This design comes from an exercise in tuning for small area on the open sky130 flow, not from production work. Function was checked by simulation only, so behaviour that the tests miss may differ from the original. Some runs may be left out. An edit can pass the tests and still lose a function that they never use.

## flow/config.mk

```make
export PLATFORM = sky130hd
export DESIGN_NAME = sgap_conv
export DESIGN_NICKNAME = sgap_conv
export VERILOG_FILES = /design/flow/design.v
export SDC_FILE = /design/flow/constraint.sdc
export NUM_CORES = 4
export LEC_CHECK = 0
export CAP_MARGIN = 20
export CORE_MARGIN = 2
export CORE_UTILIZATION = 40
export SLEW_MARGIN = 20
```

## flow/constraint.sdc

```tcl
create_clock -name core_clock -period 35.0 [get_ports {clk}]
set_input_delay 7.0000 -clock core_clock [delete_from_list [all_inputs] [get_ports {clk}]]
set_output_delay 7.0000 -clock core_clock [all_outputs]
set_load 0.01 [all_outputs]
```

## flow/design.v

```verilog
`timescale 1ns / 1ps
module mul_2bit(clk,reset,A,B,result);
input clk,reset;
input [1:0] A,B;
output [3:0] result;
reg [3:0] result;
always@(posedge clk or negedge reset)
begin
  if(reset == 1'b0)
    result <= 4'b0;
  else
   begin
      result[3] <= A[1] & A[0] & B[1] & B[0];
      result[2] <= A[1] & (~A[0]) & B[1] | A[1] & B[1] & (~B[0]);
      result[1] <= A[1] & (~B[1]) & B[0] | A[1] & (~A[0]) & B[0] | (~A[1]) & A[0] & B[1] | A[0] & B[1] & (~B[0]);
      result[0] <= A[0] & B[0];
   end
end
endmodule
`timescale 1ns / 1ps
module mul_3bit(clk,reset,A,B,result);
input clk,reset;
input [2:0] A,B;
output [5:0] result;
reg [5:0] result;
always@(posedge clk or negedge reset) 
begin
  if(reset==0)
    result <= 6'b0;
  else
   begin
        case(A)
          3'b000: result <= 6'b0;
          3'b001: result <= B;
          3'b010: result <= {B,1'b0};
          3'b011: result <= {B,1'b0}+B;
          3'b100: result <= {B,2'b0};
          3'b101: result <= {B,2'b0}+B;
          3'b110: result <= {B,2'b0}+{B,1'b0}; 
          default:  result <= {B,3'b0} + (~B + 1);
        endcase
   end
end
endmodule
`timescale 1ns / 1ps
module mul(clk,reset,filterWeight2,filterWeight3,filterOut2,filterOut3,computeOut2,computeOut3);
input clk,reset;
input [179:0] filterWeight2;      
input [59:0] filterWeight3;      
input [215:0] filterOut2;         
input [71:0] filterOut3;         
output [143:0] computeOut2;         
output [71:0] computeOut3;         
genvar i;
generate
    for (i = 0; i < 36; i=i+1)
       mul_2bit mul_2bit1(clk,reset,filterOut2[i*6+:2],filterOut2[(i*6+3)+:2],computeOut2[i*4+:4]);
    for (i = 0; i < 12; i=i+1)
       mul_3bit mul_3bit1(clk,reset,filterOut3[i*6+:3],filterOut3[(i*6+3)+:3],computeOut3[i*6+:6]);
endgenerate
endmodule
`timescale 1ns / 1ps
module shifter4bit(clk,reset,a,shift_bits,shiftOut);
input clk,reset;
input [3:0] a;
input [4:0] shift_bits;
output [23:0] shiftOut;
reg [23:0] shiftOut;
always@(posedge clk or negedge reset)
begin
    if(reset==1'b0)
    begin
        shiftOut<=24'b0;
    end
    else
    begin
        case(shift_bits)
            5'b00000:  shiftOut<={20'b0,a};
            5'b00001:  shiftOut<={19'b0,a,1'b0};
            5'b00010:  shiftOut<={18'b0,a,2'b0};
            5'b00011:  shiftOut<={17'b0,a,3'b0};
            5'b00100:  shiftOut<={16'b0,a,4'b0};
            5'b00101:  shiftOut<={15'b0,a,5'b0};
            5'b00110:  shiftOut<={14'b0,a,6'b0};
            5'b00111:  shiftOut<={13'b0,a,7'b0};
            5'b01000:  shiftOut<={12'b0,a,8'b0};
            5'b01001:  shiftOut<={11'b0,a,9'b0};
            5'b01010:  shiftOut<={10'b0,a,10'b0};
            5'b01011:  shiftOut<={9'b0,a,11'b0};
            5'b01100:  shiftOut<={8'b0,a,12'b0};
            5'b01101:  shiftOut<={7'b0,a,13'b0};
            5'b01110:  shiftOut<={6'b0,a,14'b0};
            5'b01111:  shiftOut<={5'b0,a,15'b0};
            5'b10000:  shiftOut<={4'b0,a,16'b0};
            5'b10001:  shiftOut<={3'b0,a,17'b0};
            5'b10010:  shiftOut<={2'b0,a,18'b0};
            5'b10011:  shiftOut<={1'b0,a,19'b0};
            5'b10100:  shiftOut<={a,20'b0};
            default:   shiftOut<=24'b0;
        endcase
    end
end
endmodule
`timescale 1ns / 1ps
module shifter6bit(clk,reset,a,shift_bits,shiftOut);
input clk,reset;
input [5:0] a;
input [4:0] shift_bits;
output [23:0] shiftOut;
reg [23:0] shiftOut;
always@(posedge clk or negedge reset)
begin
    if(reset==1'b0)
    begin
        shiftOut<=24'b0;
    end
    else
    begin
        case(shift_bits)
            5'b00000:  shiftOut<={20'b0,a};
            5'b00001:  shiftOut<={17'b0,a,1'b0};
            5'b00010:  shiftOut<={16'b0,a,2'b0};
            5'b00011:  shiftOut<={15'b0,a,3'b0};
            5'b00100:  shiftOut<={14'b0,a,4'b0};
            5'b00101:  shiftOut<={13'b0,a,5'b0};
            5'b00110:  shiftOut<={12'b0,a,6'b0};
            5'b00111:  shiftOut<={11'b0,a,7'b0};
            5'b01000:  shiftOut<={10'b0,a,8'b0};
            5'b01001:  shiftOut<={9'b0,a,9'b0};
            5'b01010:  shiftOut<={8'b0,a,10'b0};
            5'b01011:  shiftOut<={7'b0,a,11'b0};
            5'b01100:  shiftOut<={6'b0,a,12'b0};
            5'b01101:  shiftOut<={5'b0,a,13'b0};
            5'b01110:  shiftOut<={4'b0,a,14'b0};
            5'b01111:  shiftOut<={3'b0,a,15'b0};
            5'b10000:  shiftOut<={2'b0,a,16'b0};
            5'b10001:  shiftOut<={1'b0,a,17'b0};
            5'b10010:  shiftOut<={a,18'b0};
            default:   shiftOut<=24'b0;
        endcase
    end
end
endmodule
`timescale 1ns / 1ps
module concat(clk,reset,computeOut2,computeOut3,filterWeight2,filterWeight3,concatOut,nonconcatOut);
input clk,reset;
input [143:0] computeOut2;         
input [71:0] computeOut3;         
input [179:0] filterWeight2;      
input [59:0] filterWeight3;      
output [383:0] concatOut;
output [383:0] nonconcatOut;
reg [383:0] concatOut;
reg [383:0] nonconcatOut;    
wire [863:0] shiftOut2;      
wire [287:0] shiftOut3;      
genvar i;
generate
    for (i = 0 ; i < 36; i=i+1)
       shifter4bit shifter4bit1(clk,reset,computeOut2[i*4+:4],filterWeight2[i*5+:5],shiftOut2[i*24+:24]);
    for (i = 0; i < 12; i=i+1)
       shifter6bit shifter6bit1(clk,reset,computeOut3[i*6+:6],filterWeight3[i*5+:5],shiftOut3[i*24+:24]);
endgenerate
always@(*)
begin
  if(reset==1'b0)
  begin
    concatOut<=384'b0;
    nonconcatOut<=384'b0;
  end
  else
  begin
    nonconcatOut[23:0]<=shiftOut2[23:0];
    nonconcatOut[47:24]<=shiftOut2[47:24];
    concatOut[23:0]<=shiftOut2[71:48] | shiftOut3[23:0];
    concatOut[47:24]<=shiftOut2[95:72] | shiftOut3[47:24];
    concatOut[71:48]<=shiftOut2[143:120] | shiftOut2[119:96];
    concatOut[95:72]<=shiftOut2[167:144] | shiftOut3[71:48];
    concatOut[119:96]<=shiftOut2[191:168] | shiftOut3[95:72];
    nonconcatOut[71:48]<=shiftOut2[215:192];
    nonconcatOut[95:72]<=shiftOut2[239:216];
    nonconcatOut[119:96]<=shiftOut2[263:240];
    nonconcatOut[143:120]<=shiftOut2[287:264];
    concatOut[143:120]<=shiftOut2[311:288] | shiftOut3[119:96];
    concatOut[167:144]<=shiftOut2[335:312] | shiftOut3[143:120];
    concatOut[191:168]<=shiftOut2[383:360] | shiftOut2[359:336];
    concatOut[215:192]<=shiftOut2[407:384] | shiftOut3[167:144];
    concatOut[239:216]<=shiftOut2[431:408] | shiftOut3[191:168];
    nonconcatOut[167:144]<=shiftOut2[455:432];
    nonconcatOut[191:168]<=shiftOut2[479:456];
    nonconcatOut[215:192]<=shiftOut2[503:480];
    nonconcatOut[239:216]<=shiftOut2[527:504];
    concatOut[263:240]<=shiftOut2[551:528] | shiftOut3[215:192];
    concatOut[287:264]<=shiftOut2[575:552] | shiftOut3[239:216];
    concatOut[311:288]<=shiftOut2[623:600] | shiftOut2[599:576];
    concatOut[335:312]<=shiftOut2[647:624] | shiftOut3[263:240];
    concatOut[359:336]<=shiftOut2[671:648] | shiftOut3[287:264];
    nonconcatOut[263:240]<=shiftOut2[695:672];
    nonconcatOut[287:264]<=shiftOut2[719:696];
    nonconcatOut[311:288]<=shiftOut2[743:720];
    nonconcatOut[335:312]<=shiftOut2[767:744];
    concatOut[383:360]<=shiftOut2[815:792] | shiftOut2[791:768];
    nonconcatOut[359:336]<=shiftOut2[839:816];
    nonconcatOut[383:360]<=shiftOut2[863:840];
  end
end
endmodule
`timescale 1ns / 1ps
module add(clk,reset,concatOut,nonconcatOut,addOut);
input clk,reset;
input [383:0] concatOut;          
input [383:0] nonconcatOut;       
output [29:0] addOut;
reg [29:0] addOut;
always@(posedge clk or negedge reset)
begin
   if(reset==1'b0)
      addOut<=30'b0;
   else
   begin
      addOut<=concatOut[383:360]+concatOut[359:336]+concatOut[335:312]+concatOut[311:288]+concatOut[287:264]+concatOut[263:240]+concatOut[239:216]+concatOut[215:192]+concatOut[191:168]+concatOut[167:144]+concatOut[143:120]+concatOut[119:96]+concatOut[95:72]+concatOut[71:48]+concatOut[47:24] + concatOut[23:0]+nonconcatOut[383:360]+nonconcatOut[359:336]+nonconcatOut[335:312]+nonconcatOut[311:288]+nonconcatOut[287:264]+nonconcatOut[263:240]+nonconcatOut[239:216]+nonconcatOut[215:192]+nonconcatOut[191:168]+nonconcatOut[167:144]+nonconcatOut[143:120]+nonconcatOut[119:96]+nonconcatOut[95:72]+nonconcatOut[71:48]+nonconcatOut[47:24]+nonconcatOut[23:0];
   end
end
endmodule
`timescale 1ns / 1ps
module maxpooling(clk,reset,operands,maxOut);
input clk,reset;
input [107:0] operands;        
output [11:0] maxOut;
reg [11:0] maxOut;
reg [11:0] maxreg;
reg [3:0] i;
always@(*)
begin 
   maxreg = 12'b0;
   for (i=0; i<9; i=i+1)
   begin
       if(operands[i*12+:12] > maxreg) 
          maxreg = operands[i*12+:12]; 
   end
   if(reset==1'b0)
      maxOut = 12'b0;
   else
      maxOut = maxreg;
end 
endmodule
`timescale 1ns / 1ps
module avg_sum(clk,reset,operands,sumreg);
input clk,reset;
input [107:0] operands;        
output [15:0] sumreg;
reg [15:0] sumreg;
always@(*)
begin
    if(reset==1'b0)
      sumreg<=16'b0;
   else
      sumreg<=(({4'b0,operands[11:0]}+operands[23:12])+(operands[35:24]+operands[47:36]))+((operands[59:48]+operands[71:60])+(operands[83:72]+operands[95:84]))+operands[107:96];
end
endmodule
`timescale 1ns / 1ps
module avgpooling(clk,reset,operands,avgOut);
input clk,reset;
input [107:0] operands;        
output [11:0] avgOut;
reg [11:0] avgOut;
wire [15:0] sumreg;
reg [3:0] i;
avg_sum avg_sum1(clk,reset,operands,sumreg);
always@(*)
begin 
   if(reset==1'b0)
      avgOut<=12'b0;
   else
      avgOut<=sumreg/9;
end 
endmodule
`timescale 1ns / 1ps
module sgap_conv(clk,reset,ops,filterWeight2,filterWeight3,filterOut2,filterOut3,operands,data,sum);
input clk,reset;
input [1:0] ops;
input [179:0] filterWeight2;      
input [59:0] filterWeight3;       
input [215:0] filterOut2;         
input [71:0] filterOut3;          
input [107:0] operands;           
input [63:0] data;      
output [29:0] sum;
reg [29:0] sum;
wire [143:0] computeOut2;         
wire [71:0] computeOut3;         
wire [383:0] concatOut;          
wire [383:0] nonconcatOut;       
wire [29:0] addOut;
wire [11:0] maxOut;
wire [11:0] avgOut;
mul mul1(clk,reset,filterWeight2,filterWeight3,filterOut2,filterOut3,computeOut2,computeOut3);
concat concat1(clk,reset,computeOut2,computeOut3,filterWeight2,filterWeight3,concatOut,nonconcatOut);
add  add1(clk,reset,concatOut,nonconcatOut,addOut);
maxpooling maxpooling1(clk,reset,operands,maxOut);
avgpooling avgpooling1(clk,reset,operands,avgOut);
always@(*)
begin
   case(ops)
      2'b00:  sum<=addOut;
      2'b01:  sum<=maxOut;
      2'b10:  sum<=avgOut;
      default:  sum<=data;
   endcase
end
endmodule
```

## flow/run.sh

```bash
#!/bin/bash
# synth_recipe.tcl (not shown) runs the flow's synth.tcl, then flattens the netlist and writes it again
# the make line also repeats each setting of config.mk as NAME=value (left out here)
make -C /OpenROAD-flow-scripts/flow DESIGN_CONFIG=/design/flow/config.mk WORK_HOME=/design/flow/orfs CLKGATE_MAP_FILE= SYNTH_SCRIPT=/design/flow/synth_recipe.tcl finish
```

### Close-up of the layout, run 1

Bar = 10 um. Window x 354 to 394, y 105 to 145 um. Cells in grey, sequential cells in the stronger grey; small squares are vias.
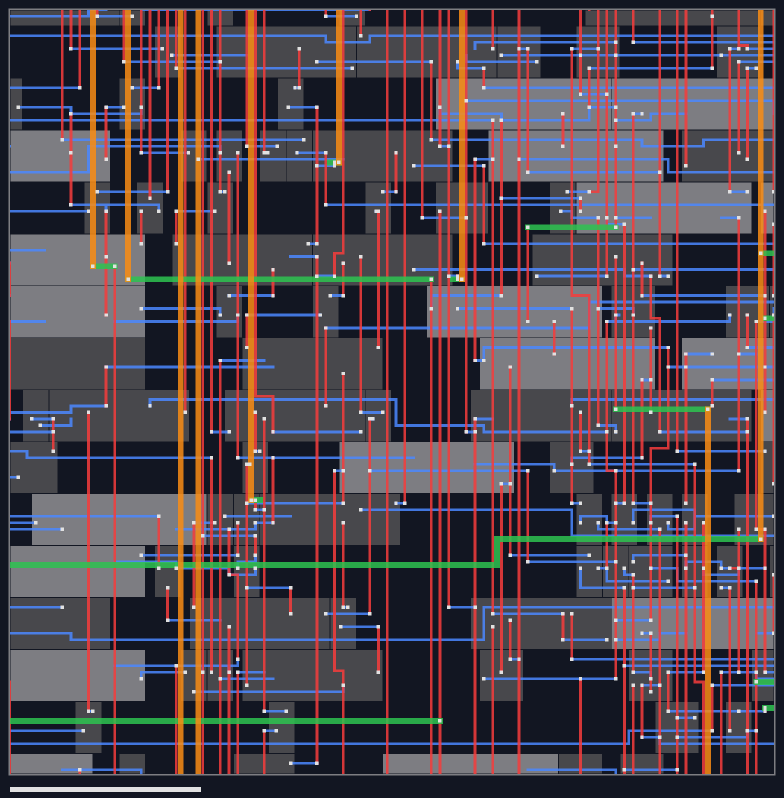
metal 2 -> red
metal 1 -> blue
metal 3 -> green
metal 4 -> orange
netlist names of flops here include = `concat1.genblk1.shifter4bit1.shiftOut` (15)
most frequent = inv_1 (16), fa_1 (16), dfrtp_1 (15)
cells with their middle in the window = 81
sequential cells in the window = 15

### I/O nets highlighted, run 1

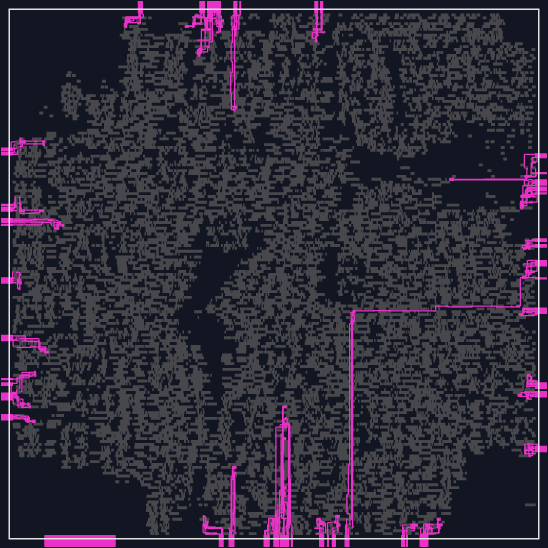
`filterOut2` -> magenta  # bits 216, direction input, end cells 180, buffers 144, wire 6200 um

### I/O pins on the die edge, run 1

Pins as bars across the die edge, other pins in grey.
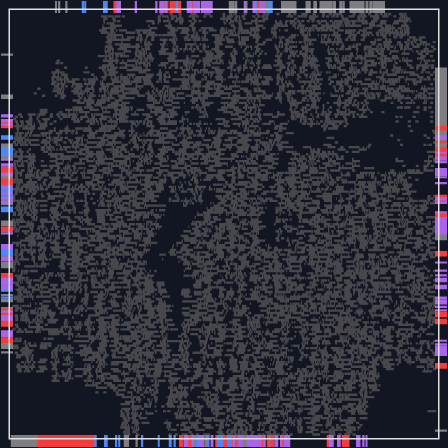
`filterOut2` -> red  # pins 216, direction input, edge 119 bottom, 37 right, 32 left, 28 top
`filterWeight2` -> purple  # pins 180, direction input, edge 54 right, 51 bottom, 40 left, 35 top
`filterWeight3` -> blue  # pins 60, direction input, edge 28 left, 20 bottom, 12 top

### Routing congestion map, run 1

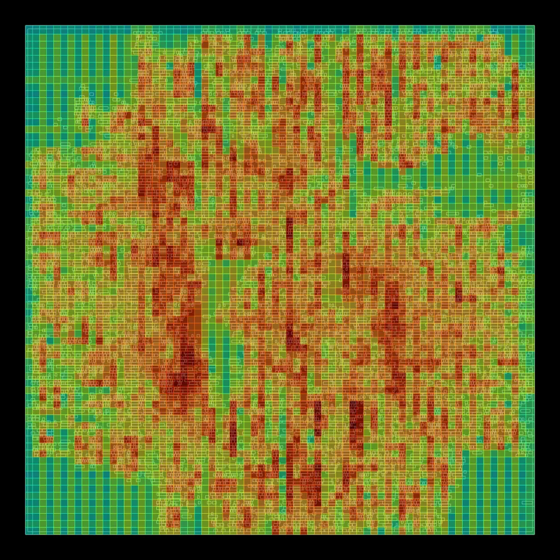
grt met1 use: 36.8%
Top Usage Layer GRT: met2
GRT Total Usage: 26.9%
final core utilization: 46.2%
met3 Track Usage GR: 5.29%

==> summary.md, run 1 <==
| Metric | Value |
|---|---|
| Vias in the first global route | `slightly below 80000` |
| Kind of end point of the critical path | `output port` |
| Clock Tree Buf Depth | `3` |
| Synth area leader | `dfrtp_1` |
| Final wirelength | `337 mm` |
| Met3 routed WL | `25.2 mm` |
| Register area | `35000 um2` |
| Max-slew headroom | `30.5%` |
| Cell variety after synth | `124` |
| Sequential area share after synthesis | `35.8%` |
| Synth Area in Adders | `19.8%` |
| Data required, critical path | `28000 ps` |
| Initial Utilization | `40.2%` |
| Placed Area | `roughly 110000 um2` |
| WL per Instance | `between 20 and 25 um` |
| Mapped Avg Cell Area | `9.27 um2` |
| Slew at the pin closest to its max-slew limit | `1030 ps` |
| Nets | `roughly 13000` |
| Post-Synthesis Cell Area | `97800 um2` |
| Unrepaired setup endpoints after global routing | `no` |
| Most used DFF post-synth | `dfrtp_1` |
| Die Y | `approximately 500 um` |
| Multi-input combinational cell area | `57300 um2` |
| PortBufs | `627` |
| # rows | `~180` |
| Highest routed layer | `met5` |
| Antenna Nets Post-Route | `0` |
| Buf/Inv on CP | `11` |
| Largest family of logic cells by synthesized area | `adder cells` |
| Number of CTS-inserted buffers | `166` |
| Largest stage delay, worst path | `720 ps` |
| Mapped Nets | `around 12000` |
| Post-synthesis simple-gate area fraction | `18.2%` |
| Slowest CP cell | `a22oi_1` |
| #FFs+latches synth | `between 1000 and 1500` |
| Post-CTS Resized | `0` |
| MaxCap Viol Count | `0` |
| Status | `no timing/DRC/antenna violations` |
| DR WL met2 | `approximately 150 mm` |
| Post-Layout Inst Area | `between 100000 and 150000 um2` |
| Fraction of registers with async set/reset | `100%` |
| Cell family with most CP delay | `compound AO/OA/AOI/OAI gates` |
| Area contributors post-synth | `dfrtp_1 36%, fa_1 16%, nand2_1 4.8%` |
| H-tree levels | `4` |
| Hold Path Class | `flip-flop to flip-flop` |
| Gp weighted congestion | `1.00` |
| FILL cells | `23162` |
| Compound-cell area share of the yosys netlist | `16.2%` |
| Met1 Routed Length | `143 mm` |
| Clock-pin slew on the worst setup and hold paths | `60 ps` |
| XOR/XNOR Fraction of Synth Area | `1.51%` |
| Core Footprint | `243000 um2` |
| Largest net degree at the start of global routing | `179` |
| Post-synth top area share | `35.8%` |
| First-pass GRT wire length | `a little over 500 mm` |
| P&R area growth vs syn | `15.0%` |
| Clk_skew | `~48 ps` |
| 1st-iter DRT viols | `~8600` |
| Yosys warns | `10` |
| Vias | `79529` |
| Share of layout cells above drive strength 1 | `5.16%` |
| Final hold vios | `0` |
| Fin. max-slew vios | `0` |
| Post-DP HPWL | `around 270 mm` |
| I/O pins | `734` |
| Hold_buf cts | `0` |
| Period minus WS final | `31640 ps` |
| CP Max Fanout | `24` |
| Critical path arrival | `24640 ps` |
| Post-synth EDFFs | `0` |
| Most common cell type on the critical path | `a21oi_1` |
| Final worst-path cycle share | `90.4%` |
| DRC viols | `0` |
| Postcts setup bufs | `0` |
| Setup TNS | `0 ps` |
| Die ar. | `about 250000 um2` |
| Critical path class | `input pin to output port` |
| CP Launch Type | `input pin` |
| Cell count after synthesis | `10552` |
| DR vias/cell | `5.61` |
| TritonCTS clock tree | `done` |
| Global route overflow | `0` |
| Final setup viols | `0` |
| Clk Latency, worst-skew pair | `about 860 ps` |
| Mux cell area share after synthesis | `2.85%` |
| DR pass1 iterations | `6` |
| Clock Sink Count | `1398` |
| Root Buffer | `clkbuf_16` |
| Die Wd | `498 um` |
| Initial antenna violation count | `between 50 and 60` |
| Highest clock rate | `~32 MHz` |
[run 1: per-stage QoR]
step	instances	setup slack (ps)	hold WS [ps]	utilization, %
2_1_floorplan	10552	6270	460	-
6_report	14186	3360	546	46.2
3_3_place_gp	13852	3470	511	43.7
3_5_place_dp	13852	3410	524	43.7
4_1_cts	14160	3380	541	46.2
5_1_grt	14176	1610	580	46.2
[run 1: state kept, by name, indices dropped and copies added, names as in the netlist]
register                               flops
add1.addOut                               30
concat1.genblk1.shifter4bit1.shiftOut    864
concat1.genblk2.shifter6bit1.shiftOut    288
mul1.genblk1.mul_2bit1.result            144
mul1.genblk2.mul_3bit1.result             72
[run 1: worst paths after layout]
kind	end	slack (ps)	depth (start not counted)	from
setup / recovery	sum[0]	3360	94	operands[5]
hold / removal	concat1.genblk1[14].shifter4bit1.shiftOut[21]$_DFF_PN0_	550	2	mul1.genblk1[14].mul_2bit1.result[1]$_DFF_PN0_
setup reg to reg	add1.addOut[29]$_DFF_PN0_	23190	45	concat1.genblk2[11].shifter6bit1.shiftOut[1]$_DFF_PN0_
hold reg to reg	concat1.genblk1[14].shifter4bit1.shiftOut[21]$_DFF_PN0_	550	2	mul1.genblk1[14].mul_2bit1.result[1]$_DFF_PN0_
max in group asynchronous	mul1.genblk1[16].mul_2bit1.result[0]$_DFF_PN0_	25330	6	reset
min in group asynchronous	mul1.genblk1[10].mul_2bit1.result[0]$_DFF_PN0_	6030	1	reset
[run 1: worst min-delay path, cell delays in order, from the launching register on]
cell and delay, ps:
dfrtp_1 380, nand2_1 60, o21ai_0 70
[run 1: kinds of logic (layout without fill, tap and decap cells)]
| kind of cell | count (synthesis) | count (layout) |
|---|---|---|
| DFF | 1398 | 1398 |
| xor gates and xnor gates | 164 | 164 |
| AOI/OAI and AO/OA | 2418 | 2418 |
| other | 0 | 26 |
| and+or+nand+nor | 3769 | 3769 |
| muxes | 261 | 261 |
| adders and majority gates | 1078 | 1078 |
| buffers and inverters | 1464 | 1870 |
[run 1: cells in the final DEF, fill, tap and decap left out, types with 32 or more instances in the layout]
cell and instances:
inv_1 887, a22oi_1 273, o32ai_1 34, a22o_1 80
a21o_1 65, dfrtp_1 1398, nor3_1 250, nor4_1 68
nand3b_1 51, and2_1 213, nand2_1 1246, or2_2 62
a31oi_1 74, clkbuf_16 167, buf_4 37, and3_1 77
a221o_1 56, mux2i_1 181, o31ai_1 50, nand4_1 32
a32oi_1 50, clkdlybuf4s50_1 625, a211oi_1 37, ha_1 286
o21ai_0 767, nand3_1 199, a21oi_1 422, nor2b_1 193
xor2_1 69, o22ai_1 146, nor3b_1 47, xnor2_1 92
o211ai_1 34, nor2_1 1003, fa_1 786, mux2_2 73
nand2b_1 179, or3_1 42
[run 1: Yosys cell counts (27+ instances only)]
cell type and instances:
nand4_1 32, a31oi_1 74, or3_1 42, a21oi_1 422, a22oi_1 273, nor2_1 1004, a22o_1 80, o31ai_1 50
or2_2 62, o211ai_1 34, dfrtp_1 1398, nand3_1 199, a32oi_1 50, nor2b_1 193, nor4_1 68, o21ai_0 767
o21a_1 27, xnor2_1 92, o32ai_1 34, and3_1 77, inv_1 887, a21o_1 65, mux2i_1 181, nor3b_1 48
clkbuf_1 522, a211oi_1 38, nor3_1 250, nand2_1 1246, a221o_1 56, nand2b_1 179, and2_1 214, xor2_1 69
nand3b_1 51, ha_1 286, buf_1 35, o22ai_1 146, fa_1 786, mux2_2 73
[run 1: final cells by class]
| type | count | area share (%) |
|---|---|---|
| timing repair buffer | 670 | 5.94 |
| multi-input combinational | 7690 | 51.0 |
| sequential | 1398 | 31.1 |
| antenna | 26 | 0.0579 |
| clock inverter | 96 | 1.26 |
| clock buffer | 212 | 4.13 |
| inverter | 892 | 2.98 |
| tap | 3202 | 3.56 |
[run 1: per-layer routing]
| layer | GRT usage [%] | vias to the layer above |
|---|---|---|
| met2 | 42.3 | 3077 |
| met5 | 0 | - |
| met4 | 9.85 | 40 |
| li1 | - | 36589 |
| met1 | 36.8 | 39269 |
| met3 | 5.29 | 554 |
==> run 1 -> run 2 <==
==> flow/design.v (replaced) <==
`timescale 1ns / 1ps
module sgap_conv(clk,reset,ops,filterWeight2,filterWeight3,filterOut2,filterOut3,operands,data,sum);
input clk,reset;
input [1:0] ops;
input [179:0] filterWeight2;
input [59:0] filterWeight3;
input [215:0] filterOut2;
input [71:0] filterOut3;
input [107:0] operands;
input [63:0] data;
output reg [29:0] sum;
reg [143:0] p2;
reg [71:0] p3;
reg [28:0] acc;
reg [28:0] r;
integer i;
always @(posedge clk or negedge reset)
  if (!reset) begin
    p2 <= 0; p3 <= 0;
  end else begin
    for (i = 0; i < 36; i = i + 1)
      p2[i*4+:4] <= filterOut2[i*6+:2] * filterOut2[i*6+3+:2];
    for (i = 0; i < 12; i = i + 1)
      p3[i*6+:6] <= filterOut3[i*6+:3] * filterOut3[i*6+3+:3];
  end
reg [23:0] s2 [0:35];
reg [23:0] s3 [0:11];
reg [28:0] tot;
always @(*) begin
  for (i = 0; i < 36; i = i + 1)
    s2[i] = (filterWeight2[i*5+:5] <= 20) ? ({20'b0, p2[i*4+:4]} << filterWeight2[i*5+:5]) : 24'b0;
  for (i = 0; i < 12; i = i + 1)
    s3[i] = (filterWeight3[i*5+:5] <= 18) ? ({18'b0, p3[i*6+:6]} << filterWeight3[i*5+:5]) : 24'b0;
  tot = s2[0] + s2[1] + s2[8] + s2[9] + s2[10] + s2[11] + s2[18] + s2[19]
      + s2[20] + s2[21] + s2[28] + s2[29] + s2[30] + s2[31] + s2[34] + s2[35]
      + (s2[2] | s3[0]) + (s2[3] | s3[1]) + (s2[5] | s2[4]) + (s2[6] | s3[2])
      + (s2[7] | s3[3]) + (s2[12] | s3[4]) + (s2[13] | s3[5]) + (s2[15] | s2[14])
      + (s2[16] | s3[6]) + (s2[17] | s3[7]) + (s2[22] | s3[8]) + (s2[23] | s3[9])
      + (s2[25] | s2[24]) + (s2[26] | s3[10]) + (s2[27] | s3[11]) + (s2[33] | s2[32]);
end
always @(posedge clk or negedge reset)
  if (!reset) begin
    acc <= 0; r <= 0;
  end else begin
    acc <= tot; r <= acc;
  end
reg [11:0] mx;
reg [15:0] asum;
always @(*) begin
  mx = 12'b0;
  asum = 16'b0;
  for (i = 0; i < 9; i = i + 1) begin
    if (operands[i*12+:12] > mx) mx = operands[i*12+:12];
    asum = asum + operands[i*12+:12];
  end
end
wire [11:0] avg = asum / 9;
always @(*)
  case (ops)
    2'b00: sum = {1'b0, r};
    2'b01: sum = reset ? {18'b0, mx} : 30'b0;
    2'b10: sum = reset ? {18'b0, avg} : 30'b0;
    default: sum = data[29:0];
  endcase
endmodule
### Supply voltage drop heat map, run 2

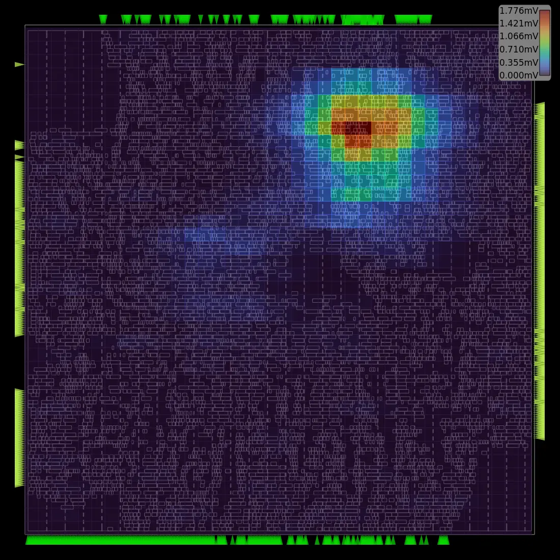

==> run 2 against run 1 <==
  * Still clean on timing, DRC and antenna
  * Sequential share of layout area down 21 points
  * Worst hold slack worse by 190 ps
  * Clock skew up 3.3 ps
  * Wire length down 37%
  * Area after synthesis down 41%
  * Global-route usage up 1.9 points
  * Die area down 41%
  * Via count down 35%
  * Synthesized cell count down 35%
  * Critical path type unchanged
  * Largest cell class unchanged
==> summary.md, run 2 <==
| Metric | Value |
|---|---|
| Data required, critical path | `28000 ps (about the same)` |
| Final setup viols | `0 (unchanged)` |
| Final core utilization | `46.8% (was 46.2%)` |
| Post-DP HPWL | `186 mm (was 272 mm)` |
| Gp weighted congestion | `1.03 (was 1.00)` |
| Critical path arrival | `25880 ps (was 24640 ps)` |
| Antenna Nets Post-Route | `0 (unchanged)` |
| DR pass1 iterations | `8 (was 6)` |
| Yosys warns | `3 (was 10)` |
| Setup TNS | `0 ps (unchanged)` |
| Post-Layout Inst Area | `66300 um2 (was 112000 um2)` |
| GRT Total Usage | `28.8% (was 26.9%)` |
| TritonCTS clock tree | `done (unchanged)` |
| Clk Latency, worst-skew pair | `640 ps (was 860 ps)` |
| Postcts setup bufs | `0 (unchanged)` |
| First-pass GRT wire length | `320 mm (was 506 mm)` |
| Most common cell type on the critical path | `a21oi_1 (unchanged)` |
| Clock Sink Count | `274 (was 1398)` |
| Cell count after synthesis | `6852 (was 10552)` |
| Crit path depth | `92 (was 94)` |
| Cell family with most CP delay | `compound AO/OA/AOI/OAI gates (unchanged)` |
| Share of layout cells above drive strength 1 | `3.96% (was 5.16%)` |
| XOR/XNOR Fraction of Synth Area | `1.18% (was 1.51%)` |
| Final wirelength | `212 mm (was 337 mm)` |
| Kind of end point of the critical path | `output port (unchanged)` |
| Fin. max-slew vios | `0 (unchanged)` |
| Global route overflow | `0 (unchanged)` |
| Nets | `9085 (was 12594)` |
| 1st-iter DRT viols | `4839 (was 8605)` |
| Synth Area in Adders | `35.4% (was 19.8%)` |
| Biggest register | `p2 (was concat1.genblk1.shifter4bit1.shiftOut)` |
| DRC viols | `0 (unchanged)` |
| FF-to-FF path depth | `44 (was 45)` |
| Clock Tree Buf Depth | `3 (unchanged)` |
| Vias | `51771 (was 79529)` |
| #FFs+latches synth | `274 (was 1398)` |
| Final worst-path cycle share | `93.9% (was 90.4%)` |
| H-tree levels | `2 (was 4)` |
| Number of CTS-inserted buffers | `38 (was 166)` |
| Synth area leader | `fa_1 (was dfrtp_1)` |
| Most frequent cells in the layout | `943 x inv_1, 820 x fa_1, 721 x nand2_1, 626 x clkdlybuf4s50_1, 478 x nor2_1 (was 1398 x dfrtp_1, 1246 x nand2_1, 1003 x nor2_1, 887 x inv_1, 786 x fa_1)` |
| Area contributors post-synth | `fa_1 29%, dfrtp_1 12%, ha_1 6.6% (was dfrtp_1 36%, fa_1 16%, nand2_1 4.8%)` |
| Highest clock rate | `30.4 MHz (was 31.6 MHz)` |
| Sequential area share after synthesis | `12.0% (was 35.8%)` |
| Slew at the pin closest to its max-slew limit | `1000 ps (was 1030 ps)` |
| Clk_skew | `50.9 ps (was 47.6 ps)` |
| Placed Area | `65000 um2 (was 106000 um2)` |
| PortBufs | `627 (unchanged)` |
| Post-Synthesis Cell Area | `57200 um2 (was 97800 um2)` |
| Flop2flop setup slack | `23770 ps (was 23190 ps)` |
| Mapped Avg Cell Area | `8.35 um2 (was 9.27 um2)` |
| MaxCap Viol Count | `0 (unchanged)` |
| Largest register FFs | `144 (was 864)` |
| Unrepaired setup endpoints after global routing | `no (unchanged)` |
| Worst setup path end | `sum[0] (unchanged)` |
| Compound-cell area share of the yosys netlist | `17.9% (was 16.2%)` |
| Status | `no timing/DRC/antenna violations (unchanged)` |
| Hold Path Class | `flip-flop to flip-flop (unchanged)` |
| Core Footprint | `142000 um2 (was 243000 um2)` |
| Mapped Nets | `8677 (was 12328)` |
| WHS | `352 ps (was 546 ps)` |
| CP Max Fanout | `24 (unchanged)` |
| Clock-pin slew on the worst setup and hold paths | `50 ps (was 60 ps)` |
| Die Wd | `382 um (was 498 um)` |
| Initial antenna violation count | `19 (was 59)` |
| Hold wc startpoint | `acc[14]$_DFF_PN0_ (was mul1.genblk1[14].mul_2bit1.result[1]$_DFF_PN0_)` |
| Most common cell after layout, fill and taps aside | `inv_1 (was dfrtp_1)` |
| I/O pins | `734 (unchanged)` |
| Post-synthesis simple-gate area fraction | `19.4% (was 18.2%)` |
| Top-count cell post-synth | `inv_1 (was dfrtp_1)` |
| Slowest CP cell | `nor2_1 (was a22oi_1)` |
| Vias in the first global route | `51912 (was 79070)` |
| Reg2Reg Capture Point | `acc[28]$_DFF_PN0_ (was add1.addOut[29]$_DFF_PN0_)` |
| CP Launch Type | `input pin (unchanged)` |
| Final hold vios | `0 (unchanged)` |
| Critical Path Start | `operands[1] (was operands[5])` |
| Largest net degree at the start of global routing | `67 (was 179)` |
| FILL cells | `13942 (was 23162)` |
| DR vias/cell | `5.64 (was 5.61)` |
| Post-synth top area share | `28.7% (was 35.8%)` |
| Biggest regs | `p2 (144), p3 (72) (was concat1.genblk1.shifter4bit1.shiftOut (864), concat1.genblk2.shifter6bit1.shiftOut (288), mul1.genblk1.mul_2bit1.result (144))` |
| Post-CTS Resized | `0 (unchanged)` |
| Critical path class | `input pin to output port (unchanged)` |
| RR Startpoint | `p2[91]$_DFF_PN0_ (was concat1.genblk2[11].shifter6bit1.shiftOut[1]$_DFF_PN0_)` |
| Hold_buf cts | `0 (unchanged)` |
| P&R area growth vs syn | `15.9% (was 15.0%)` |
| Die ar. | `146000 um2 (was 248000 um2)` |
| Largest family of logic cells by synthesized area | `adder cells (unchanged)` |
| Post-synth EDFFs | `0 (unchanged)` |
| Mux cell area share after synthesis | `6.14% (was 2.85%)` |
| Buf/Inv on CP | `12 (was 11)` |
| Max-slew headroom | `32.6% (was 30.5%)` |
| Initial Utilization | `40.4% (was 40.2%)` |
| Cell variety after synth | `113 (was 124)` |
| Fraction of registers with async set/reset | `100% (unchanged)` |
| # rows | `138 (was 181)` |
| Most frequent cells after synthesis | `943 x inv_1, 820 x fa_1, 721 x nand2_1 (was 1398 x dfrtp_1, 1246 x nand2_1, 1004 x nor2_1)` |
| WL per Instance | `23.1 um (was 23.7 um)` |
| Die Y | `382 um (was 498 um)` |
| Largest stage delay, worst path | `740 ps (was 720 ps)` |
| Most used DFF post-synth | `dfrtp_1 (unchanged)` |
| Root Buffer | `clkbuf_16 (unchanged)` |
| Period minus WS final | `32880 ps (was 31640 ps)` |
### Close-up of the layout, run 2

Bar = 10 um. Window x 267 to 307, y 76 to 116 um. Cells in grey, sequential cells in the stronger grey; small squares are vias.
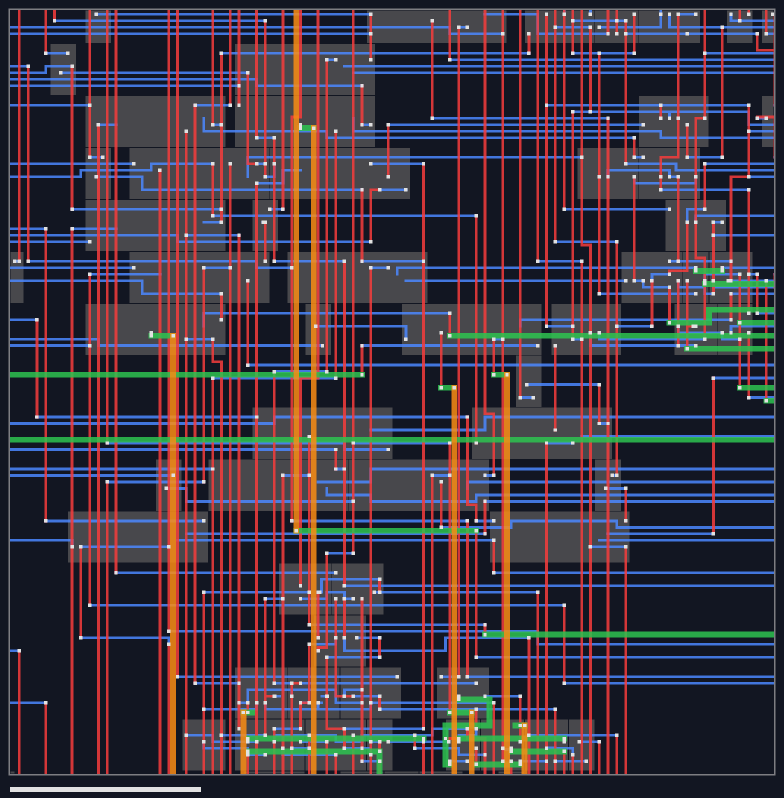
metal 4 -> orange
metal 2 -> red
metal 1 -> blue
metal 3 -> green
most frequent = fa_1 (17), inv_1 (10)
sequential cells in the window = 0
cells with their middle in the window = 55

[run 2: routing by layer]
metal  routed length (um)  vias to the layer above  track usage [%]
met2                97800                     1984             46.8
met4                 8420                       20             9.98
met5                  135                        -                0
met3                16100                      321             5.64
met1                89900                    25395             38.1
li1                     -                    24051                -
[run 2: kinds of logic after synthesis]
family	after synthesis
buf+inv	1227
mux	337
compound gates	1548
flops	274
simple gates	2263
fa+ha+maj	1127
xor+xnor	76
[run 2: metrics by stage]
stage                     worst slack (ps)  cells
after floorplan                       5440   6852
after global routing                   396   9184
final                                 2120   9186
after global placement                2390   9109
after CTS                             2280   9178
after detailed placement              2360   9109
[run 2: worst min-delay path by stage]
stage | endpoint | slack (ps) | cells past startpoint
finish | r[14]$_DFF_PN0_ | 350 | 0
global route | r[25]$_DFF_PN0_ | 360 | 0
CTS | r[28]$_DFF_PN0_ | 350 | 0
detailed placement | r[18]$_DFF_PN0_ | 340 | 0
global placement | r[0]$_DFF_PN0_ | 330 | 0
floorplan | r[0]$_DFF_PN0_ | 330 | 0
[run 2: final cells by class]
type                            count  area (um2)  area share (%)
Antenna cell                        7        17.5          0.0264
Clock buffer                       46        1030            1.55
Clock inverter                     23         289           0.436
Inverter                          947        3550            5.36
Multi-Input combinational cell   5351       45800            69.0
Sequential cell                   274        6860            10.3
Tap cell                         1890        2360            3.57
Timing Repair Buffer              648        6450            9.73
### Signal wires on met2, run 2

Bar = 100 um.
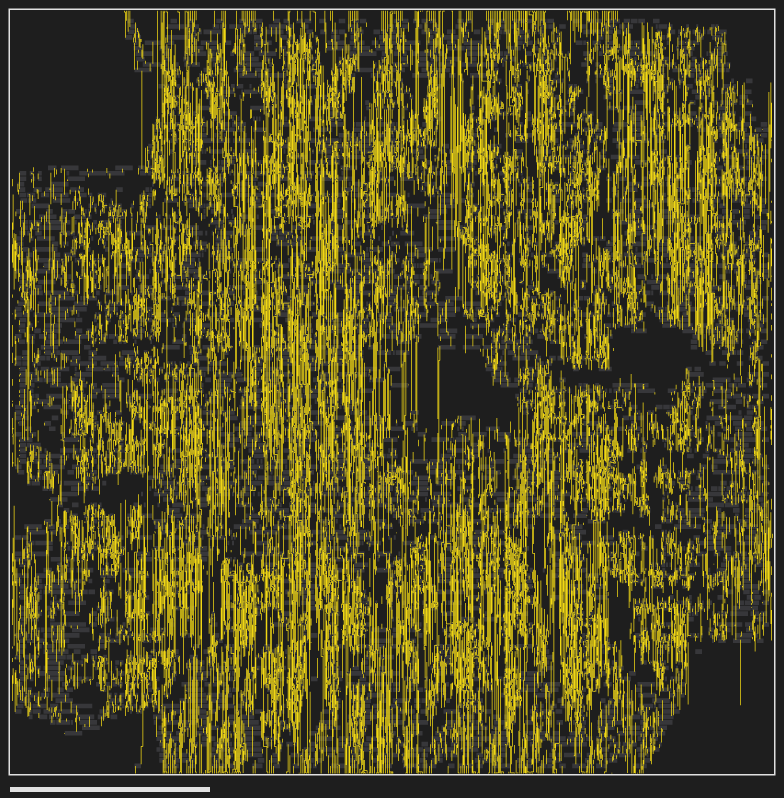

--- run 3: outline of the changes from run 2 ---
flow/design.v: 65 -> 4013 lines; modules unchanged: 0
  sgap_conv: edited, 64 -> 4006 lines
  fa_cell: new, 3 lines
  ha_cell: new, 3 lines
==> module ha_cell as of run 3 <==
module ha_cell(input a, input b, output s, output co);
assign {co, s} = a + b;
endmodule
==> module fa_cell as of run 3 <==
module fa_cell(input a, input b, input c, output s, output co);
assign {co, s} = a + b + c;
endmodule
--- a/flow/config.mk
+++ b/flow/config.mk
@@ -6,6 +6,8 @@
 export NUM_CORES = 4
 export LEC_CHECK = 0
+export ABC_AREA = 1
 export CAP_MARGIN = 20
 export CORE_MARGIN = 2
 export CORE_UTILIZATION = 40
 export SLEW_MARGIN = 20
+export SYNTH_HIERARCHICAL = 1
### Signal wires on met2, run 3

Bar = 100 um.
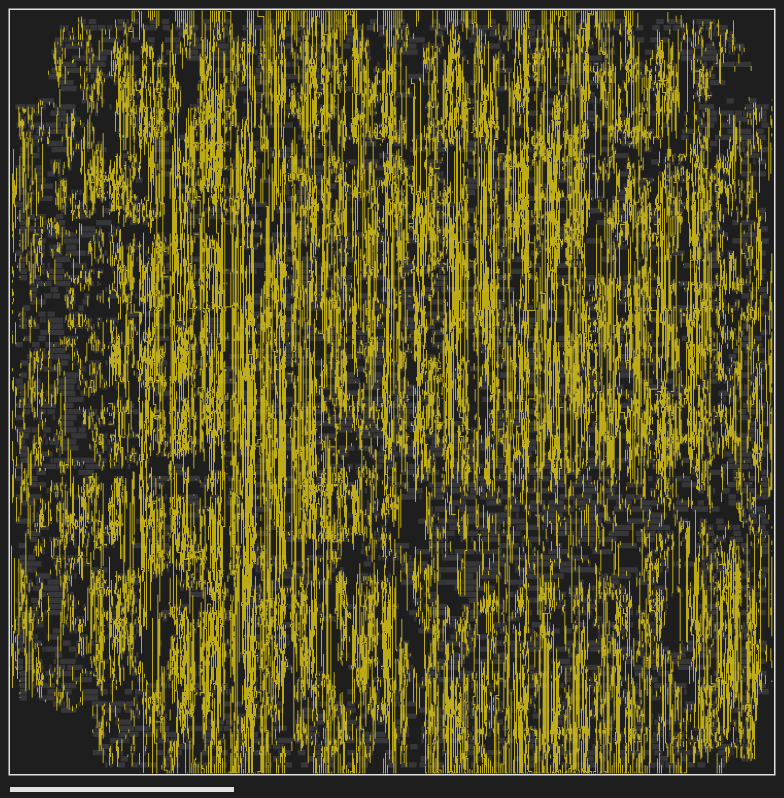
longest straight run = 114 um
wire length on this layer = 89.6 mm

### Close-up of the layout, run 3

Bar = 10 um. Window x 236 to 276, y 65 to 105 um. Cells in grey, sequential cells in the stronger grey; small squares are vias.
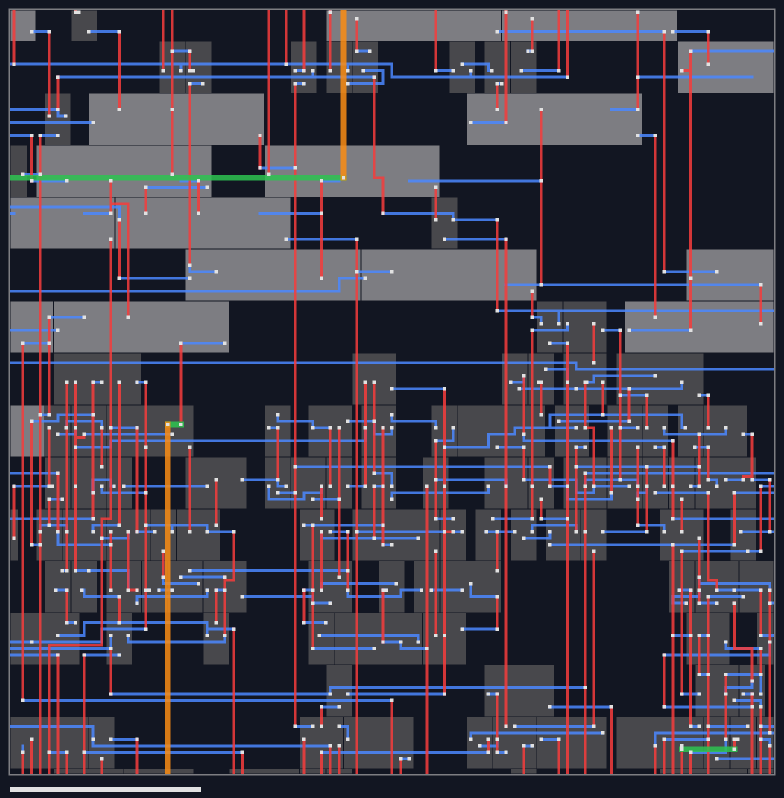
metal 2 -> red
metal 4 -> orange
metal 1 -> blue
metal 3 -> green
netlist names of flops here include = `r` (7), `acc` (6)
cells with their middle in the window = 109
most frequent = nand2_1 (22), inv_1 (20), nand2_2 (14)
sequential cells in the window = 13

==> run 3 against run 2 <==
  * Still clean on timing, DRC and antenna
  * Highest routed layer unchanged
  * Largest cell class unchanged
  * Global-route usage increased by 4.8 points
  * First-iteration DRC count decreased by 7.8%
  * Worst hold slack got worse by 21 ps
==> summary.md, run 3 <==
| Metric | Value |
|---|---|
| Synth area leader | `fa_1 (unchanged)` |
| Post-Synthesis Cell Area | `45500 um2 (was 57200 um2)` |
| Unrepaired setup endpoints after global routing | `no (unchanged)` |
| Sequential area share after synthesis | `11.2% (was 12.0%)` |
| PortBufs | `627 (unchanged)` |
| P&R area growth vs syn | `20.8% (was 15.9%)` |
| Clk_skew | `29.8 ps (was 50.9 ps)` |
| Clock-pin slew on the worst setup and hold paths | `70 ps (was 50 ps)` |
| H-tree levels | `1 (was 2)` |
| Period minus WS final | `30540 ps (was 32880 ps)` |
| Placed cell count | `7968 (was 9109)` |
| First-pass GRT wire length | `287 mm (was 320 mm)` |
| Most frequent cells after synthesis | `1518 x nand2_1, 915 x inv_1, 855 x fa_1 (was 943 x inv_1, 820 x fa_1, 721 x nand2_1)` |
| I/O pins | `734 (unchanged)` |
| Multi-input combinational cell area | `36700 um2 (was 45800 um2)` |
| Area contributors post-synth | `fa_1 38%, nand2_1 13%, dfxtp_1 7.9% (was fa_1 29%, dfrtp_1 12%, ha_1 6.6%)` |
| Max-slew headroom | `29.2% (was 32.6%)` |
| # rows | `123 (was 138)` |
| Die Y | `341 um (was 382 um)` |
| Top-count cell post-synth | `nand2_1 (was inv_1)` |
| Register area | `5080 um2 (was 6860 um2)` |
| MaxCap Viol Count | `0 (unchanged)` |
| Die Wd | `341 um (was 382 um)` |
| Cell variety after synth | `51 (was 113)` |
| Vias | `44977 (was 51771)` |
| DR pass1 iterations | `6 (was 8)` |
| Critical path class | `input pin to output port (unchanged)` |
| DRC viols | `0 (unchanged)` |
| WL per Instance | `24.7 um (was 23.1 um)` |
| Largest stage delay, worst path | `590 ps (was 740 ps)` |
| GRT Total Usage | `33.5% (was 28.8%)` |
| Antenna Nets Post-Route | `0 (unchanged)` |
| Status | `no timing/DRC/antenna violations (unchanged)` |
| Biggest regs | `c2 (108), p3 (72) (was p2 (144), p3 (72))` |
| Final core utilization | `48.7% (was 46.8%)` |
| TritonCTS clock tree | `done (unchanged)` |
| Hold_buf cts | `0 (unchanged)` |
| Yosys warns | `7 (was 3)` |
| Final hold vios | `0 (unchanged)` |
| Post-synth top area share | `37.6% (was 28.7%)` |
| Critical path arrival | `23540 ps (was 25880 ps)` |
| Kind of end point of the critical path | `output port (unchanged)` |
| Most common cell type on the critical path | `nand2_2 (was a21oi_1)` |
| CP Launch Type | `input pin (unchanged)` |
| Largest net degree at the start of global routing | `62 (was 67)` |
| Global route overflow | `0 (unchanged)` |
| #FFs+latches synth | `239 (was 274)` |
| Share of layout cells above drive strength 1 | `3.43% (was 3.96%)` |
| Postcts setup bufs | `0 (unchanged)` |
| Final worst-path cycle share | `87.2% (was 93.9%)` |
| Hold Path Class | `flip-flop to flip-flop (unchanged)` |
| FILL cells | `11159 (was 13942)` |
| Mapped Avg Cell Area | `7.80 um2 (was 8.35 um2)` |
| Setup TNS | `0 ps (unchanged)` |
| Clock Sink Count | `239 (was 274)` |
| Slowest CP cell | `fa_1 (was nor2_1)` |
| Post-DP HPWL | `176 mm (was 186 mm)` |
| Finished Layout Cells | `8031 (was 9186)` |
| Placed Area | `53900 um2 (was 65000 um2)` |
| Most common cell after layout, fill and taps aside | `nand2_1 (was inv_1)` |
| Initial Utilization | `40.4% (about the same)` |
| DR vias/cell | `5.60 (was 5.64)` |
| Fraction of registers with async set/reset | `24.7% (was 100%)` |
| Post-synth EDFFs | `0 (unchanged)` |
| Core Footprint | `113000 um2 (was 142000 um2)` |
| Initial antenna violation count | `11 (was 19)` |
| Final setup viols | `0 (unchanged)` |
| Clk Latency, worst-skew pair | `640 ps (about the same)` |
| Slew at the pin closest to its max-slew limit | `1050 ps (was 1000 ps)` |
| Fin. max-slew vios | `0 (unchanged)` |
| Data required, critical path | `28000 ps (about the same)` |
| Vias in the first global route | `44064 (was 51912)` |
| Biggest register | `c2 (was p2)` |
| Number of CTS-inserted buffers | `31 (was 38)` |
| Mapped Nets | `7490 (was 8677)` |
| Cell count after synthesis | `5828 (was 6852)` |
| CP Max Fanout | `5 (was 24)` |
| Gp weighted congestion | `1.06 (was 1.03)` |
| Clock Tree Buf Depth | `3 (unchanged)` |
| Post-Layout Inst Area | `54900 um2 (was 66300 um2)` |
| Most frequent cells in the layout | `1518 x nand2_1, 915 x inv_1, 855 x fa_1, 626 x clkdlybuf4s50_1, 390 x nor2_1 (was 943 x inv_1, 820 x fa_1, 721 x nand2_1, 626 x clkdlybuf4s50_1, 478 x nor2_1)` |
| Root Buffer | `clkbuf_16 (unchanged)` |
| Die ar. | `116000 um2 (was 146000 um2)` |
| Largest register FFs | `108 (was 144)` |
| Final wirelength | `198 mm (was 212 mm)` |
| Nets | `8163 (was 9085)` |
| Post-CTS Resized | `0 (unchanged)` |
| Most used DFF post-synth | `dfxtp_1 (was dfrtp_1)` |
| Highest clock rate | `32.7 MHz (was 30.4 MHz)` |
| 1st-iter DRT viols | `4460 (was 4839)` |
[run 3: final timing paths]
check	slack (ps)	from	end	cells past startpoint
max	4460	operands[96]	sum[0]	101
min	330	acc[5]$_DFF_PN0_	r[5]$_DFF_PN0_	0
max reg2reg	17940	c2[81]$_DFF_P_	acc[27]$_DFF_PN0_	41
min reg2reg	330	acc[5]$_DFF_PN0_	r[5]$_DFF_PN0_	0
max in group asynchronous	27970	reset	r[15]$_DFF_PN0_	2
min in group asynchronous	6530	reset	acc[4]$_DFF_PN0_	2
[run 3: kinds of logic after synthesis]
kind of cell | after synthesis | synth area share [%]
multiplexers | 12 | 0.264
other | 1 | 0.00825
XOR/XNOR | 59 | 1.14
adder cells (fa/ha/maj) | 958 | 40.5
flip-flops | 239 | 11.2
buffers and inverters | 967 | 8.00
AO/OA/AOI/OAI | 1071 | 15.7
AND/OR/NAND/NOR | 2521 | 23.2
[run 3: layer usage]
layer / wire length [um] / track usage (%) / vias to the layer above
met5: 65 / 0 / -
li1: - / - / 20758
met2: 89600 / 52.9 / 1980
met1: 80600 / 44.2 / 21889
met4: 10300 / 14.7 / 10
met3: 17800 / 7.55 / 340
[run 3: Yosys stat by module (local to each module, per instance)]
module,cells inside,flip-flops and latches
sgap_conv,4976,239
fa_cell,1,0
ha_cell,1,0
[run 3: critical path, delay by kind of cell]
| family | cells | cell delay [ps] |
|---|---|---|
| adder cells (fa/ha/maj) | 28 | 9520 |
| buffers and inverters | 13 | 1580 |
| AO/OA/AOI/OAI | 2 | 250 |
| AND/OR/NAND/NOR | 58 | 5150 |
[run 3: through the flow]
step / hold slack [ps] / worst slack, ps
after CTS: 332 / 4450
after floorplan: 331 / 6710
after global placement: 332 / 4760
final: 331 / 4460
after detailed placement: 335 / 4410
after global routing: 356 / 3280
[run 3: final cells by class]
class	count	area share [%]
flip-flops and latches	239	9.25
multi-input cells	4622	66.9
clock buffers	39	1.50
well taps	1500	3.42
diodes	6	0.0273
repair buffers	684	12.2
clock inverters	18	0.360
inverters	923	6.31
### Supply voltage drop heat map, run 3

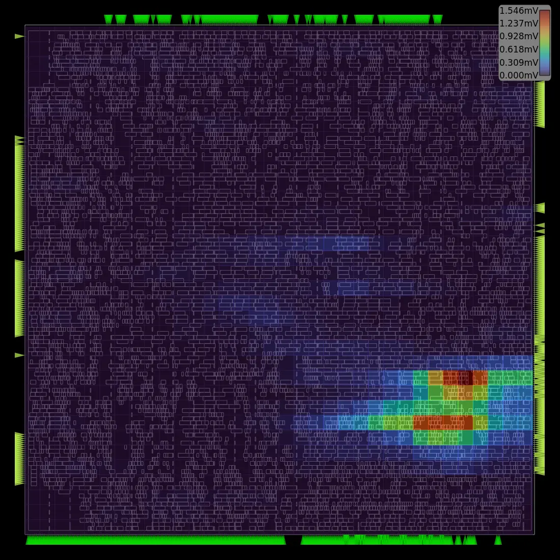

==> run 3 -> run 4 <==
--- a/flow/config.mk
+++ b/flow/config.mk
@@ -10,3 +10,5 @@
 export CORE_MARGIN = 2
-export CORE_UTILIZATION = 40
+export CORE_UTILIZATION = 60
+export CTS_BUF_LIST = sky130_fd_sc_hd__clkbuf_8
+export PLACE_DENSITY = 0.72
 export SLEW_MARGIN = 20
### Supply voltage drop heat map, run 4

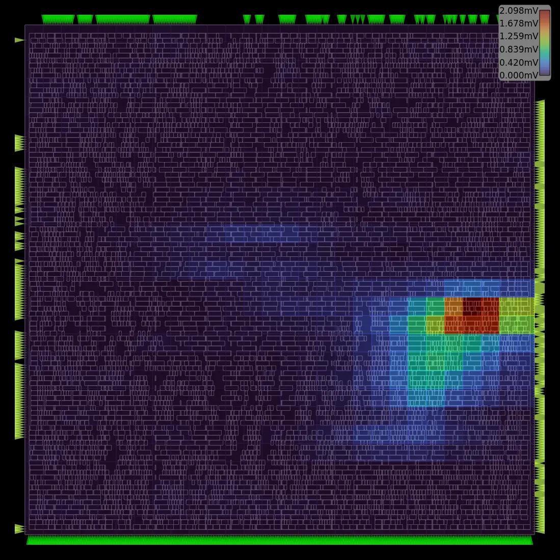

### I/O pins on the die edge, run 4

Pins as bars across the die edge, other pins in grey.
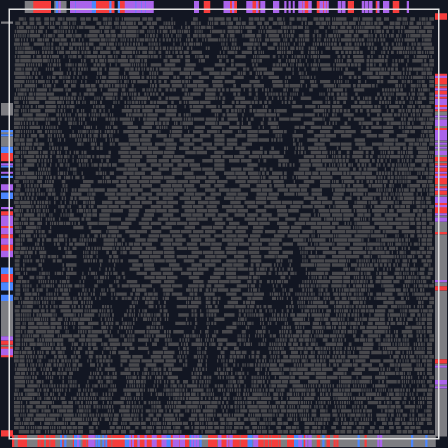
`filterWeight2` -> purple  # pins 180, direction input, edge 79 top, 40 bottom, 36 right, 25 left
`filterOut2` -> red  # pins 216, direction input, edge 101 bottom, 57 top, 35 right, 23 left
`filterWeight3` -> blue  # pins 60, direction input, edge 30 bottom, 20 left, 10 top
all pins by edge = 300 bottom, 177 right, 158 top, 99 left

==> run 4 against run 3 <==
  * Register-to-register slack lost 100 ps
  * Synthesized cell count is the same
  * Worst hold slack gained 17 ps
  * Via count grew 6.5%
  * Die area shrank 33%
  * Area after synthesis is the same
  * Utilization grew 24 points
  * Fmax shrank 0.88%
  * Global-route usage grew 14 points
  * Count of clock-buffer cells in the layout grew 16
  * Critical path type unchanged
  * Critical endpoint unchanged
  * Largest cell class unchanged
==> summary.md, run 4 <==
| Metric | Value |
|---|---|
| Status | `no timing/DRC/antenna violations (unchanged)` |
| Slew at the pin closest to its max-slew limit | `1080 ps (was 1050 ps)` |
| Clock Tree Buf Depth | `3 (unchanged)` |
| Nets | `8150 (was 8163)` |
| Gp weighted congestion | `1.22 (was 1.06)` |
| Worst hold path depth | `0 (unchanged)` |
| Cell count after synthesis | `5828 (unchanged)` |
| Final core utilization | `72.3% (was 48.7%)` |
| DR pass1 iterations | `11 (was 6)` |
| Most frequent cells in the layout | `1518 x nand2_1, 922 x inv_1, 855 x fa_1, 626 x clkdlybuf4s50_1, 390 x nor2_1 (was 1518 x nand2_1, 915 x inv_1, 855 x fa_1, 626 x clkdlybuf4s50_1, 390 x nor2_1)` |
| Fin. max-slew vios | `0 (unchanged)` |
| Final wirelength | `185 mm (was 198 mm)` |
| Fraction of registers with async set/reset | `24.7% (unchanged)` |
| Mapped Avg Cell Area | `7.80 um2 (unchanged)` |
| Number of CTS-inserted buffers | `45 (was 31)` |
| Setup TNS | `0 ps (unchanged)` |
| Die ar. | `78000 um2 (was 116000 um2)` |
| Mapped Nets | `7490 (unchanged)` |
| Period minus WS final | `30810 ps (was 30540 ps)` |
| #FFs+latches synth | `239 (unchanged)` |
| Critical path class | `input pin to output port (unchanged)` |
| Antenna Nets Post-Route | `0 (unchanged)` |
| Global route overflow | `0 (unchanged)` |
| First-pass GRT wire length | `274 mm (was 287 mm)` |
| MaxCap Viol Count | `0 (unchanged)` |
| Biggest regs | `c2 (108), p3 (72) (unchanged)` |
| Post-synth EDFFs | `0 (unchanged)` |
| Vias in the first global route | `46673 (was 44064)` |
| Yosys warns | `7 (unchanged)` |
| Die Y | `279 um (was 341 um)` |
| Largest net degree at the start of global routing | `62 (unchanged)` |
| Initial antenna violation count | `39 (was 11)` |
| P&R area growth vs syn | `18.9% (was 20.8%)` |
| Post-CTS Resized | `0 (unchanged)` |
| DRC viols | `0 (unchanged)` |
| Slowest CP cell | `fa_1 (unchanged)` |
| PortBufs | `627 (unchanged)` |
| Max-slew headroom | `27.4% (was 29.2%)` |
| Final worst-path cycle share | `88.0% (was 87.2%)` |
| Post-Synthesis Cell Area | `45500 um2 (unchanged)` |
| Postcts setup bufs | `0 (unchanged)` |
| Hold Path Class | `flip-flop to flip-flop (unchanged)` |
| Setup ws final | `4190 ps (was 4460 ps)` |
| Clk_skew | `39.0 ps (was 29.8 ps)` |
| Most used DFF post-synth | `dfxtp_1 (unchanged)` |
| Biggest register | `c2 (unchanged)` |
| Sequential area share after synthesis | `11.2% (unchanged)` |
| Area contributors post-synth | `fa_1 38%, nand2_1 13%, dfxtp_1 7.9% (unchanged)` |
| DR vias/cell | `6.36 (was 5.60)` |
| 1st-iter DRT viols | `6323 (was 4460)` |
| Kind of end point of the critical path | `output port (unchanged)` |
| Die Wd | `279 um (was 341 um)` |
| Pre-CTS WS | `4240 ps (was 4410 ps)` |
| Top-count cell post-synth | `nand2_1 (unchanged)` |
| # rows | `100 (was 123)` |
| Post-Layout Inst Area | `54000 um2 (was 54900 um2)` |
| Clk Latency, worst-skew pair | `650 ps (was 640 ps)` |
| Most common cell after layout, fill and taps aside | `nand2_1 (unchanged)` |
| Reg2Reg Capture Point | `acc[27]$_DFF_PN0_ (unchanged)` |
| Synth area leader | `fa_1 (unchanged)` |
| GRT Total Usage | `47.2% (was 33.5%)` |
| Placed Area | `53000 um2 (was 53900 um2)` |
| Vias | `47903 (was 44977)` |
| I/O pins | `734 (unchanged)` |
| CP Launch Type | `input pin (unchanged)` |
| Finished Layout Cells | `7527 (was 8031)` |
| Core Footprint | `74700 um2 (was 113000 um2)` |
| RR Startpoint | `c2[69]$_DFF_P_ (was c2[81]$_DFF_P_)` |
| Placed cell count | `7410 (was 7968)` |
| Final setup viols | `0 (unchanged)` |
| FF-to-FF path depth | `41 (unchanged)` |
| Largest stage delay, worst path | `570 ps (was 590 ps)` |
| Worst setup path end | `sum[0] (unchanged)` |
| TritonCTS clock tree | `done (unchanged)` |
| Highest clock rate | `32.5 MHz (was 32.7 MHz)` |
| Cell variety after synth | `51 (unchanged)` |
| Post-DP HPWL | `160 mm (was 176 mm)` |
| Critical path arrival | `23810 ps (was 23540 ps)` |
| Share of layout cells above drive strength 1 | `3.33% (was 3.43%)` |
| WL per Instance | `24.6 um (was 24.7 um)` |
| Flop2flop setup slack | `17840 ps (was 17940 ps)` |
| Data required, critical path | `28000 ps (about the same)` |
## run 4: layout make-up
cell class	instances	area, um2
clock inverter	24	183
multi-input combinational	4622	36800
timing repair buffer	657	6500
fill	5859	20700
antenna	38	95.1
clock buffer	55	757
tap	969	1210
sequential	239	5080
inverter	923	3460
## run 4: modules after synthesis, one instance, submodules excluded
module,area (um2),cells inside
fa_cell,20.0,1
ha_cell,12.5,1
sgap_conv,28600,4976
## run 4: worst min path at each step
stage                                 start         endpoint  slack (ps)
final                     acc[11]$_DFF_PN0_  r[11]$_DFF_PN0_         350
after detailed placement  acc[13]$_DFF_PN0_  r[13]$_DFF_PN0_         330
after CTS                  acc[4]$_DFF_PN0_   r[4]$_DFF_PN0_         350
after global placement    acc[25]$_DFF_PN0_  r[25]$_DFF_PN0_         330
after global routing       acc[1]$_DFF_PN0_   r[1]$_DFF_PN0_         350
after floorplan            acc[0]$_DFF_PN0_   r[0]$_DFF_PN0_         330
## run 4: worst max-delay path: cells and delay by family
kind	cells	cell delay, ps
buffers and inverters	13	1610
and+or+nand+nor	58	5380
AOI/OAI and AO/OA	2	240
adders and majority gates	28	9490
## run 4: cell families after synthesis
group	count (synthesis)	share of synthesized area (%)
buf+inv	967	8.00
flops	239	11.2
xor+xnor	59	1.14
other cells	1	0.00825
fa+ha+maj	958	40.5
simple gates	2521	23.2
mux	12	0.264
compound gates	1071	15.7
## run 4: stage by stage
stage               hold WS, ps
floorplan                   331
global placement            334
detailed placement          335
CTS                         352
global route                353
finish                      348
## run 4: metal layers
metal  vias to the layer above  routed length [um]  GRT usage [%]
met5                         -                 257          0.813
met2                      3699               78200           70.3
met4                        22               16000           31.2
met1                     22422               61300           54.6
met3                       954               29200           21.8
li1                      20806                   -              -
==> run 4 -> run 5 <==
==> flow/flow/run.sh (new file) <==
#!/bin/bash
set -euo pipefail
W=$(pwd)
sed 's#^  log_cmd abc {\*}$abc_args#  set abc_args [lreplace $abc_args 0 1 -script '"$W"'/flow/area.abc]\n  log_cmd abc {*}$abc_args#' \
  "$FLOW_HOME/scripts/synth.tcl" > "$W/own_synth_body.tcl"
grep -q "flow/area.abc" "$W/own_synth_body.tcl"
sed 's#source $::env(SCRIPTS_DIR)/synth.tcl#source '"$W"'/own_synth_body.tcl#' synth_recipe.tcl > "$W/own_synth.tcl"
grep -q own_synth_body "$W/own_synth.tcl"
sed 's#SYNTH_SCRIPT=[^ ]*synth_recipe.tcl#SYNTH_SCRIPT='"$W"'/own_synth.tcl '"'"'BUFFER_PORTS_ARGS=-buffer_cell sky130_fd_sc_hd__buf_1'"'"'#' \
  standard.sh > "$W/own_standard.sh"
grep -q own_synth.tcl "$W/own_standard.sh"
bash "$W/own_standard.sh" finish > "$W/flow.log" 2>&1
==> flow/flow/area.abc (new file) <==
strash
dch -f
amap -F 1000
==> flow/standard.sh (new file) <==
#!/bin/bash
# synth_recipe.tcl (not shown) runs the flow's synth.tcl, then flattens the netlist and writes it again
# the make line also repeats each setting of config.mk as NAME=value (left out here)
make -C /OpenROAD-flow-scripts/flow DESIGN_CONFIG=/design/flow/config.mk WORK_HOME=/design/flow/orfs CLKGATE_MAP_FILE= SYNTH_SCRIPT=/design/flow/synth_recipe.tcl "${@:-finish}"
--- a/flow/config.mk
+++ b/flow/config.mk
@@ -10,5 +10,3 @@
 export CORE_MARGIN = 2
-export CORE_UTILIZATION = 60
-export CTS_BUF_LIST = sky130_fd_sc_hd__clkbuf_8
-export PLACE_DENSITY = 0.72
+export CORE_UTILIZATION = 40
 export SLEW_MARGIN = 20
removed: flow/run.sh
### Supply voltage drop heat map, run 5

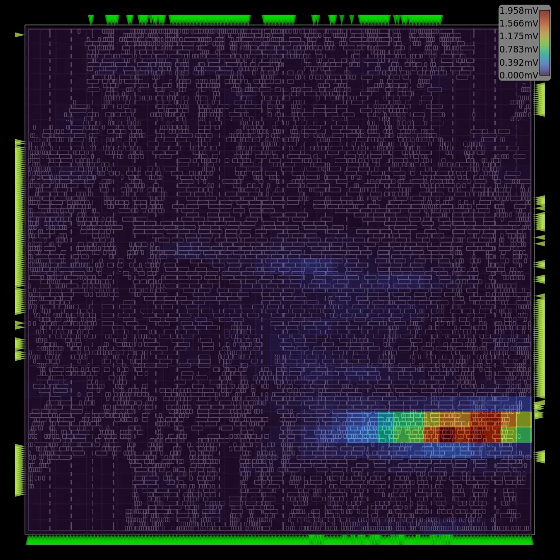

==> run 5 against run 4 <==
  * Utilization is 26 points lower
  * Register-to-register slack lost 360 ps
  * Wire length is 0.54% lower
  * Area after synthesis shrank 5.5%
  * Worst hold slack got worse by 7.0 ps
  * Critical path depth decreased by 11
  * Setup slack got worse by 3200 ps
  * Die area rose by 41%
  * Flip-flop and latch count is the same
  * Highest routed layer is now met4
==> summary.md, run 5 <==
| Metric | Value |
|---|---|
| Antenna Nets Post-Route | `0 (unchanged)` |
| Cell variety after synth | `39 (was 51)` |
| Gp weighted congestion | `1.07 (was 1.22)` |
| Final setup viols | `0 (unchanged)` |
| Most common cell type on the critical path | `fa_1 (was nand2_2)` |
| Vias | `43278 (was 47903)` |
| Die Y | `332 um (was 279 um)` |
| Post-synth top area share | `39.8% (was 37.6%)` |
| Yosys warns | `7 (unchanged)` |
| Setup TNS | `0 ps (unchanged)` |
| Vias in the first global route | `42174 (was 46673)` |
| # rows | `120 (was 100)` |
| Final wirelength | `184 mm (was 185 mm)` |
| Clock Tree Buf Depth | `3 (unchanged)` |
| DR pass1 iterations | `14 (was 11)` |
| Root Buffer | `clkbuf_16 (was clkbuf_8)` |
| Hold_buf cts | `0 (unchanged)` |
| Slowest CP cell | `fa_1 (unchanged)` |
| 1st-iter DRT viols | `6045 (was 6323)` |
| Grt met2 use | `52.5% (was 70.3%)` |
| Post-DP HPWL | `162 mm (was 160 mm)` |
| Die ar. | `110000 um2 (was 78000 um2)` |
| Mapped Nets | `6492 (was 7490)` |
| Most used DFF post-synth | `dfxtp_1 (unchanged)` |
| Finished Layout Cells | `7031 (was 7527)` |
| Post-synth EDFFs | `0 (unchanged)` |
| Kind of end point of the critical path | `output port (unchanged)` |
| PortBufs | `627 (unchanged)` |
| Top-count cell post-synth | `clkinv_1 (was nand2_1)` |
| Number of CTS-inserted buffers | `31 (was 45)` |
| Post-Synthesis Cell Area | `43000 um2 (was 45500 um2)` |
| MaxCap Viol Count | `0 (unchanged)` |
| DRC viols | `0 (unchanged)` |
| Synth area leader | `fa_1 (unchanged)` |
| Status | `no timing/DRC/antenna violations (unchanged)` |
| Clk_skew | `47.5 ps (was 39.0 ps)` |
| WHS | `341 ps (was 348 ps)` |
| Core Footprint | `107000 um2 (was 74700 um2)` |
| Biggest register | `c2 (unchanged)` |
| Share of layout cells above drive strength 1 | `3.09% (was 3.33%)` |
| Placed cell count | `6936 (was 7410)` |
| DR vias/cell | `6.16 (was 6.36)` |
| Placed Area | `47700 um2 (was 53000 um2)` |
| Top Usage Layer GRT | `met2 (unchanged)` |
| Global route overflow | `0 (unchanged)` |
| Nets | `7240 (was 8150)` |
| I/O pins | `734 (unchanged)` |
| Sequential area share after synthesis | `11.8% (was 11.2%)` |
| Slew at the pin closest to its max-slew limit | `1090 ps (was 1080 ps)` |
| Die Wd | `332 um (was 279 um)` |
| Fraction of registers with async set/reset | `24.7% (unchanged)` |
| Most frequent cells in the layout | `871 x clkinv_1, 855 x fa_1, 626 x buf_1, 542 x nor2_1, 377 x o22ai_1 (was 1518 x nand2_1, 922 x inv_1, 855 x fa_1, 626 x clkdlybuf4s50_1, 390 x nor2_1)` |
| Largest register FFs | `108 (unchanged)` |
| Clk Latency, worst-skew pair | `650 ps (about the same)` |
| Met3 Track Usage GR | `6.98% (was 21.8%)` |
| Highest clock rate | `29.4 MHz (was 32.5 MHz)` |
| Initial Utilization | `40.3% (was 60.9%)` |
| CP Max Fanout | `5 (unchanged)` |
| Post-Layout Inst Area | `49000 um2 (was 54000 um2)` |
| Data required, critical path | `28000 ps (about the same)` |
| Most common cell after layout, fill and taps aside | `clkinv_1 (was nand2_1)` |
| Largest stage delay, worst path | `590 ps (was 570 ps)` |
| Clock-pin slew on the worst setup and hold paths | `80 ps (was 60 ps)` |
| Area contributors post-synth | `fa_1 40%, dfxtp_1 8.4%, clkinv_1 7.7% (was fa_1 38%, nand2_1 13%, dfxtp_1 7.9%)` |
| Final hold vios | `0 (unchanged)` |
| Period minus WS final | `33970 ps (was 30810 ps)` |
| WL per Instance | `26.2 um (was 24.6 um)` |
| Fin. max-slew vios | `0 (unchanged)` |
| Largest net degree at the start of global routing | `62 (unchanged)` |
### Close-up of the layout, run 5

Bar = 10 um. Window x 229 to 269, y 63 to 103 um. Cells in grey, sequential cells in the stronger grey; small squares are vias.
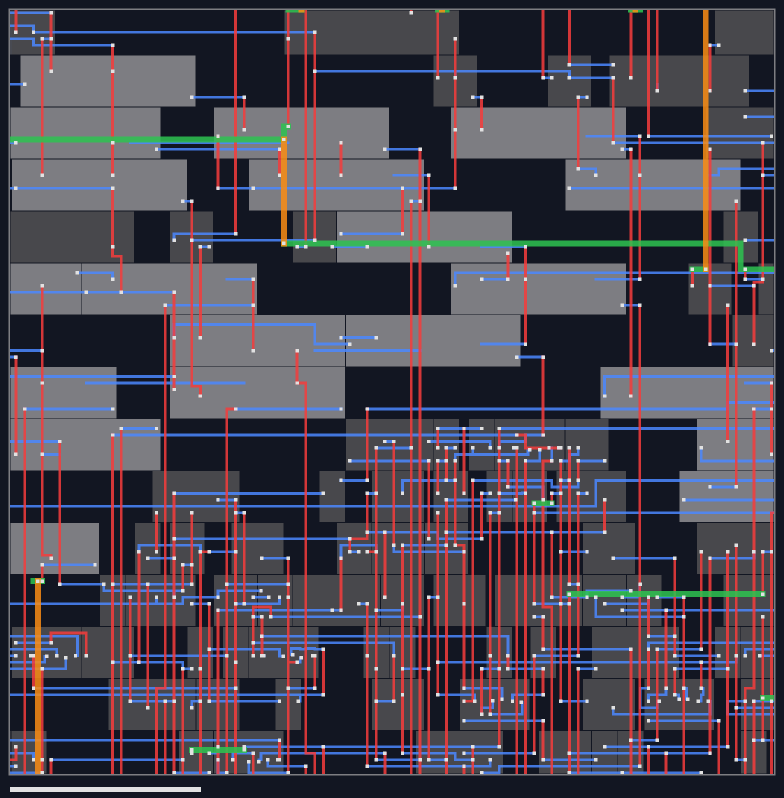
metal 1 -> blue
metal 4 -> orange
metal 2 -> red
metal 3 -> green
netlist names of flops here include = `r` (11), `acc` (7)
cells with their middle in the window = 88
sequential cells in the window = 18
most frequent = dfrtp_1 (18), buf_4 (9), ha_1 (8)

run 5: critical path, delay by kind of cell:
| family | cells | cell delay (ps) |
|---|---|---|
| fa+ha+maj | 23 | 8500 |
| compound gates | 27 | 5800 |
| buf+inv | 24 | 3160 |
| simple gates | 16 | 2550 |
run 5: modules after synthesis, one instance, submodules excluded:
module / cell area, um2 / flops+latches
sgap_conv: 26100 / 239
fa_cell: 20.0 / 0
ha_cell: 12.5 / 0
run 5: final timing paths:
path	slack (ps)	from	cells past startpoint	to
setup / recovery	1030	operands[96]	90	sum[0]
hold / removal	340	acc[23]$_DFF_PN0_	0	r[23]$_DFF_PN0_
setup reg to reg	17480	c2[66]$_DFF_P_	40	acc[27]$_DFF_PN0_
hold reg to reg	340	acc[23]$_DFF_PN0_	0	r[23]$_DFF_PN0_
max in group asynchronous	27970	reset	2	acc[25]$_DFF_PN0_
min in group asynchronous	6530	reset	2	r[0]$_DFF_PN0_
run 5: metrics by stage:
step,worst slack (ps),util (%)
finish,1030,45.9
global route,-308,45.9
CTS,94.8,45.7
detailed placement,-844,44.7
global placement,-289,44.7
floorplan,571,-
run 5: layout make-up:
cell class / count / area, um2 / area share (%)
Multi-Input combinational cell: 3712 / 34700 / 70.9
Timing Repair Buffer: 715 / 3020 / 6.16
Inverter: 879 / 3300 / 6.74
Clock inverter: 20 / 191 / 0.391
Antenna cell: 26 / 65.1 / 0.133
Clock buffer: 37 / 838 / 1.71
Sequential cell: 239 / 5080 / 10.4
Tap cell: 1403 / 1760 / 3.58
run 5: layer usage:
metal / up-vias / wire, um
li1: 19218 / -
met1: 21183 / 71000
met2: 2447 / 84700
met3: 430 / 17300
met4: 0 / 10900
met5: - / 0
run 5: what timing repair did:
| action | 4_1_cts | 5_1_grt |
|---|---|---|
| cloned | 0 | 0 |
| endpoints found under the setup margin | 2 | 3 |
| gates resized for setup | 3 | 30 |
| pin swaps | 3 | 9 |
| setup buffers | 4 | 8 |
run 5: kinds of logic after synthesis:
| logic type | after synthesis | share of synthesized area (%) |
|---|---|---|
| AOI/OAI and AO/OA | 1546 | 25.5 |
| and+or+nand+nor | 1206 | 12.2 |
| adders and majority gates | 958 | 42.8 |
| buffers and inverters | 879 | 7.68 |
| DFF | 239 | 11.8 |
| xor gates and xnor gates | 1 | 0.0204 |
| other | 1 | 0.00872 |
==> run 5 -> run 6 <==
--- a/flow/design.v
+++ b/flow/design.v
@@ -3943,48 +3943,5 @@
 ha_cell pa_ha86 (pa_144, pa_118, pa_171, pa_172);
-wire pa_173;
-wire pa_174;
-ha_cell pa_ha87 (operands[0], pa_145, pa_173, pa_174);
-wire pa_175;
-wire pa_176;
-fa_cell pa_fa88 (pa_147, pa_146, pa_174, pa_175, pa_176);
-wire pa_177;
-wire pa_178;
-fa_cell pa_fa89 (pa_149, pa_148, pa_176, pa_177, pa_178);
-wire pa_179;
-wire pa_180;
-fa_cell pa_fa90 (pa_151, pa_150, pa_178, pa_179, pa_180);
-wire pa_181;
-wire pa_182;
-fa_cell pa_fa91 (pa_153, pa_152, pa_180, pa_181, pa_182);
-wire pa_183;
-wire pa_184;
-fa_cell pa_fa92 (pa_155, pa_154, pa_182, pa_183, pa_184);
-wire pa_185;
-wire pa_186;
-fa_cell pa_fa93 (pa_157, pa_156, pa_184, pa_185, pa_186);
-wire pa_187;
-wire pa_188;
-fa_cell pa_fa94 (pa_159, pa_158, pa_186, pa_187, pa_188);
-wire pa_189;
-wire pa_190;
-fa_cell pa_fa95 (pa_161, pa_160, pa_188, pa_189, pa_190);
-wire pa_191;
-wire pa_192;
-fa_cell pa_fa96 (pa_163, pa_162, pa_190, pa_191, pa_192);
-wire pa_193;
-wire pa_194;
-fa_cell pa_fa97 (pa_165, pa_164, pa_192, pa_193, pa_194);
-wire pa_195;
-wire pa_196;
-fa_cell pa_fa98 (pa_167, pa_166, pa_194, pa_195, pa_196);
-wire pa_197;
-wire pa_198;
-fa_cell pa_fa99 (pa_169, pa_168, pa_196, pa_197, pa_198);
-wire pa_199;
-wire pa_200;
-fa_cell pa_fa100 (pa_171, pa_170, pa_198, pa_199, pa_200);
-wire pa_201;
-wire pa_202;
-ha_cell pa_ha101 (pa_172, pa_200, pa_201, pa_202);
-wire [15:0] asum = {pa_202,pa_201,pa_199,pa_197,pa_195,pa_193,pa_191,pa_189,pa_187,pa_185,pa_183,pa_181,pa_179,pa_177,pa_175,pa_173};
+wire [15:0] asum_a = {1'b0,pa_172,pa_171,pa_169,pa_167,pa_165,pa_163,pa_161,pa_159,pa_157,pa_155,pa_153,pa_151,pa_149,pa_147,operands[0]};
+wire [15:0] asum_b = {1'b0,1'b0,pa_170,pa_168,pa_166,pa_164,pa_162,pa_160,pa_158,pa_156,pa_154,pa_152,pa_150,pa_148,pa_146,pa_145};
+wire [15:0] asum = asum_a + asum_b;
 reg [11:0] avg;
### Signal wires on met2, run 6

Bar = 100 um.
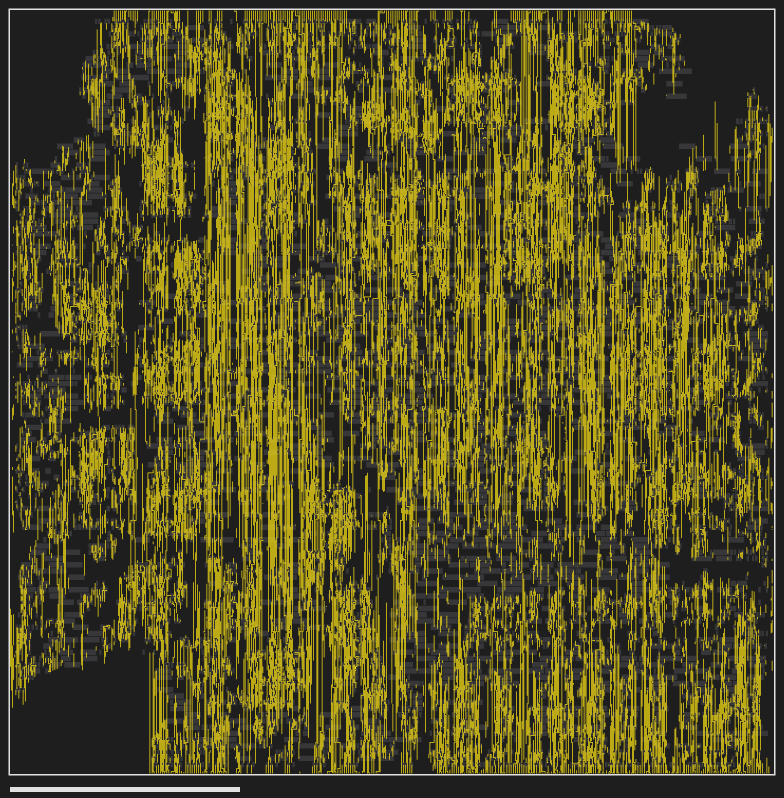
wire length on this layer = 86.1 mm
longest straight run = 94.2 um

### I/O pins on the die edge, run 6

Pins as bars across the die edge, other pins in grey.
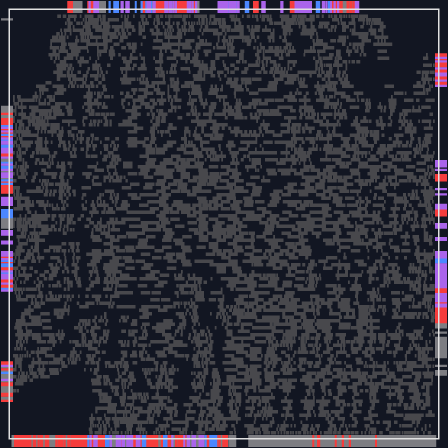
`filterOut2` -> red  # pins 216, direction input, edge 99 bottom, 52 top, 33 right, 32 left
`filterWeight2` -> purple  # pins 180, direction input, edge 69 top, 47 right, 36 left, 28 bottom
`filterWeight3` -> blue  # pins 60, direction input, edge 21 left, 20 top, 16 bottom, 3 right

==> run 6 against run 5 <==
  * Non-clock buffer count is 12 lower
  * Flip-flop and latch count stayed put
  * Via count is 0.27% higher
  * Register-to-register slack better by 150 ps
  * Fmax is 2.8% higher
  * Critical path type unchanged
==> summary.md, run 6 <==
| Metric | Value |
|---|---|
| Initial Utilization | `40.4% (was 40.3%)` |
| 1st-iter DRT viols | `5796 (was 6045)` |
| Share of layout cells above drive strength 1 | `2.41% (was 3.09%)` |
| Kind of end point of the critical path | `output port (unchanged)` |
| Vias in the first global route | `42311 (was 42174)` |
| Final setup viols | `0 (unchanged)` |
| Placed Area | `47800 um2 (was 47700 um2)` |
| H-tree levels | `2 (was 1)` |
| Clock Sink Count | `239 (unchanged)` |
| MaxCap Viol Count | `0 (unchanged)` |
| Nets | `7282 (was 7240)` |
| DRC viols | `0 (unchanged)` |
| Status | `no timing/DRC/antenna violations (unchanged)` |
| Clk_skew | `30.8 ps (was 47.5 ps)` |
| Most common cell type on the critical path | `clkinv_1 (was fa_1)` |
| Data required, critical path | `28000 ps (about the same)` |
| FILL cells | `10712 (was 10603)` |
| Slowest CP cell | `fa_1 (unchanged)` |
| Gp weighted congestion | `1.05 (was 1.07)` |
| Fin. max-slew vios | `0 (unchanged)` |
| Largest net degree at the start of global routing | `62 (unchanged)` |
| Antenna Nets Post-Route | `0 (unchanged)` |
| Hold wc startpoint | `acc[5]$_DFF_PN0_ (was acc[23]$_DFF_PN0_)` |
| Largest stage delay, worst path | `550 ps (was 590 ps)` |
| Final worst-path cycle share | `94.4% (was 97.1%)` |
| Hold Path Class | `flip-flop to flip-flop (unchanged)` |
| Critical path class | `input pin to output port (unchanged)` |
| Core Footprint | `107000 um2 (about the same)` |
| WL per Instance | `26.4 um (was 26.2 um)` |
| Initial antenna violation count | `27 (was 26)` |
| Placed cell count | `6976 (was 6936)` |
| GRT Total Usage | `33.0% (was 32.6%)` |
| Clk Latency, worst-skew pair | `590 ps (was 650 ps)` |
| I/O pins | `734 (unchanged)` |
| Setup TNS | `0 ps (unchanged)` |
| Number of CTS-inserted buffers | `34 (was 31)` |
| Post-Synthesis Cell Area | `43200 um2 (was 43000 um2)` |
| #FFs+latches synth | `239 (unchanged)` |
| Largest register FFs | `108 (unchanged)` |
| Most frequent cells in the layout | `886 x clkinv_1, 843 x fa_1, 626 x buf_1, 548 x nor2_1, 385 x o22ai_1 (was 871 x clkinv_1, 855 x fa_1, 626 x buf_1, 542 x nor2_1, 377 x o22ai_1)` |
| Die ar. | `111000 um2 (was 110000 um2)` |
| Critical Path Start | `operands[96] (unchanged)` |
| Most used DFF post-synth | `dfxtp_1 (unchanged)` |
| DR vias/cell | `6.14 (was 6.16)` |
| # rows | `120 (unchanged)` |
| Clock-pin slew on the worst setup and hold paths | `60 ps (was 80 ps)` |
| PortBufs | `627 (unchanged)` |
| Area contributors post-synth | `fa_1 39%, dfxtp_1 8.3%, clkinv_1 7.7% (was fa_1 40%, dfxtp_1 8.4%, clkinv_1 7.7%)` |
| Final core utilization | `45.9% (about the same)` |
| Biggest register | `c2 (unchanged)` |
| Post-DP HPWL | `164 mm (was 162 mm)` |
| Synth area leader | `fa_1 (unchanged)` |
| Slew at the pin closest to its max-slew limit | `1100 ps (was 1090 ps)` |
| Highest clock rate | `30.3 MHz (was 29.4 MHz)` |
| Final wirelength | `186 mm (was 184 mm)` |
| Most common cell after layout, fill and taps aside | `clkinv_1 (unchanged)` |
| Yosys warns | `7 (unchanged)` |
| Post-synth EDFFs | `0 (unchanged)` |
| Finished Layout Cells | `7064 (was 7031)` |
| Most frequent cells after synthesis | `887 x clkinv_1, 843 x fa_1, 549 x nor2_1 (was 879 x clkinv_1, 855 x fa_1, 543 x nor2_1)` |
| RR Startpoint | `c2[69]$_DFF_P_ (was c2[66]$_DFF_P_)` |
| First-pass GRT wire length | `270 mm (was 268 mm)` |
[run 6: cell types whose count changed after synthesis, sizes merged, moves of 8 or more]
| cell | change |
|---|---|
| a22oi | -24 |
| a222oi | +22 |
| o21a | +21 |
| nand3 | +15 |
| fa | -12 |
| ha | +12 |
| a21oi | +9 |
| clkinv | +8 |
| nand4 | -8 |
[run 6: cell families after synthesis]
| kind of cell | synth area share, % |
|---|---|
| fa+ha+maj | 42.4 |
| other cells | 0.00868 |
| buf+inv | 7.70 |
| flops | 11.8 |
| compound gates | 25.9 |
| simple gates | 12.3 |
[run 6: final cells by class]
type,instances,area [um2],area share (%)
Antenna cell,19,47.5,0.0968
Inverter,887,3330,6.78
Clock inverter,17,248,0.504
Timing Repair Buffer,703,2930,5.95
Sequential cell,239,5080,10.3
Multi-Input combinational cell,3755,34800,70.9
Tap cell,1403,1760,3.57
Clock buffer,41,908,1.85
[run 6: what timing repair did]
| action | in CTS | in global routing |
|---|---|---|
| hold buffers | 0 | 0 |
| setup buffers | 0 | 11 |
| resized for setup | 0 | 8 |
| endpoints found under the setup margin | 0 | 3 |
| hold endpoints to repair | 0 | 0 |
[run 6: metal layers]
layer | track usage, % | vias to the layer above | wire, um
li1 | - | 19383 | -
met1 | 42.0 | 21252 | 70900
met2 | 53.2 | 2344 | 86100
met3 | 8.07 | 401 | 19300
met4 | 14.9 | 14 | 9880
met5 | 0 | - | 81
[run 6: final timing paths]
| path | cells past startpoint | slack (ps) | to |
|---|---|---|---|
| worst max-delay path | 85 | 1960 | sum[0] |
| worst min-delay path | 0 | 340 | r[5]$_DFF_PN0_ |
| worst max register to register | 40 | 17630 | acc[27]$_DFF_PN0_ |
| worst min register to register | 0 | 340 | r[5]$_DFF_PN0_ |
| max in group asynchronous | 2 | 27930 | acc[22]$_DFF_PN0_ |
| min in group asynchronous | 2 | 6570 | r[0]$_DFF_PN0_ |
[run 6: critical path: cells and delay by family]
kind,cells,cell delay [ps]
AOI/OAI and AO/OA,33,8860
buffers and inverters,21,3640
adders and majority gates,11,3710
and+or+nand+nor,20,2880
[run 6: per-stage QoR]
step,hold WS (ps),worst slack [ps]
finish,342,1960
global placement,333,502
floorplan,331,3050
detailed placement,337,180
global route,346,-14.3
CTS,345,35.1
[run 6: per-module statistics from Yosys, one instance, submodules excluded]
module,cell area [um2],flops+latches
fa_cell,20.0,0
ha_cell,12.5,0
sgap_conv,26600,239
==> run 6 -> run 7 <==
--- a/flow/config.mk
+++ b/flow/config.mk
@@ -11,2 +11,5 @@
 export CORE_UTILIZATION = 40
+export CTS_BUF_LIST = sky130_fd_sc_hd__clkbuf_8
+export CTS_CLUSTER_DIAMETER = 100
+export CTS_CLUSTER_SIZE = 20
 export SLEW_MARGIN = 20
### I/O nets highlighted, run 7

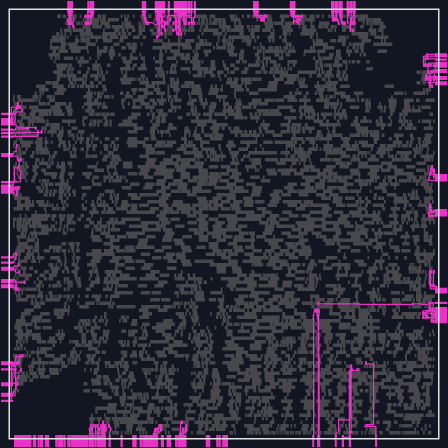
`filterOut2` -> magenta  # bits 216, direction input, end cells 144, buffers 144, wire 2330 um

### I/O pins on the die edge, run 7

Pins as bars across the die edge, other pins in grey.
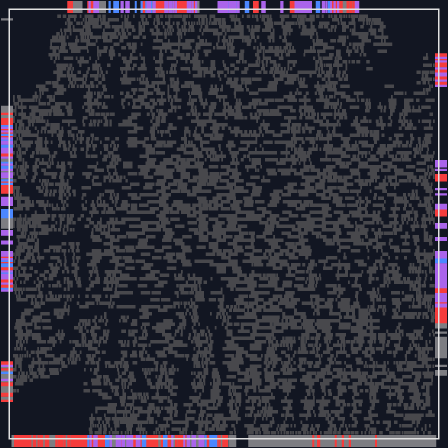
`filterWeight3` -> blue  # pins 60, direction input, edge 21 left, 20 top, 16 bottom, 3 right
`filterOut2` -> red  # pins 216, direction input, edge 99 bottom, 52 top, 33 right, 32 left
`filterWeight2` -> purple  # pins 180, direction input, edge 69 top, 47 right, 36 left, 28 bottom
all pins by edge = 346 bottom, 167 top, 118 left, 103 right

==> run 7 against run 6 <==
  * Still clean
  * First-iteration DRC count is 4.2% lower
  * Critical path depth stayed put
  * Non-clock buffer count stayed put
  * Fmax is 0.22% higher
  * Design area is 1.4% lower
  * Flip-flop and latch count stayed put
  * Count of clock-buffer cells in the layout is 18 lower
  * Critical endpoint unchanged
==> summary.md, run 7 <==
| Metric | Value |
|---|---|
| Status | `no timing/DRC/antenna violations (unchanged)` |
| Clock Tree Buf Depth | `3 (unchanged)` |
| Die Y | `333 um (unchanged)` |
| Area contributors post-synth | `fa_1 39%, dfxtp_1 8.3%, clkinv_1 7.7% (unchanged)` |
| Biggest register | `c2 (unchanged)` |
| Most frequent cells after synthesis | `887 x clkinv_1, 843 x fa_1, 549 x nor2_1 (unchanged)` |
| Post-synth top area share | `39.0% (unchanged)` |
| Vias | `43379 (was 43394)` |
| Die ar. | `111000 um2 (unchanged)` |
| Biggest regs | `c2 (108), p3 (72) (unchanged)` |
| I/O pins | `734 (unchanged)` |
| Most common cell type on the critical path | `clkinv_1 (unchanged)` |
| H-tree levels | `1 (was 2)` |
| Most frequent cells in the layout | `886 x clkinv_1, 843 x fa_1, 626 x buf_1, 548 x nor2_1, 385 x o22ai_1 (unchanged)` |
| Critical path arrival | `25970 ps (was 26040 ps)` |
| Mapped Avg Cell Area | `8.85 um2 (unchanged)` |
| Die Wd | `333 um (unchanged)` |
| Largest net degree at the start of global routing | `62 (unchanged)` |
| Finished Layout Cells | `7045 (was 7064)` |
| Vias in the first global route | `42152 (was 42311)` |
| DR pass1 iterations | `13 (was 15)` |
| Post-DP HPWL | `164 mm (unchanged)` |
| Mapped Nets | `6543 (unchanged)` |
| Synth area leader | `fa_1 (unchanged)` |
| Grt met1 use | `42.1% (was 42.0%)` |
| Final hold vios | `0 (unchanged)` |
| Fin. max-slew vios | `0 (unchanged)` |
| DRC viols | `0 (unchanged)` |
| Antenna Nets Post-Route | `0 (unchanged)` |
| DR vias/cell | `6.16 (was 6.14)` |
| Period minus WS final | `32970 ps (was 33040 ps)` |
| Global route overflow | `0 (unchanged)` |
| #FFs+latches synth | `239 (unchanged)` |
| Top-count cell post-synth | `clkinv_1 (unchanged)` |
| Clk_skew | `35.8 ps (was 30.8 ps)` |
| Final worst-path cycle share | `94.2% (was 94.4%)` |
| Top Usage Layer GRT | `met2 (unchanged)` |
| Max-slew headroom | `25.8% (was 26.4%)` |
| Hold Path Class | `flip-flop to flip-flop (unchanged)` |
| Initial Utilization | `40.4% (unchanged)` |
| Clock Sink Count | `239 (unchanged)` |
| Critical path class | `input pin to output port (unchanged)` |
| Final wirelength | `186 mm (about the same)` |
| Number of CTS-inserted buffers | `22 (was 34)` |
| Flop2flop setup slack | `17550 ps (was 17630 ps)` |
| Nets | `7270 (was 7282)` |
| CP Launch Type | `input pin (unchanged)` |
| First-pass GRT wire length | `270 mm (about the same)` |
| Cell count after synthesis | `4881 (unchanged)` |
| TritonCTS clock tree | `done (unchanged)` |
| Share of layout cells above drive strength 1 | `2.15% (was 2.41%)` |
| Gp weighted congestion | `1.05 (unchanged)` |
| WL per Instance | `26.4 um (about the same)` |
| CP Max Fanout | `6 (unchanged)` |
| MaxCap Viol Count | `0 (unchanged)` |
| Cell variety after synth | `41 (unchanged)` |
| Most used DFF post-synth | `dfxtp_1 (unchanged)` |
| Final setup viols | `0 (unchanged)` |
| Met3 Track Usage GR | `7.82% (was 8.07%)` |
| Largest register FFs | `108 (unchanged)` |
| Clk Latency, worst-skew pair | `700 ps (was 590 ps)` |
| Most common cell after layout, fill and taps aside | `clkinv_1 (unchanged)` |
| Initial antenna violation count | `28 (was 27)` |
| Hold_buf cts | `0 (unchanged)` |
| # rows | `120 (unchanged)` |
| Post-synth EDFFs | `0 (unchanged)` |
| Root Buffer | `clkbuf_8 (was clkbuf_16)` |
| Kind of end point of the critical path | `output port (unchanged)` |
| 1st-iter DRT viols | `5555 (was 5796)` |
| Slew at the pin closest to its max-slew limit | `1110 ps (was 1100 ps)` |
| Data required, critical path | `28000 ps (about the same)` |
| GRT Total Usage | `32.9% (was 33.0%)` |
| Post-Synthesis Cell Area | `43200 um2 (unchanged)` |
| Placed cell count | `6976 (unchanged)` |
| Clock-pin slew on the worst setup and hold paths | `100 ps (was 60 ps)` |
| Grt met2 use | `53.1% (was 53.2%)` |
| Highest clock rate | `30.3 MHz (about the same)` |
| Yosys warns | `7 (unchanged)` |
-- run 7: cell type report --
cell class	instances	area, um2
timing repair buffer	703	2930
clock buffer	23	317
clock inverter	16	175
multi-input combinational	3755	34800
fill	10775	58600
antenna	19	47.5
tap	1403	1760
inverter	887	3330
sequential	239	5080
-- run 7: per-module statistics from Yosys, one instance, submodules excluded --
module,flops+latches,copies in the design
sgap_conv,239,1
ha_cell,0,19
fa_cell,0,818
-- run 7: worst paths after layout --
check / from / endpoint / cells past startpoint
max reg2reg: c2[69]$_DFF_P_ / acc[27]$_DFF_PN0_ / 40
min in group asynchronous: reset / r[2]$_DFF_PN0_ / 2
max in group asynchronous: reset / acc[18]$_DFF_PN0_ / 2
min: acc[2]$_DFF_PN0_ / r[2]$_DFF_PN0_ / 0
max: operands[96] / sum[0] / 85
min reg2reg: acc[2]$_DFF_PN0_ / r[2]$_DFF_PN0_ / 0
-- run 7: per-layer routing --
metal / part of all wire [%] / vias up
met2: 46 / 2317
met4: 5.1 / 12
li1: - / 19340
met5: 0.043 / -
met1: 38 / 21340
met3: 10 / 370
-- run 7: repair_timing --
item,in CTS,in global routing
setup endpoints to repair,0,3
buffers inserted,0,11
gates resized for setup,0,8
hold endpoints to repair,0,0
-- run 7: stage by stage --
step	hold WS, ps	util [%]	area (um2)	setup WS (ps)	setup TNS (ps)
floorplan	331	-	43200	3050	0
global placement	333	44.7	47800	502	0
detailed placement	337	44.7	47800	180	0
CTS	350	45.1	48300	35.1	0
global route	361	45.3	48500	-14.3	-14.3
finish	347	45.3	48500	2030	0
-- run 7: kinds of logic (layout without fill, tap and decap cells) --
family          count (synthesis)  in the layout  synth area share (%)
fa+ha+maj                     958            958                  42.4
other cells                     1             20               0.00868
simple gates                 1226           1226                  12.3
buf+inv                       887           1629                  7.70
flops                         239            239                  11.8
compound gates               1570           1570                  25.9
-- run 7: worst max-delay path, delay by kind of cell --
family                   cells  cell delay (ps)
buffers and inverters       21             3580
AO/OA/AOI/OAI               33             8790
adder cells (fa/ha/maj)     11             3700
AND/OR/NAND/NOR             20             2870
==> run 7 -> run 8 <==
--- a/flow/config.mk
+++ b/flow/config.mk
@@ -14,2 +14,3 @@
 export CTS_CLUSTER_SIZE = 20
+export GPL_TIMING_DRIVEN = 0
 export SLEW_MARGIN = 20
### Supply voltage drop heat map, run 8

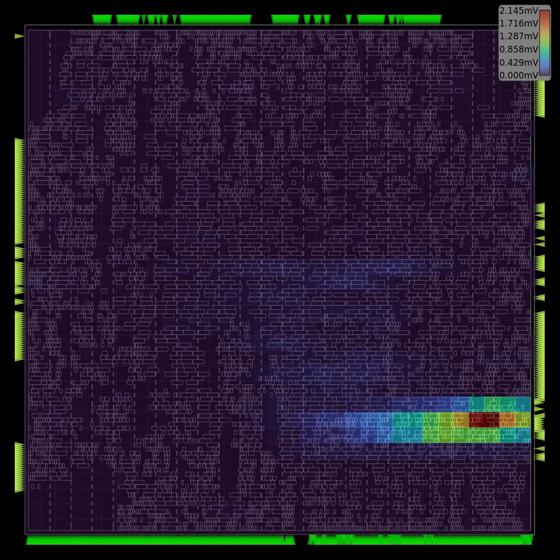

### Signal wires on met2, run 8

Bar = 100 um.
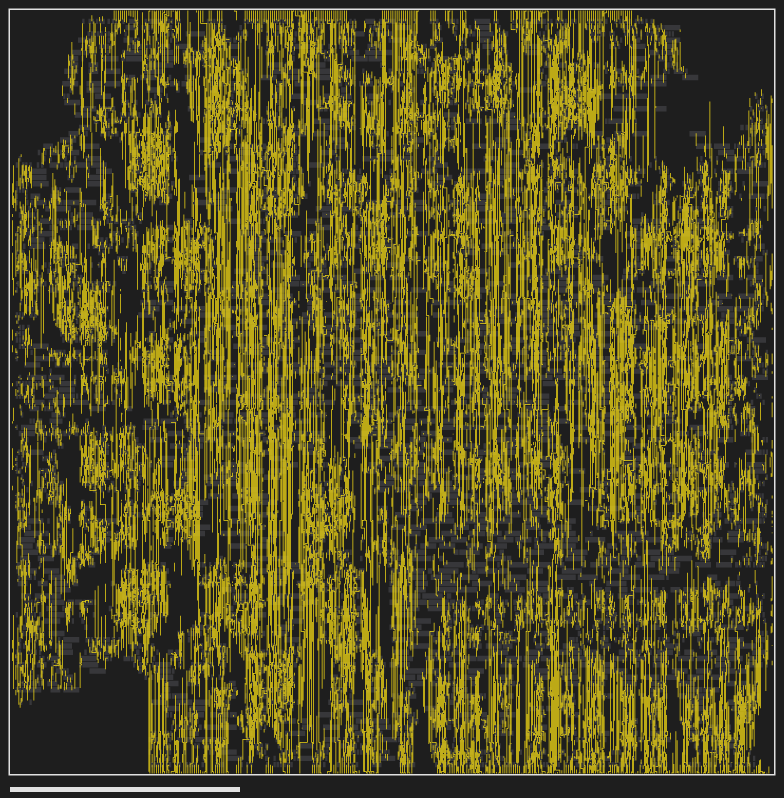
wire length on this layer = 86.9 mm
longest straight run = 95.5 um
nets with wire on the layer = 6396
share of all routed wire = 46%

==> run 8 against run 7 <==
  * Still clean
  * Clock skew increased by 20 ps
  * Area after synthesis stayed put
  * Worst hold slack gained 1.9 ps
  * Global-route usage up 0.35 points
  * Setup slack lost 360 ps
  * Critical path depth did not move
  * Design area down 1.1%
  * Synthesized cell count unchanged
  * Wire length rose by 0.86%
  * Flip-flop and latch count unchanged
  * Sequential share of layout area rose by 0.11 points
  * Critical endpoint unchanged
==> summary.md, run 8 <==
| Metric | Value |
|---|---|
| Status | `no timing/DRC/antenna violations (unchanged)` |
| DRC viols | `0 (unchanged)` |
| Cell variety after synth | `41 (unchanged)` |
| Top Usage Layer GRT | `met2 (unchanged)` |
| First-pass GRT wire length | `272 mm (was 270 mm)` |
| Clk_skew | `55.4 ps (was 35.8 ps)` |
| Initial antenna violation count | `18 (was 28)` |
| # rows | `120 (unchanged)` |
| Post-Synthesis Cell Area | `43200 um2 (unchanged)` |
| #FFs+latches synth | `239 (unchanged)` |
| Die Wd | `333 um (unchanged)` |
| Post-synth EDFFs | `0 (unchanged)` |
| WHS | `349 ps (was 347 ps)` |
| Data required, critical path | `28000 ps (about the same)` |
| Mapped Avg Cell Area | `8.85 um2 (unchanged)` |
| Post-DP HPWL | `166 mm (was 164 mm)` |
| Mapped Nets | `6543 (unchanged)` |
| Yosys warns | `7 (unchanged)` |
| Post-synth top area share | `39.0% (unchanged)` |
| Max-slew headroom | `21.8% (was 25.8%)` |
| Placed cell count | `6912 (was 6976)` |
| Critical path arrival | `26320 ps (was 25970 ps)` |
| Most used DFF post-synth | `dfxtp_1 (unchanged)` |
| Largest net degree at the start of global routing | `36 (was 62)` |
| Slowest CP cell | `fa_1 (unchanged)` |
| Hold worst-path end | `r[28]$_DFF_PN0_ (was r[2]$_DFF_PN0_)` |
| P&R area growth vs syn | `11.0% (was 12.1%)` |
| Fin. max-slew vios | `0 (unchanged)` |
| Final worst-path cycle share | `95.2% (was 94.2%)` |
| Hold wc startpoint | `acc[28]$_DFF_PN0_ (was acc[2]$_DFF_PN0_)` |
| MaxCap Viol Count | `0 (unchanged)` |
| Die Y | `333 um (unchanged)` |
| Biggest regs | `c2 (108), p3 (72) (unchanged)` |
| Final wirelength | `188 mm (was 186 mm)` |
| Nets | `7207 (was 7270)` |
| FILL cells | `10755 (was 10775)` |
| Clock-pin slew on the worst setup and hold paths | `120 ps (was 100 ps)` |
| Met3 Track Usage GR | `7.03% (was 7.82%)` |
| I/O pins | `734 (unchanged)` |
| Grt met2 use | `53.9% (was 53.1%)` |
| TritonCTS clock tree | `done (unchanged)` |
| Worst hold path depth | `0 (unchanged)` |
| GRT Total Usage | `33.2% (was 32.9%)` |
| DR pass1 iterations | `13 (unchanged)` |
| CP Max Fanout | `6 (unchanged)` |
| WL per Instance | `26.9 um (was 26.4 um)` |
| Clock Sink Count | `239 (unchanged)` |
| Largest stage delay, worst path | `570 ps (about the same)` |
| Cell count after synthesis | `4881 (unchanged)` |
| PortBufs | `627 (unchanged)` |
| Kind of end point of the critical path | `output port (unchanged)` |
| DR vias/cell | `6.20 (was 6.16)` |
| Grt met1 use | `42.9% (was 42.1%)` |
| Vias in the first global route | `42064 (was 42152)` |
| Highest clock rate | `30.0 MHz (was 30.3 MHz)` |
| Die ar. | `111000 um2 (unchanged)` |
| Gp weighted congestion | `1.06 (was 1.05)` |
| CP Launch Type | `input pin (unchanged)` |
| Vias | `43247 (was 43379)` |
| Root Buffer | `clkbuf_8 (unchanged)` |
| Number of CTS-inserted buffers | `21 (was 22)` |
| Top-count cell post-synth | `clkinv_1 (unchanged)` |
| Critical path class | `input pin to output port (unchanged)` |
| Finished Layout Cells | `6973 (was 7045)` |
| RR Startpoint | `c2[69]$_DFF_P_ (unchanged)` |
| Flop2flop setup slack | `17560 ps (was 17550 ps)` |
| Clock Tree Buf Depth | `3 (unchanged)` |
| Core Footprint | `107000 um2 (unchanged)` |
| Clk Latency, worst-skew pair | `700 ps (about the same)` |
| Reg2Reg Capture Point | `acc[27]$_DFF_PN0_ (unchanged)` |
| 1st-iter DRT viols | `5950 (was 5555)` |
| Most frequent cells after synthesis | `887 x clkinv_1, 843 x fa_1, 549 x nor2_1 (unchanged)` |
| Biggest register | `c2 (unchanged)` |
| Slew at the pin closest to its max-slew limit | `1160 ps (was 1110 ps)` |
| Setup TNS | `0 ps (unchanged)` |
| Antenna Nets Post-Route | `0 (unchanged)` |
| Most common cell type on the critical path | `clkinv_1 (unchanged)` |
| FF-to-FF path depth | `40 (unchanged)` |
| Sequential area share after synthesis | `11.8% (unchanged)` |
| Final setup viols | `0 (unchanged)` |
| H-tree levels | `1 (unchanged)` |
| Synth area leader | `fa_1 (unchanged)` |
| Fraction of registers with async set/reset | `24.7% (unchanged)` |
| Period minus WS final | `33320 ps (was 32970 ps)` |
| Largest register FFs | `108 (unchanged)` |
| Final hold vios | `0 (unchanged)` |
| Share of layout cells above drive strength 1 | `1.01% (was 2.15%)` |
| Global route overflow | `0 (unchanged)` |
| Area contributors post-synth | `fa_1 39%, dfxtp_1 8.3%, clkinv_1 7.7% (unchanged)` |
| Hold Path Class | `flip-flop to flip-flop (unchanged)` |
| Initial Utilization | `40.4% (unchanged)` |
| Most common cell after layout, fill and taps aside | `clkinv_1 (unchanged)` |
| Most frequent cells in the layout | `886 x clkinv_1, 843 x fa_1, 624 x buf_1, 548 x nor2_1, 385 x o22ai_1 (was 886 x clkinv_1, 843 x fa_1, 626 x buf_1, 548 x nor2_1, 385 x o22ai_1)` |
## run 8: cell type report
type,count,area [um2],area share [%]
Antenna cell,13,32.5,0.0678
Clock buffer,21,289,0.603
Clock inverter,14,158,0.329
Inverter,887,3330,6.94
Multi-Input combinational cell,3755,34800,72.6
Sequential cell,239,5080,10.6
Tap cell,1403,1760,3.66
Timing Repair Buffer,641,2470,5.16
## run 8: how the worst max path moves through the flow
stage	startpoint	end	slack, ps	depth (start not counted)
final	operands[96]	sum[0]	1680	85
after global routing	operands[96]	sum[0]	-110	88
after CTS	operands[96]	sum[0]	180	83
after detailed placement	operands[96]	sum[0]	-190	82
after global placement	operands[96]	sum[0]	190	82
after floorplan	operands[96]	sum[0]	3050	80
## run 8: routing by layer
layer	part of all wire (%)	wire [um]
met1	39	72700
met4	5.1	9650
met5	0.0048	9
met2	46	86900
met3	9.7	18300
## run 8: cells by family (layout without fill, tap and decap cells)
family	count (synthesis)	in the layout	synth area share, %
simple gates	1226	1226	12.3
buf+inv	887	1563	7.70
fa+ha+maj	958	958	42.4
compound gates	1570	1570	25.9
other cells	1	14	0.00868
flops	239	239	11.8
## run 8: per-module statistics from Yosys (local to each module, per instance)
module	times used	flops+latches	cells
ha_cell	19	0	1
fa_cell	818	0	1
sgap_conv	1	239	4044
## run 8: timing repair
item / in CTS / in global routing
buffers inserted: 2 / 10
hold buffers: 0 / 0
gates resized for setup: 1 / 5
setup endpoints to repair: 1 / 3
pin swaps: 1 / 7
cloned: 0 / 0
## run 8: worst max-delay path: cells and delay by family
family          cells  cell delay (ps)
buf+inv            23             3920
fa+ha+maj          11             3730
compound gates     33             8870
simple gates       18             2790
## run 8: stage by stage
step,instance area (um2),utilization [%],worst slack (ps)
2_1_floorplan,43200,-,3050
3_3_place_gp,47300,44.2,189
3_5_place_dp,47400,44.2,-190
4_1_cts,47800,44.7,185
5_1_grt,47900,44.8,-114
6_report,48000,44.8,1680
### Routing congestion map, run 8

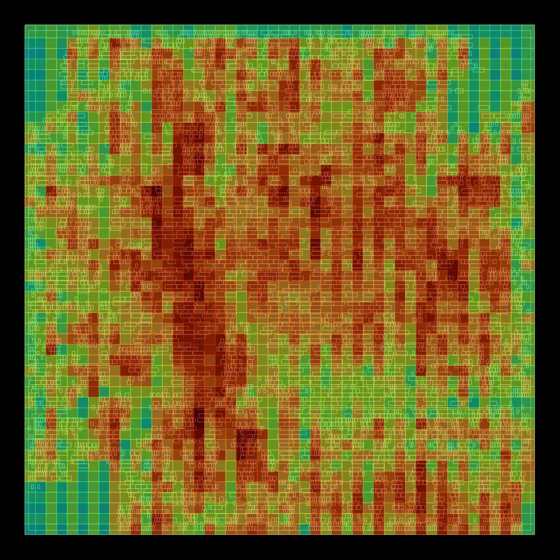

==> run 8 -> run 9 <==
--- a/flow/flow/run.sh
+++ b/flow/flow/run.sh
@@ -8,3 +8,3 @@
 grep -q own_synth_body "$W/own_synth.tcl"
-sed 's#SYNTH_SCRIPT=[^ ]*synth_recipe.tcl#SYNTH_SCRIPT='"$W"'/own_synth.tcl '"'"'BUFFER_PORTS_ARGS=-buffer_cell sky130_fd_sc_hd__buf_1'"'"'#' \
+sed 's#SYNTH_SCRIPT=[^ ]*synth_recipe.tcl#SYNTH_SCRIPT='"$W"'/own_synth.tcl '"'"'BUFFER_PORTS_ARGS=-buffer_cell sky130_fd_sc_hd__buf_1'"'"' '"'"'CTS_ARGS=-sink_clustering_enable -repair_clock_nets -sink_clustering_size 16 -sink_clustering_max_diameter 100 -buf_list sky130_fd_sc_hd__clkbuf_8 -dont_use_dummy_load'"'"'#' \
   standard.sh > "$W/own_standard.sh"
--- a/flow/config.mk
+++ b/flow/config.mk
@@ -13,4 +13,3 @@
 export CTS_CLUSTER_DIAMETER = 100
-export CTS_CLUSTER_SIZE = 20
-export GPL_TIMING_DRIVEN = 0
+export CTS_CLUSTER_SIZE = 16
 export SLEW_MARGIN = 20
### Routing congestion map, run 9

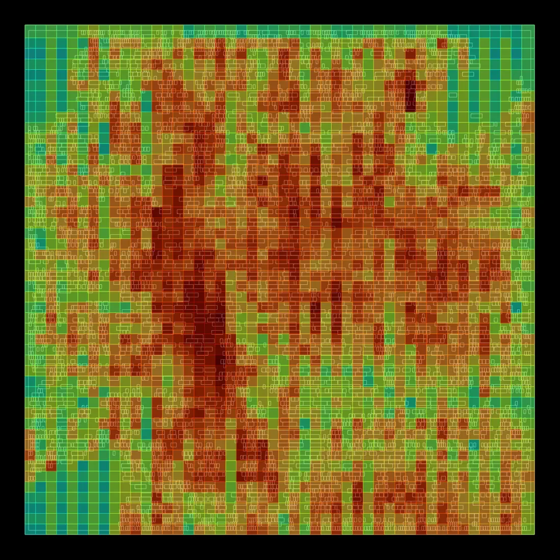
GRT Total Usage: 32.9%
met3 Track Usage GR: 7.85%

==> run 9 against run 8 <==
  * Design area is 0.70% higher
==> summary.md, run 9 <==
| Metric | Value |
|---|---|
| Die Wd | `333 um (unchanged)` |
| 1st-iter DRT viols | `5933 (was 5950)` |
| Most frequent cells after synthesis | `887 x clkinv_1, 843 x fa_1, 549 x nor2_1 (unchanged)` |
| Clock Sink Count | `239 (unchanged)` |
| DR vias/cell | `6.18 (was 6.20)` |
| Final setup viols | `0 (unchanged)` |
| Cell count after synthesis | `4881 (unchanged)` |
| Final worst-path cycle share | `94.4% (was 95.2%)` |
| Clock Tree Buf Depth | `3 (unchanged)` |
| Area contributors post-synth | `fa_1 39%, dfxtp_1 8.3%, clkinv_1 7.7% (unchanged)` |
| Post-synth EDFFs | `0 (unchanged)` |
| Final core utilization | `45.1% (was 44.8%)` |
| Slowest CP cell | `fa_1 (unchanged)` |
| Post-Synthesis Cell Area | `43200 um2 (unchanged)` |
| Highest clock rate | `30.3 MHz (was 30.0 MHz)` |
| Largest net degree at the start of global routing | `62 (was 36)` |
| Multi-input combinational cell area | `34800 um2 (about the same)` |
| Initial Utilization | `40.4% (unchanged)` |
| Max-slew headroom | `27.7% (was 21.8%)` |
| DRC viols | `0 (unchanged)` |
| Hold Path Class | `flip-flop to flip-flop (unchanged)` |
| Initial antenna violation count | `29 (was 18)` |
| Nets | `7271 (was 7207)` |
| CP Launch Type | `input pin (unchanged)` |
| Core Footprint | `107000 um2 (unchanged)` |
| Biggest regs | `c2 (108), p3 (72) (unchanged)` |
| Fraction of registers with async set/reset | `24.7% (unchanged)` |
| CP Max Fanout | `6 (unchanged)` |
| Share of layout cells above drive strength 1 | `1.89% (was 1.01%)` |
| FILL cells | `10784 (was 10755)` |
| Global route overflow | `0 (unchanged)` |
| Clk_skew | `78.4 ps (was 55.4 ps)` |
| Yosys warns | `7 (unchanged)` |
| Largest stage delay, worst path | `550 ps (was 570 ps)` |
| Mapped Nets | `6543 (unchanged)` |
| Slew at the pin closest to its max-slew limit | `1080 ps (was 1160 ps)` |
| Clock-pin slew on the worst setup and hold paths | `100 ps (was 120 ps)` |
| MaxCap Viol Count | `0 (unchanged)` |
| Die ar. | `111000 um2 (unchanged)` |
| Data required, critical path | `28000 ps (about the same)` |
| Hold_buf cts | `0 (unchanged)` |
| Kind of end point of the critical path | `output port (unchanged)` |
| Critical path class | `input pin to output port (unchanged)` |
| First-pass GRT wire length | `270 mm (was 272 mm)` |
| Synth area leader | `fa_1 (unchanged)` |
| WL per Instance | `26.5 um (was 26.9 um)` |
| Top-count cell post-synth | `clkinv_1 (unchanged)` |
| Largest register FFs | `108 (unchanged)` |
| Period minus WS final | `33030 ps (was 33320 ps)` |
| Most used DFF post-synth | `dfxtp_1 (unchanged)` |
| #FFs+latches synth | `239 (unchanged)` |
| Register area | `5080 um2 (unchanged)` |
| DR pass1 iterations | `13 (unchanged)` |
| Most frequent cells in the layout | `886 x clkinv_1, 843 x fa_1, 626 x buf_1, 548 x nor2_1, 385 x o22ai_1 (was 886 x clkinv_1, 843 x fa_1, 624 x buf_1, 548 x nor2_1, 385 x o22ai_1)` |
| Vias | `43456 (was 43247)` |
| Clk Latency, worst-skew pair | `720 ps (was 700 ps)` |
| Die Y | `333 um (unchanged)` |
| Biggest register | `c2 (unchanged)` |
| H-tree levels | `1 (unchanged)` |
| WHS | `311 ps (was 349 ps)` |
| P&R area growth vs syn | `11.7% (was 11.0%)` |
| Most common cell after layout, fill and taps aside | `clkinv_1 (unchanged)` |
| Status | `no timing/DRC/antenna violations (unchanged)` |
| Post-synth top area share | `39.0% (unchanged)` |
| Worst hold path depth | `0 (unchanged)` |
| Number of CTS-inserted buffers | `23 (was 21)` |
| Antenna Nets Post-Route | `0 (unchanged)` |
| TritonCTS clock tree | `done (unchanged)` |
| Fin. max-slew vios | `0 (unchanged)` |
| Final wirelength | `186 mm (was 188 mm)` |
| Mapped Avg Cell Area | `8.85 um2 (unchanged)` |
| FF-to-FF path depth | `40 (unchanged)` |
| Cell variety after synth | `41 (unchanged)` |
| Post-DP HPWL | `164 mm (was 166 mm)` |
| Gp weighted congestion | `1.05 (was 1.06)` |
### Supply voltage drop heat map, run 9

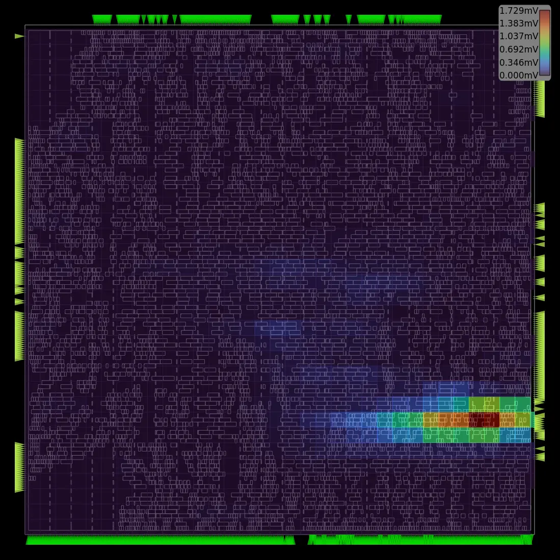

run 9: cell types whose count changed in the layout (fill, tap and decap cells not counted), moves of 3 or more:
cell and change:
buf_4 +64, clkinv_8 -3, diode_2 +7, inv_6 -3
run 9: final timing paths:
| kind | start | to | slack (ps) |
|---|---|---|---|
| hold reg to reg | acc[22]$_DFF_PN0_ | r[22]$_DFF_PN0_ | 310 |
| min in group asynchronous | reset | r[14]$_DFF_PN0_ | 6470 |
| hold / removal | acc[22]$_DFF_PN0_ | r[22]$_DFF_PN0_ | 310 |
| setup / recovery | operands[96] | sum[0] | 1970 |
| setup reg to reg | c2[78]$_DFF_P_ | acc[27]$_DFF_PN0_ | 17550 |
| max in group asynchronous | reset | v1$_DFF_PN0_ | 28020 |
run 9: logic make-up after synthesis:
| kind of cell | after synthesis | share of synthesized area [%] |
|---|---|---|
| AOI/OAI and AO/OA | 1570 | 25.9 |
| other | 1 | 0.00868 |
| and+or+nand+nor | 1226 | 12.3 |
| buffers and inverters | 887 | 7.70 |
| DFF | 239 | 11.8 |
| adders and majority gates | 958 | 42.4 |
run 9: timing repair:
action	CTS	global route
setup endpoints to repair	0	3
gates resized for setup	0	8
buffers inserted	0	11
run 9: layout make-up:
cell class                 instances  area share [%]
multi-input combinational       3755            72.1
sequential                       239            10.5
antenna                           20           0.104
inverter                         887            6.89
clock buffer                      23           0.655
tap                             1403            3.63
timing repair buffer             703            6.06
run 9: per-module statistics from Yosys (local to each module, per instance):
module | cells | times used | flip-flops and latches
ha_cell | 1 | 19 | 0
sgap_conv | 4044 | 1 | 239
fa_cell | 1 | 818 | 0
run 9: worst max-delay path, delay by kind of cell:
kind	cells	cell delay (ps)
compound gates	33	8840
fa+ha+maj	11	3710
buf+inv	21	3590
simple gates	20	2910
run 9: metrics by stage:
stage / instance area (um2) / setup WS, ps / setup TNS (ps) / cells
final: 48300 / 1970 / 0 / 7030
after floorplan: 43200 / 3050 / 0 / 4881
after global placement: 47800 / 502 / 0 / 6976
after global routing: 48300 / -14.3 / -14.3 / 7028
after detailed placement: 47800 / 180 / 0 / 6976
after CTS: 48100 / 35.1 / 0 / 6999
run 9: layer usage:
metal  routed length [um]  share of wire (%)  GRT usage (%)
met4                 9690                5.2           13.9
met1                71300                 38           42.0
met2                86100                 46           53.2
met3                18800                 10           7.85
met5                   78              0.042              0
--- run 10: outline of the changes from run 9 ---
flow/design.v: 3970 -> 4424 lines; modules unchanged: 2
  sgap_conv: edited, 3963 -> 4411 lines
  g_and2: new, 3 lines
  g_xa: new, 3 lines
==> module g_xa as of run 10 <==
module g_xa(input a, input b, input c, input d, output y);
assign y = (a & b) ^ (c & d);
endmodule
==> module g_and2 as of run 10 <==
module g_and2(input a, input b, output y);
assign y = a & b;
endmodule
--- a/flow/config.mk
+++ b/flow/config.mk
@@ -13,4 +13,5 @@
 export CTS_CLUSTER_DIAMETER = 100
 export CTS_CLUSTER_SIZE = 16
+export GPL_TIMING_DRIVEN = 0
 export SLEW_MARGIN = 20
 export SYNTH_HIERARCHICAL = 1
### Routing congestion map, run 10

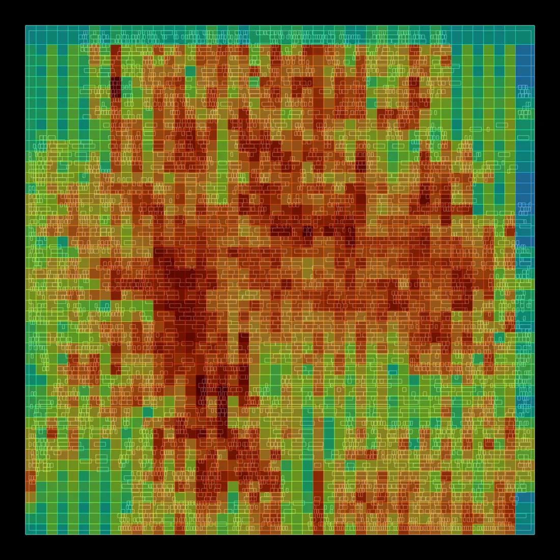
grt met1 use: 39.7%
GRT Total Usage: 32.1%
final core utilization: 44.7%
WL per Instance: 27.1 um

### Supply voltage drop heat map, run 10

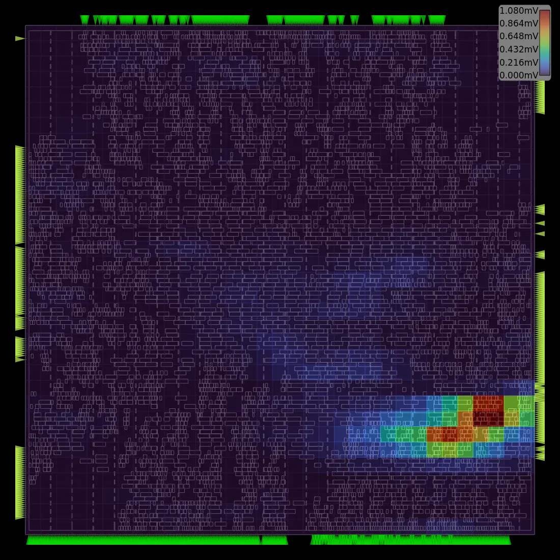

==> run 10 against run 9 <==
  * Still clean on timing, DRC and antenna
  * Final cell count is 6.0% lower
  * Utilization decreased by 0.43 points
  * First-iteration DRC count down 2.4%
  * Die area down 1.8%
  * Critical path type unchanged
  * Highest routed layer unchanged
==> summary.md, run 10 <==
| Metric | Value |
|---|---|
| Status | `no timing/DRC/antenna violations (unchanged)` |
| CP Launch Type | `input pin (unchanged)` |
| Initial Utilization | `40.3% (was 40.4%)` |
| RR Startpoint | `c2[78]$_DFF_P_ (unchanged)` |
| Largest net degree at the start of global routing | `30 (was 62)` |
| Period minus WS final | `32930 ps (was 33030 ps)` |
| Setup TNS | `0 ps (unchanged)` |
| 1st-iter DRT viols | `5788 (was 5933)` |
| Synth area leader | `fa_1 (unchanged)` |
| H-tree levels | `1 (unchanged)` |
| Highest routed layer | `met5 (unchanged)` |
| Highest clock rate | `30.4 MHz (was 30.3 MHz)` |
| Clock Sink Count | `239 (unchanged)` |
| PortBufs | `627 (unchanged)` |
| Most frequent cells in the layout | `855 x fa_1, 626 x buf_1, 600 x clkinv_1, 394 x o22ai_1, 351 x o21ai_0 (was 886 x clkinv_1, 843 x fa_1, 626 x buf_1, 548 x nor2_1, 385 x o22ai_1)` |
| # rows | `119 (was 120)` |
| Final setup viols | `0 (unchanged)` |
| TritonCTS clock tree | `done (unchanged)` |
| MaxCap Viol Count | `0 (unchanged)` |
| Sequential area share after synthesis | `12.0% (was 11.8%)` |
| Slew at the pin closest to its max-slew limit | `1140 ps (was 1080 ps)` |
| Fin. max-slew vios | `0 (unchanged)` |
| First-pass GRT wire length | `256 mm (was 270 mm)` |
| Root Buffer | `clkbuf_8 (unchanged)` |
| Post-synth EDFFs | `0 (unchanged)` |
| Most common cell type on the critical path | `clkinv_1 (unchanged)` |
| Largest register FFs | `108 (unchanged)` |
| DR pass1 iterations | `15 (was 13)` |
| Final worst-path cycle share | `94.1% (was 94.4%)` |
| CP Max Fanout | `8 (was 6)` |
| Antenna Nets Post-Route | `0 (unchanged)` |
| Clk Latency, worst-skew pair | `700 ps (was 720 ps)` |
| Area contributors post-synth | `fa_1 40%, dfxtp_1 8.5%, a222oi_1 6.1% (was fa_1 39%, dfxtp_1 8.3%, clkinv_1 7.7%)` |
| DRC viols | `0 (unchanged)` |
| Die ar. | `109000 um2 (was 111000 um2)` |
| Met1 Routed Length | `66.7 mm (was 71.3 mm)` |
| Mapped Avg Cell Area | `9.35 um2 (was 8.85 um2)` |
| Hold wc startpoint | `acc[2]$_DFF_PN0_ (was acc[22]$_DFF_PN0_)` |
| Vias | `41690 (was 43456)` |
| Slowest CP cell | `fa_1 (unchanged)` |
| DR WL met2 | `81.8 mm (was 86.1 mm)` |
| Critical path arrival | `25930 ps (was 26030 ps)` |
| I/O pins | `734 (unchanged)` |
| Most used DFF post-synth | `dfxtp_1 (unchanged)` |
| Data required, critical path | `28000 ps (about the same)` |
| P&R area growth vs syn | `10.8% (was 11.7%)` |
| Clock-pin slew on the worst setup and hold paths | `80 ps (was 100 ps)` |
| FILL cells | `10344 (was 10784)` |
| Nets | `6848 (was 7271)` |
| Biggest register | `c2 (unchanged)` |
| Critical Path Start | `operands[26] (was operands[96])` |
| Fraction of registers with async set/reset | `24.7% (unchanged)` |
| Core Footprint | `105000 um2 (was 107000 um2)` |
| Mapped Nets | `6189 (was 6543)` |
| Vias in the first global route | `40407 (was 42082)` |
| #FFs+latches synth | `239 (unchanged)` |
| Number of CTS-inserted buffers | `24 (was 23)` |
| Most common cell after layout, fill and taps aside | `fa_1 (was clkinv_1)` |
| Clk_skew | `84.4 ps (was 78.4 ps)` |
| Cell count after synthesis | `4539 (was 4881)` |
| DR vias/cell | `6.31 (was 6.18)` |
| Most frequent cells after synthesis | `855 x fa_1, 600 x clkinv_1, 395 x o22ai_1 (was 887 x clkinv_1, 843 x fa_1, 549 x nor2_1)` |
| Final wirelength | `179 mm (was 186 mm)` |
| Post-Synthesis Cell Area | `42400 um2 (was 43200 um2)` |
| Cell variety after synth | `43 (was 41)` |
| Post-synth top area share | `40.3% (was 39.0%)` |
| Share of layout cells above drive strength 1 | `0.693% (was 1.89%)` |
| Met3 routed WL | `18.7 mm (was 18.8 mm)` |
| Die Y | `330 um (was 333 um)` |
| Gp weighted congestion | `1.08 (was 1.05)` |
| Register area | `5080 um2 (unchanged)` |
| Final hold vios | `0 (unchanged)` |
| Multi-input combinational cell area | `35100 um2 (was 34800 um2)` |
| Clock Tree Buf Depth | `3 (unchanged)` |
| Top-count cell post-synth | `fa_1 (was clkinv_1)` |
| Yosys warns | `7 (unchanged)` |
| Global route overflow | `0 (unchanged)` |
| Initial antenna violation count | `25 (was 29)` |
| Die Wd | `330 um (was 333 um)` |
| Biggest regs | `c2 (108), p3 (72) (unchanged)` |
| Max-slew headroom | `23.9% (was 27.7%)` |
| Largest stage delay, worst path | `580 ps (was 550 ps)` |
| Hold Path Class | `flip-flop to flip-flop (unchanged)` |
| Post-DP HPWL | `157 mm (was 164 mm)` |
| Kind of end point of the critical path | `output port (unchanged)` |
| Critical path class | `input pin to output port (unchanged)` |
==> run 10: cell types whose count changed after synthesis, sizes merged, moves of 9 or more <==
cell	previous run	this run
clkinv	887	600
and2	0	252
nor2	549	320
ha	115	91
nand2	184	160
a21oi	103	82
fa	843	855
o21bai	13	2
o21ai	363	354
==> run 10: worst paths after layout <==
| check | endpoint | slack (ps) | cells after the start |
|---|---|---|---|
| min in group asynchronous | acc[6]$_DFF_PN0_ | 6190 | 1 |
| max reg2reg | acc[27]$_DFF_PN0_ | 17440 | 40 |
| max | sum[0] | 2070 | 86 |
| max in group asynchronous | r[27]$_DFF_PN0_ | 28180 | 3 |
| min | r[2]$_DFF_PN0_ | 350 | 0 |
| min reg2reg | r[2]$_DFF_PN0_ | 350 | 0 |
==> run 10: modules after synthesis, one instance, submodules excluded <==
module     times used  cell area (um2)  cells inside  flip-flops and latches
g_and2            180             6.26             1                       0
ha_cell            55             12.5             1                       0
sgap_conv           1            22800          3306                     239
fa_cell           854             20.0             1                       0
g_xa               36             21.3             4                       0
==> run 10: per-layer routing <==
layer / vias to the layer above / GRT usage, %
li1: 18391 / -
met1: 20477 / 39.7
met2: 2380 / 50.8
met3: 436 / 8.60
met4: 6 / 17.9
met5: - / 0
==> run 10: through the flow <==
| stage | area [um2] | hold WS, ps | utilization [%] | std cells | worst slack, ps |
|---|---|---|---|---|---|
| 2_1_floorplan | 42400 | 331 | - | 4539 | 4520 |
| 3_3_place_gp | 46500 | 334 | 44.2 | 6557 | 1630 |
| 3_5_place_dp | 46600 | 335 | 44.3 | 6559 | 1320 |
| 4_1_cts | 46900 | 353 | 44.6 | 6583 | 1160 |
| 5_1_grt | 47000 | 361 | 44.7 | 6607 | -40.9 |
| 6_report | 47000 | 351 | 44.7 | 6611 | 2070 |
==> run 10: critical path, delay by kind of cell <==
family	cells	cell delay (ps)
adder cells (fa/ha/maj)	14	4250
buffers and inverters	17	3000
AND/OR/NAND/NOR	19	2400
AO/OA/AOI/OAI	36	9270
==> run 10: repair_timing <==
item                       4_1_cts  5_1_grt
hold buffers                     0        0
setup endpoints to repair        0        2
buffers inserted                 0        4
resized for setup                0        5
==> run 10: layout make-up <==
| cell class | count | area share (%) |
|---|---|---|
| timing repair buffer | 633 | 5.17 |
| antenna | 24 | 0.128 |
| inverter | 600 | 4.79 |
| clock buffer | 24 | 0.702 |
| sequential | 239 | 10.8 |
| multi-input combinational | 3700 | 74.7 |
| tap | 1391 | 3.70 |
==> run 10: logic make-up after synthesis <==
| logic type | synth area share (%) |
|---|---|
| AOI/OAI and AO/OA | 25.8 |
| adders and majority gates | 43.0 |
| buffers and inverters | 5.31 |
| DFF | 12.0 |
| other | 0.00883 |
| and+or+nand+nor | 13.9 |

[port drivers added, routing unchanged]
How much do the figures lean on ideal ports? The routed layouts below were timed once more, with nothing changed but the port constraints.
Step 1 assumes that a clkbuf_16 drives the clock port and a buf_2 every other input.
Step 2 also shifts input and output timing later by t, the mid clock arrival at the registers, as if the neighbouring blocks saw the same clock.
Slacks: no drivers / after step 1 / after step 2; pairs: no drivers / after step 1.
run | t (ns) | setup WS [ns] | hold WS [ns] | worst register clock-pin slew, ns | worst data-port slew with drivers (ns)
run 1 | 0.929 | 3.363 / 3.319 / 3.319 | 0.546 / 0.546 / 0.546 | 0.07 / 0.07 | 0.19
run 2 | 0.690 | 2.119 / 2.088 / 2.088 | 0.352 / 0.352 / 0.352 | 0.07 / 0.07 | 0.16
run 3 | 0.703 | 4.463 / 4.439 / 4.439 | 0.331 / 0.331 / 0.331 | 0.07 / 0.07 | 0.23
run 4 | 0.705 | 4.192 / 4.163 / 4.163 | 0.348 / 0.348 / 0.348 | 0.06 / 0.06 | 0.16
run 5 | 0.702 | 1.028 / 1.005 / 1.005 | 0.341 / 0.341 / 0.341 | 0.08 / 0.08 | 0.16
run 6 | 0.657 | 1.962 / 1.939 / 1.939 | 0.342 / 0.342 / 0.342 | 0.06 / 0.06 | 0.19
run 7 | 0.757 | 2.034 / 2.011 / 2.011 | 0.347 / 0.347 / 0.347 | 0.12 / 0.12 | 0.20
run 8 | 0.750 | 1.675 / 1.652 / 1.652 | 0.349 / 0.349 / 0.349 | 0.12 / 0.12 | 0.18
run 9 | 0.754 | 1.972 / 1.949 / 1.949 | 0.311 / 0.311 / 0.311 | 0.11 / 0.11 | 0.18
run 10 | 0.743 | 2.069 / 2.046 / 2.046 | 0.351 / 0.351 / 0.351 | 0.10 / 0.10 | 0.12
After both steps every run listed still meets setup and hold. The setup slack of run 1, which loses most, moves by -0.044 ns with the drivers and by -0.044 ns with both steps.
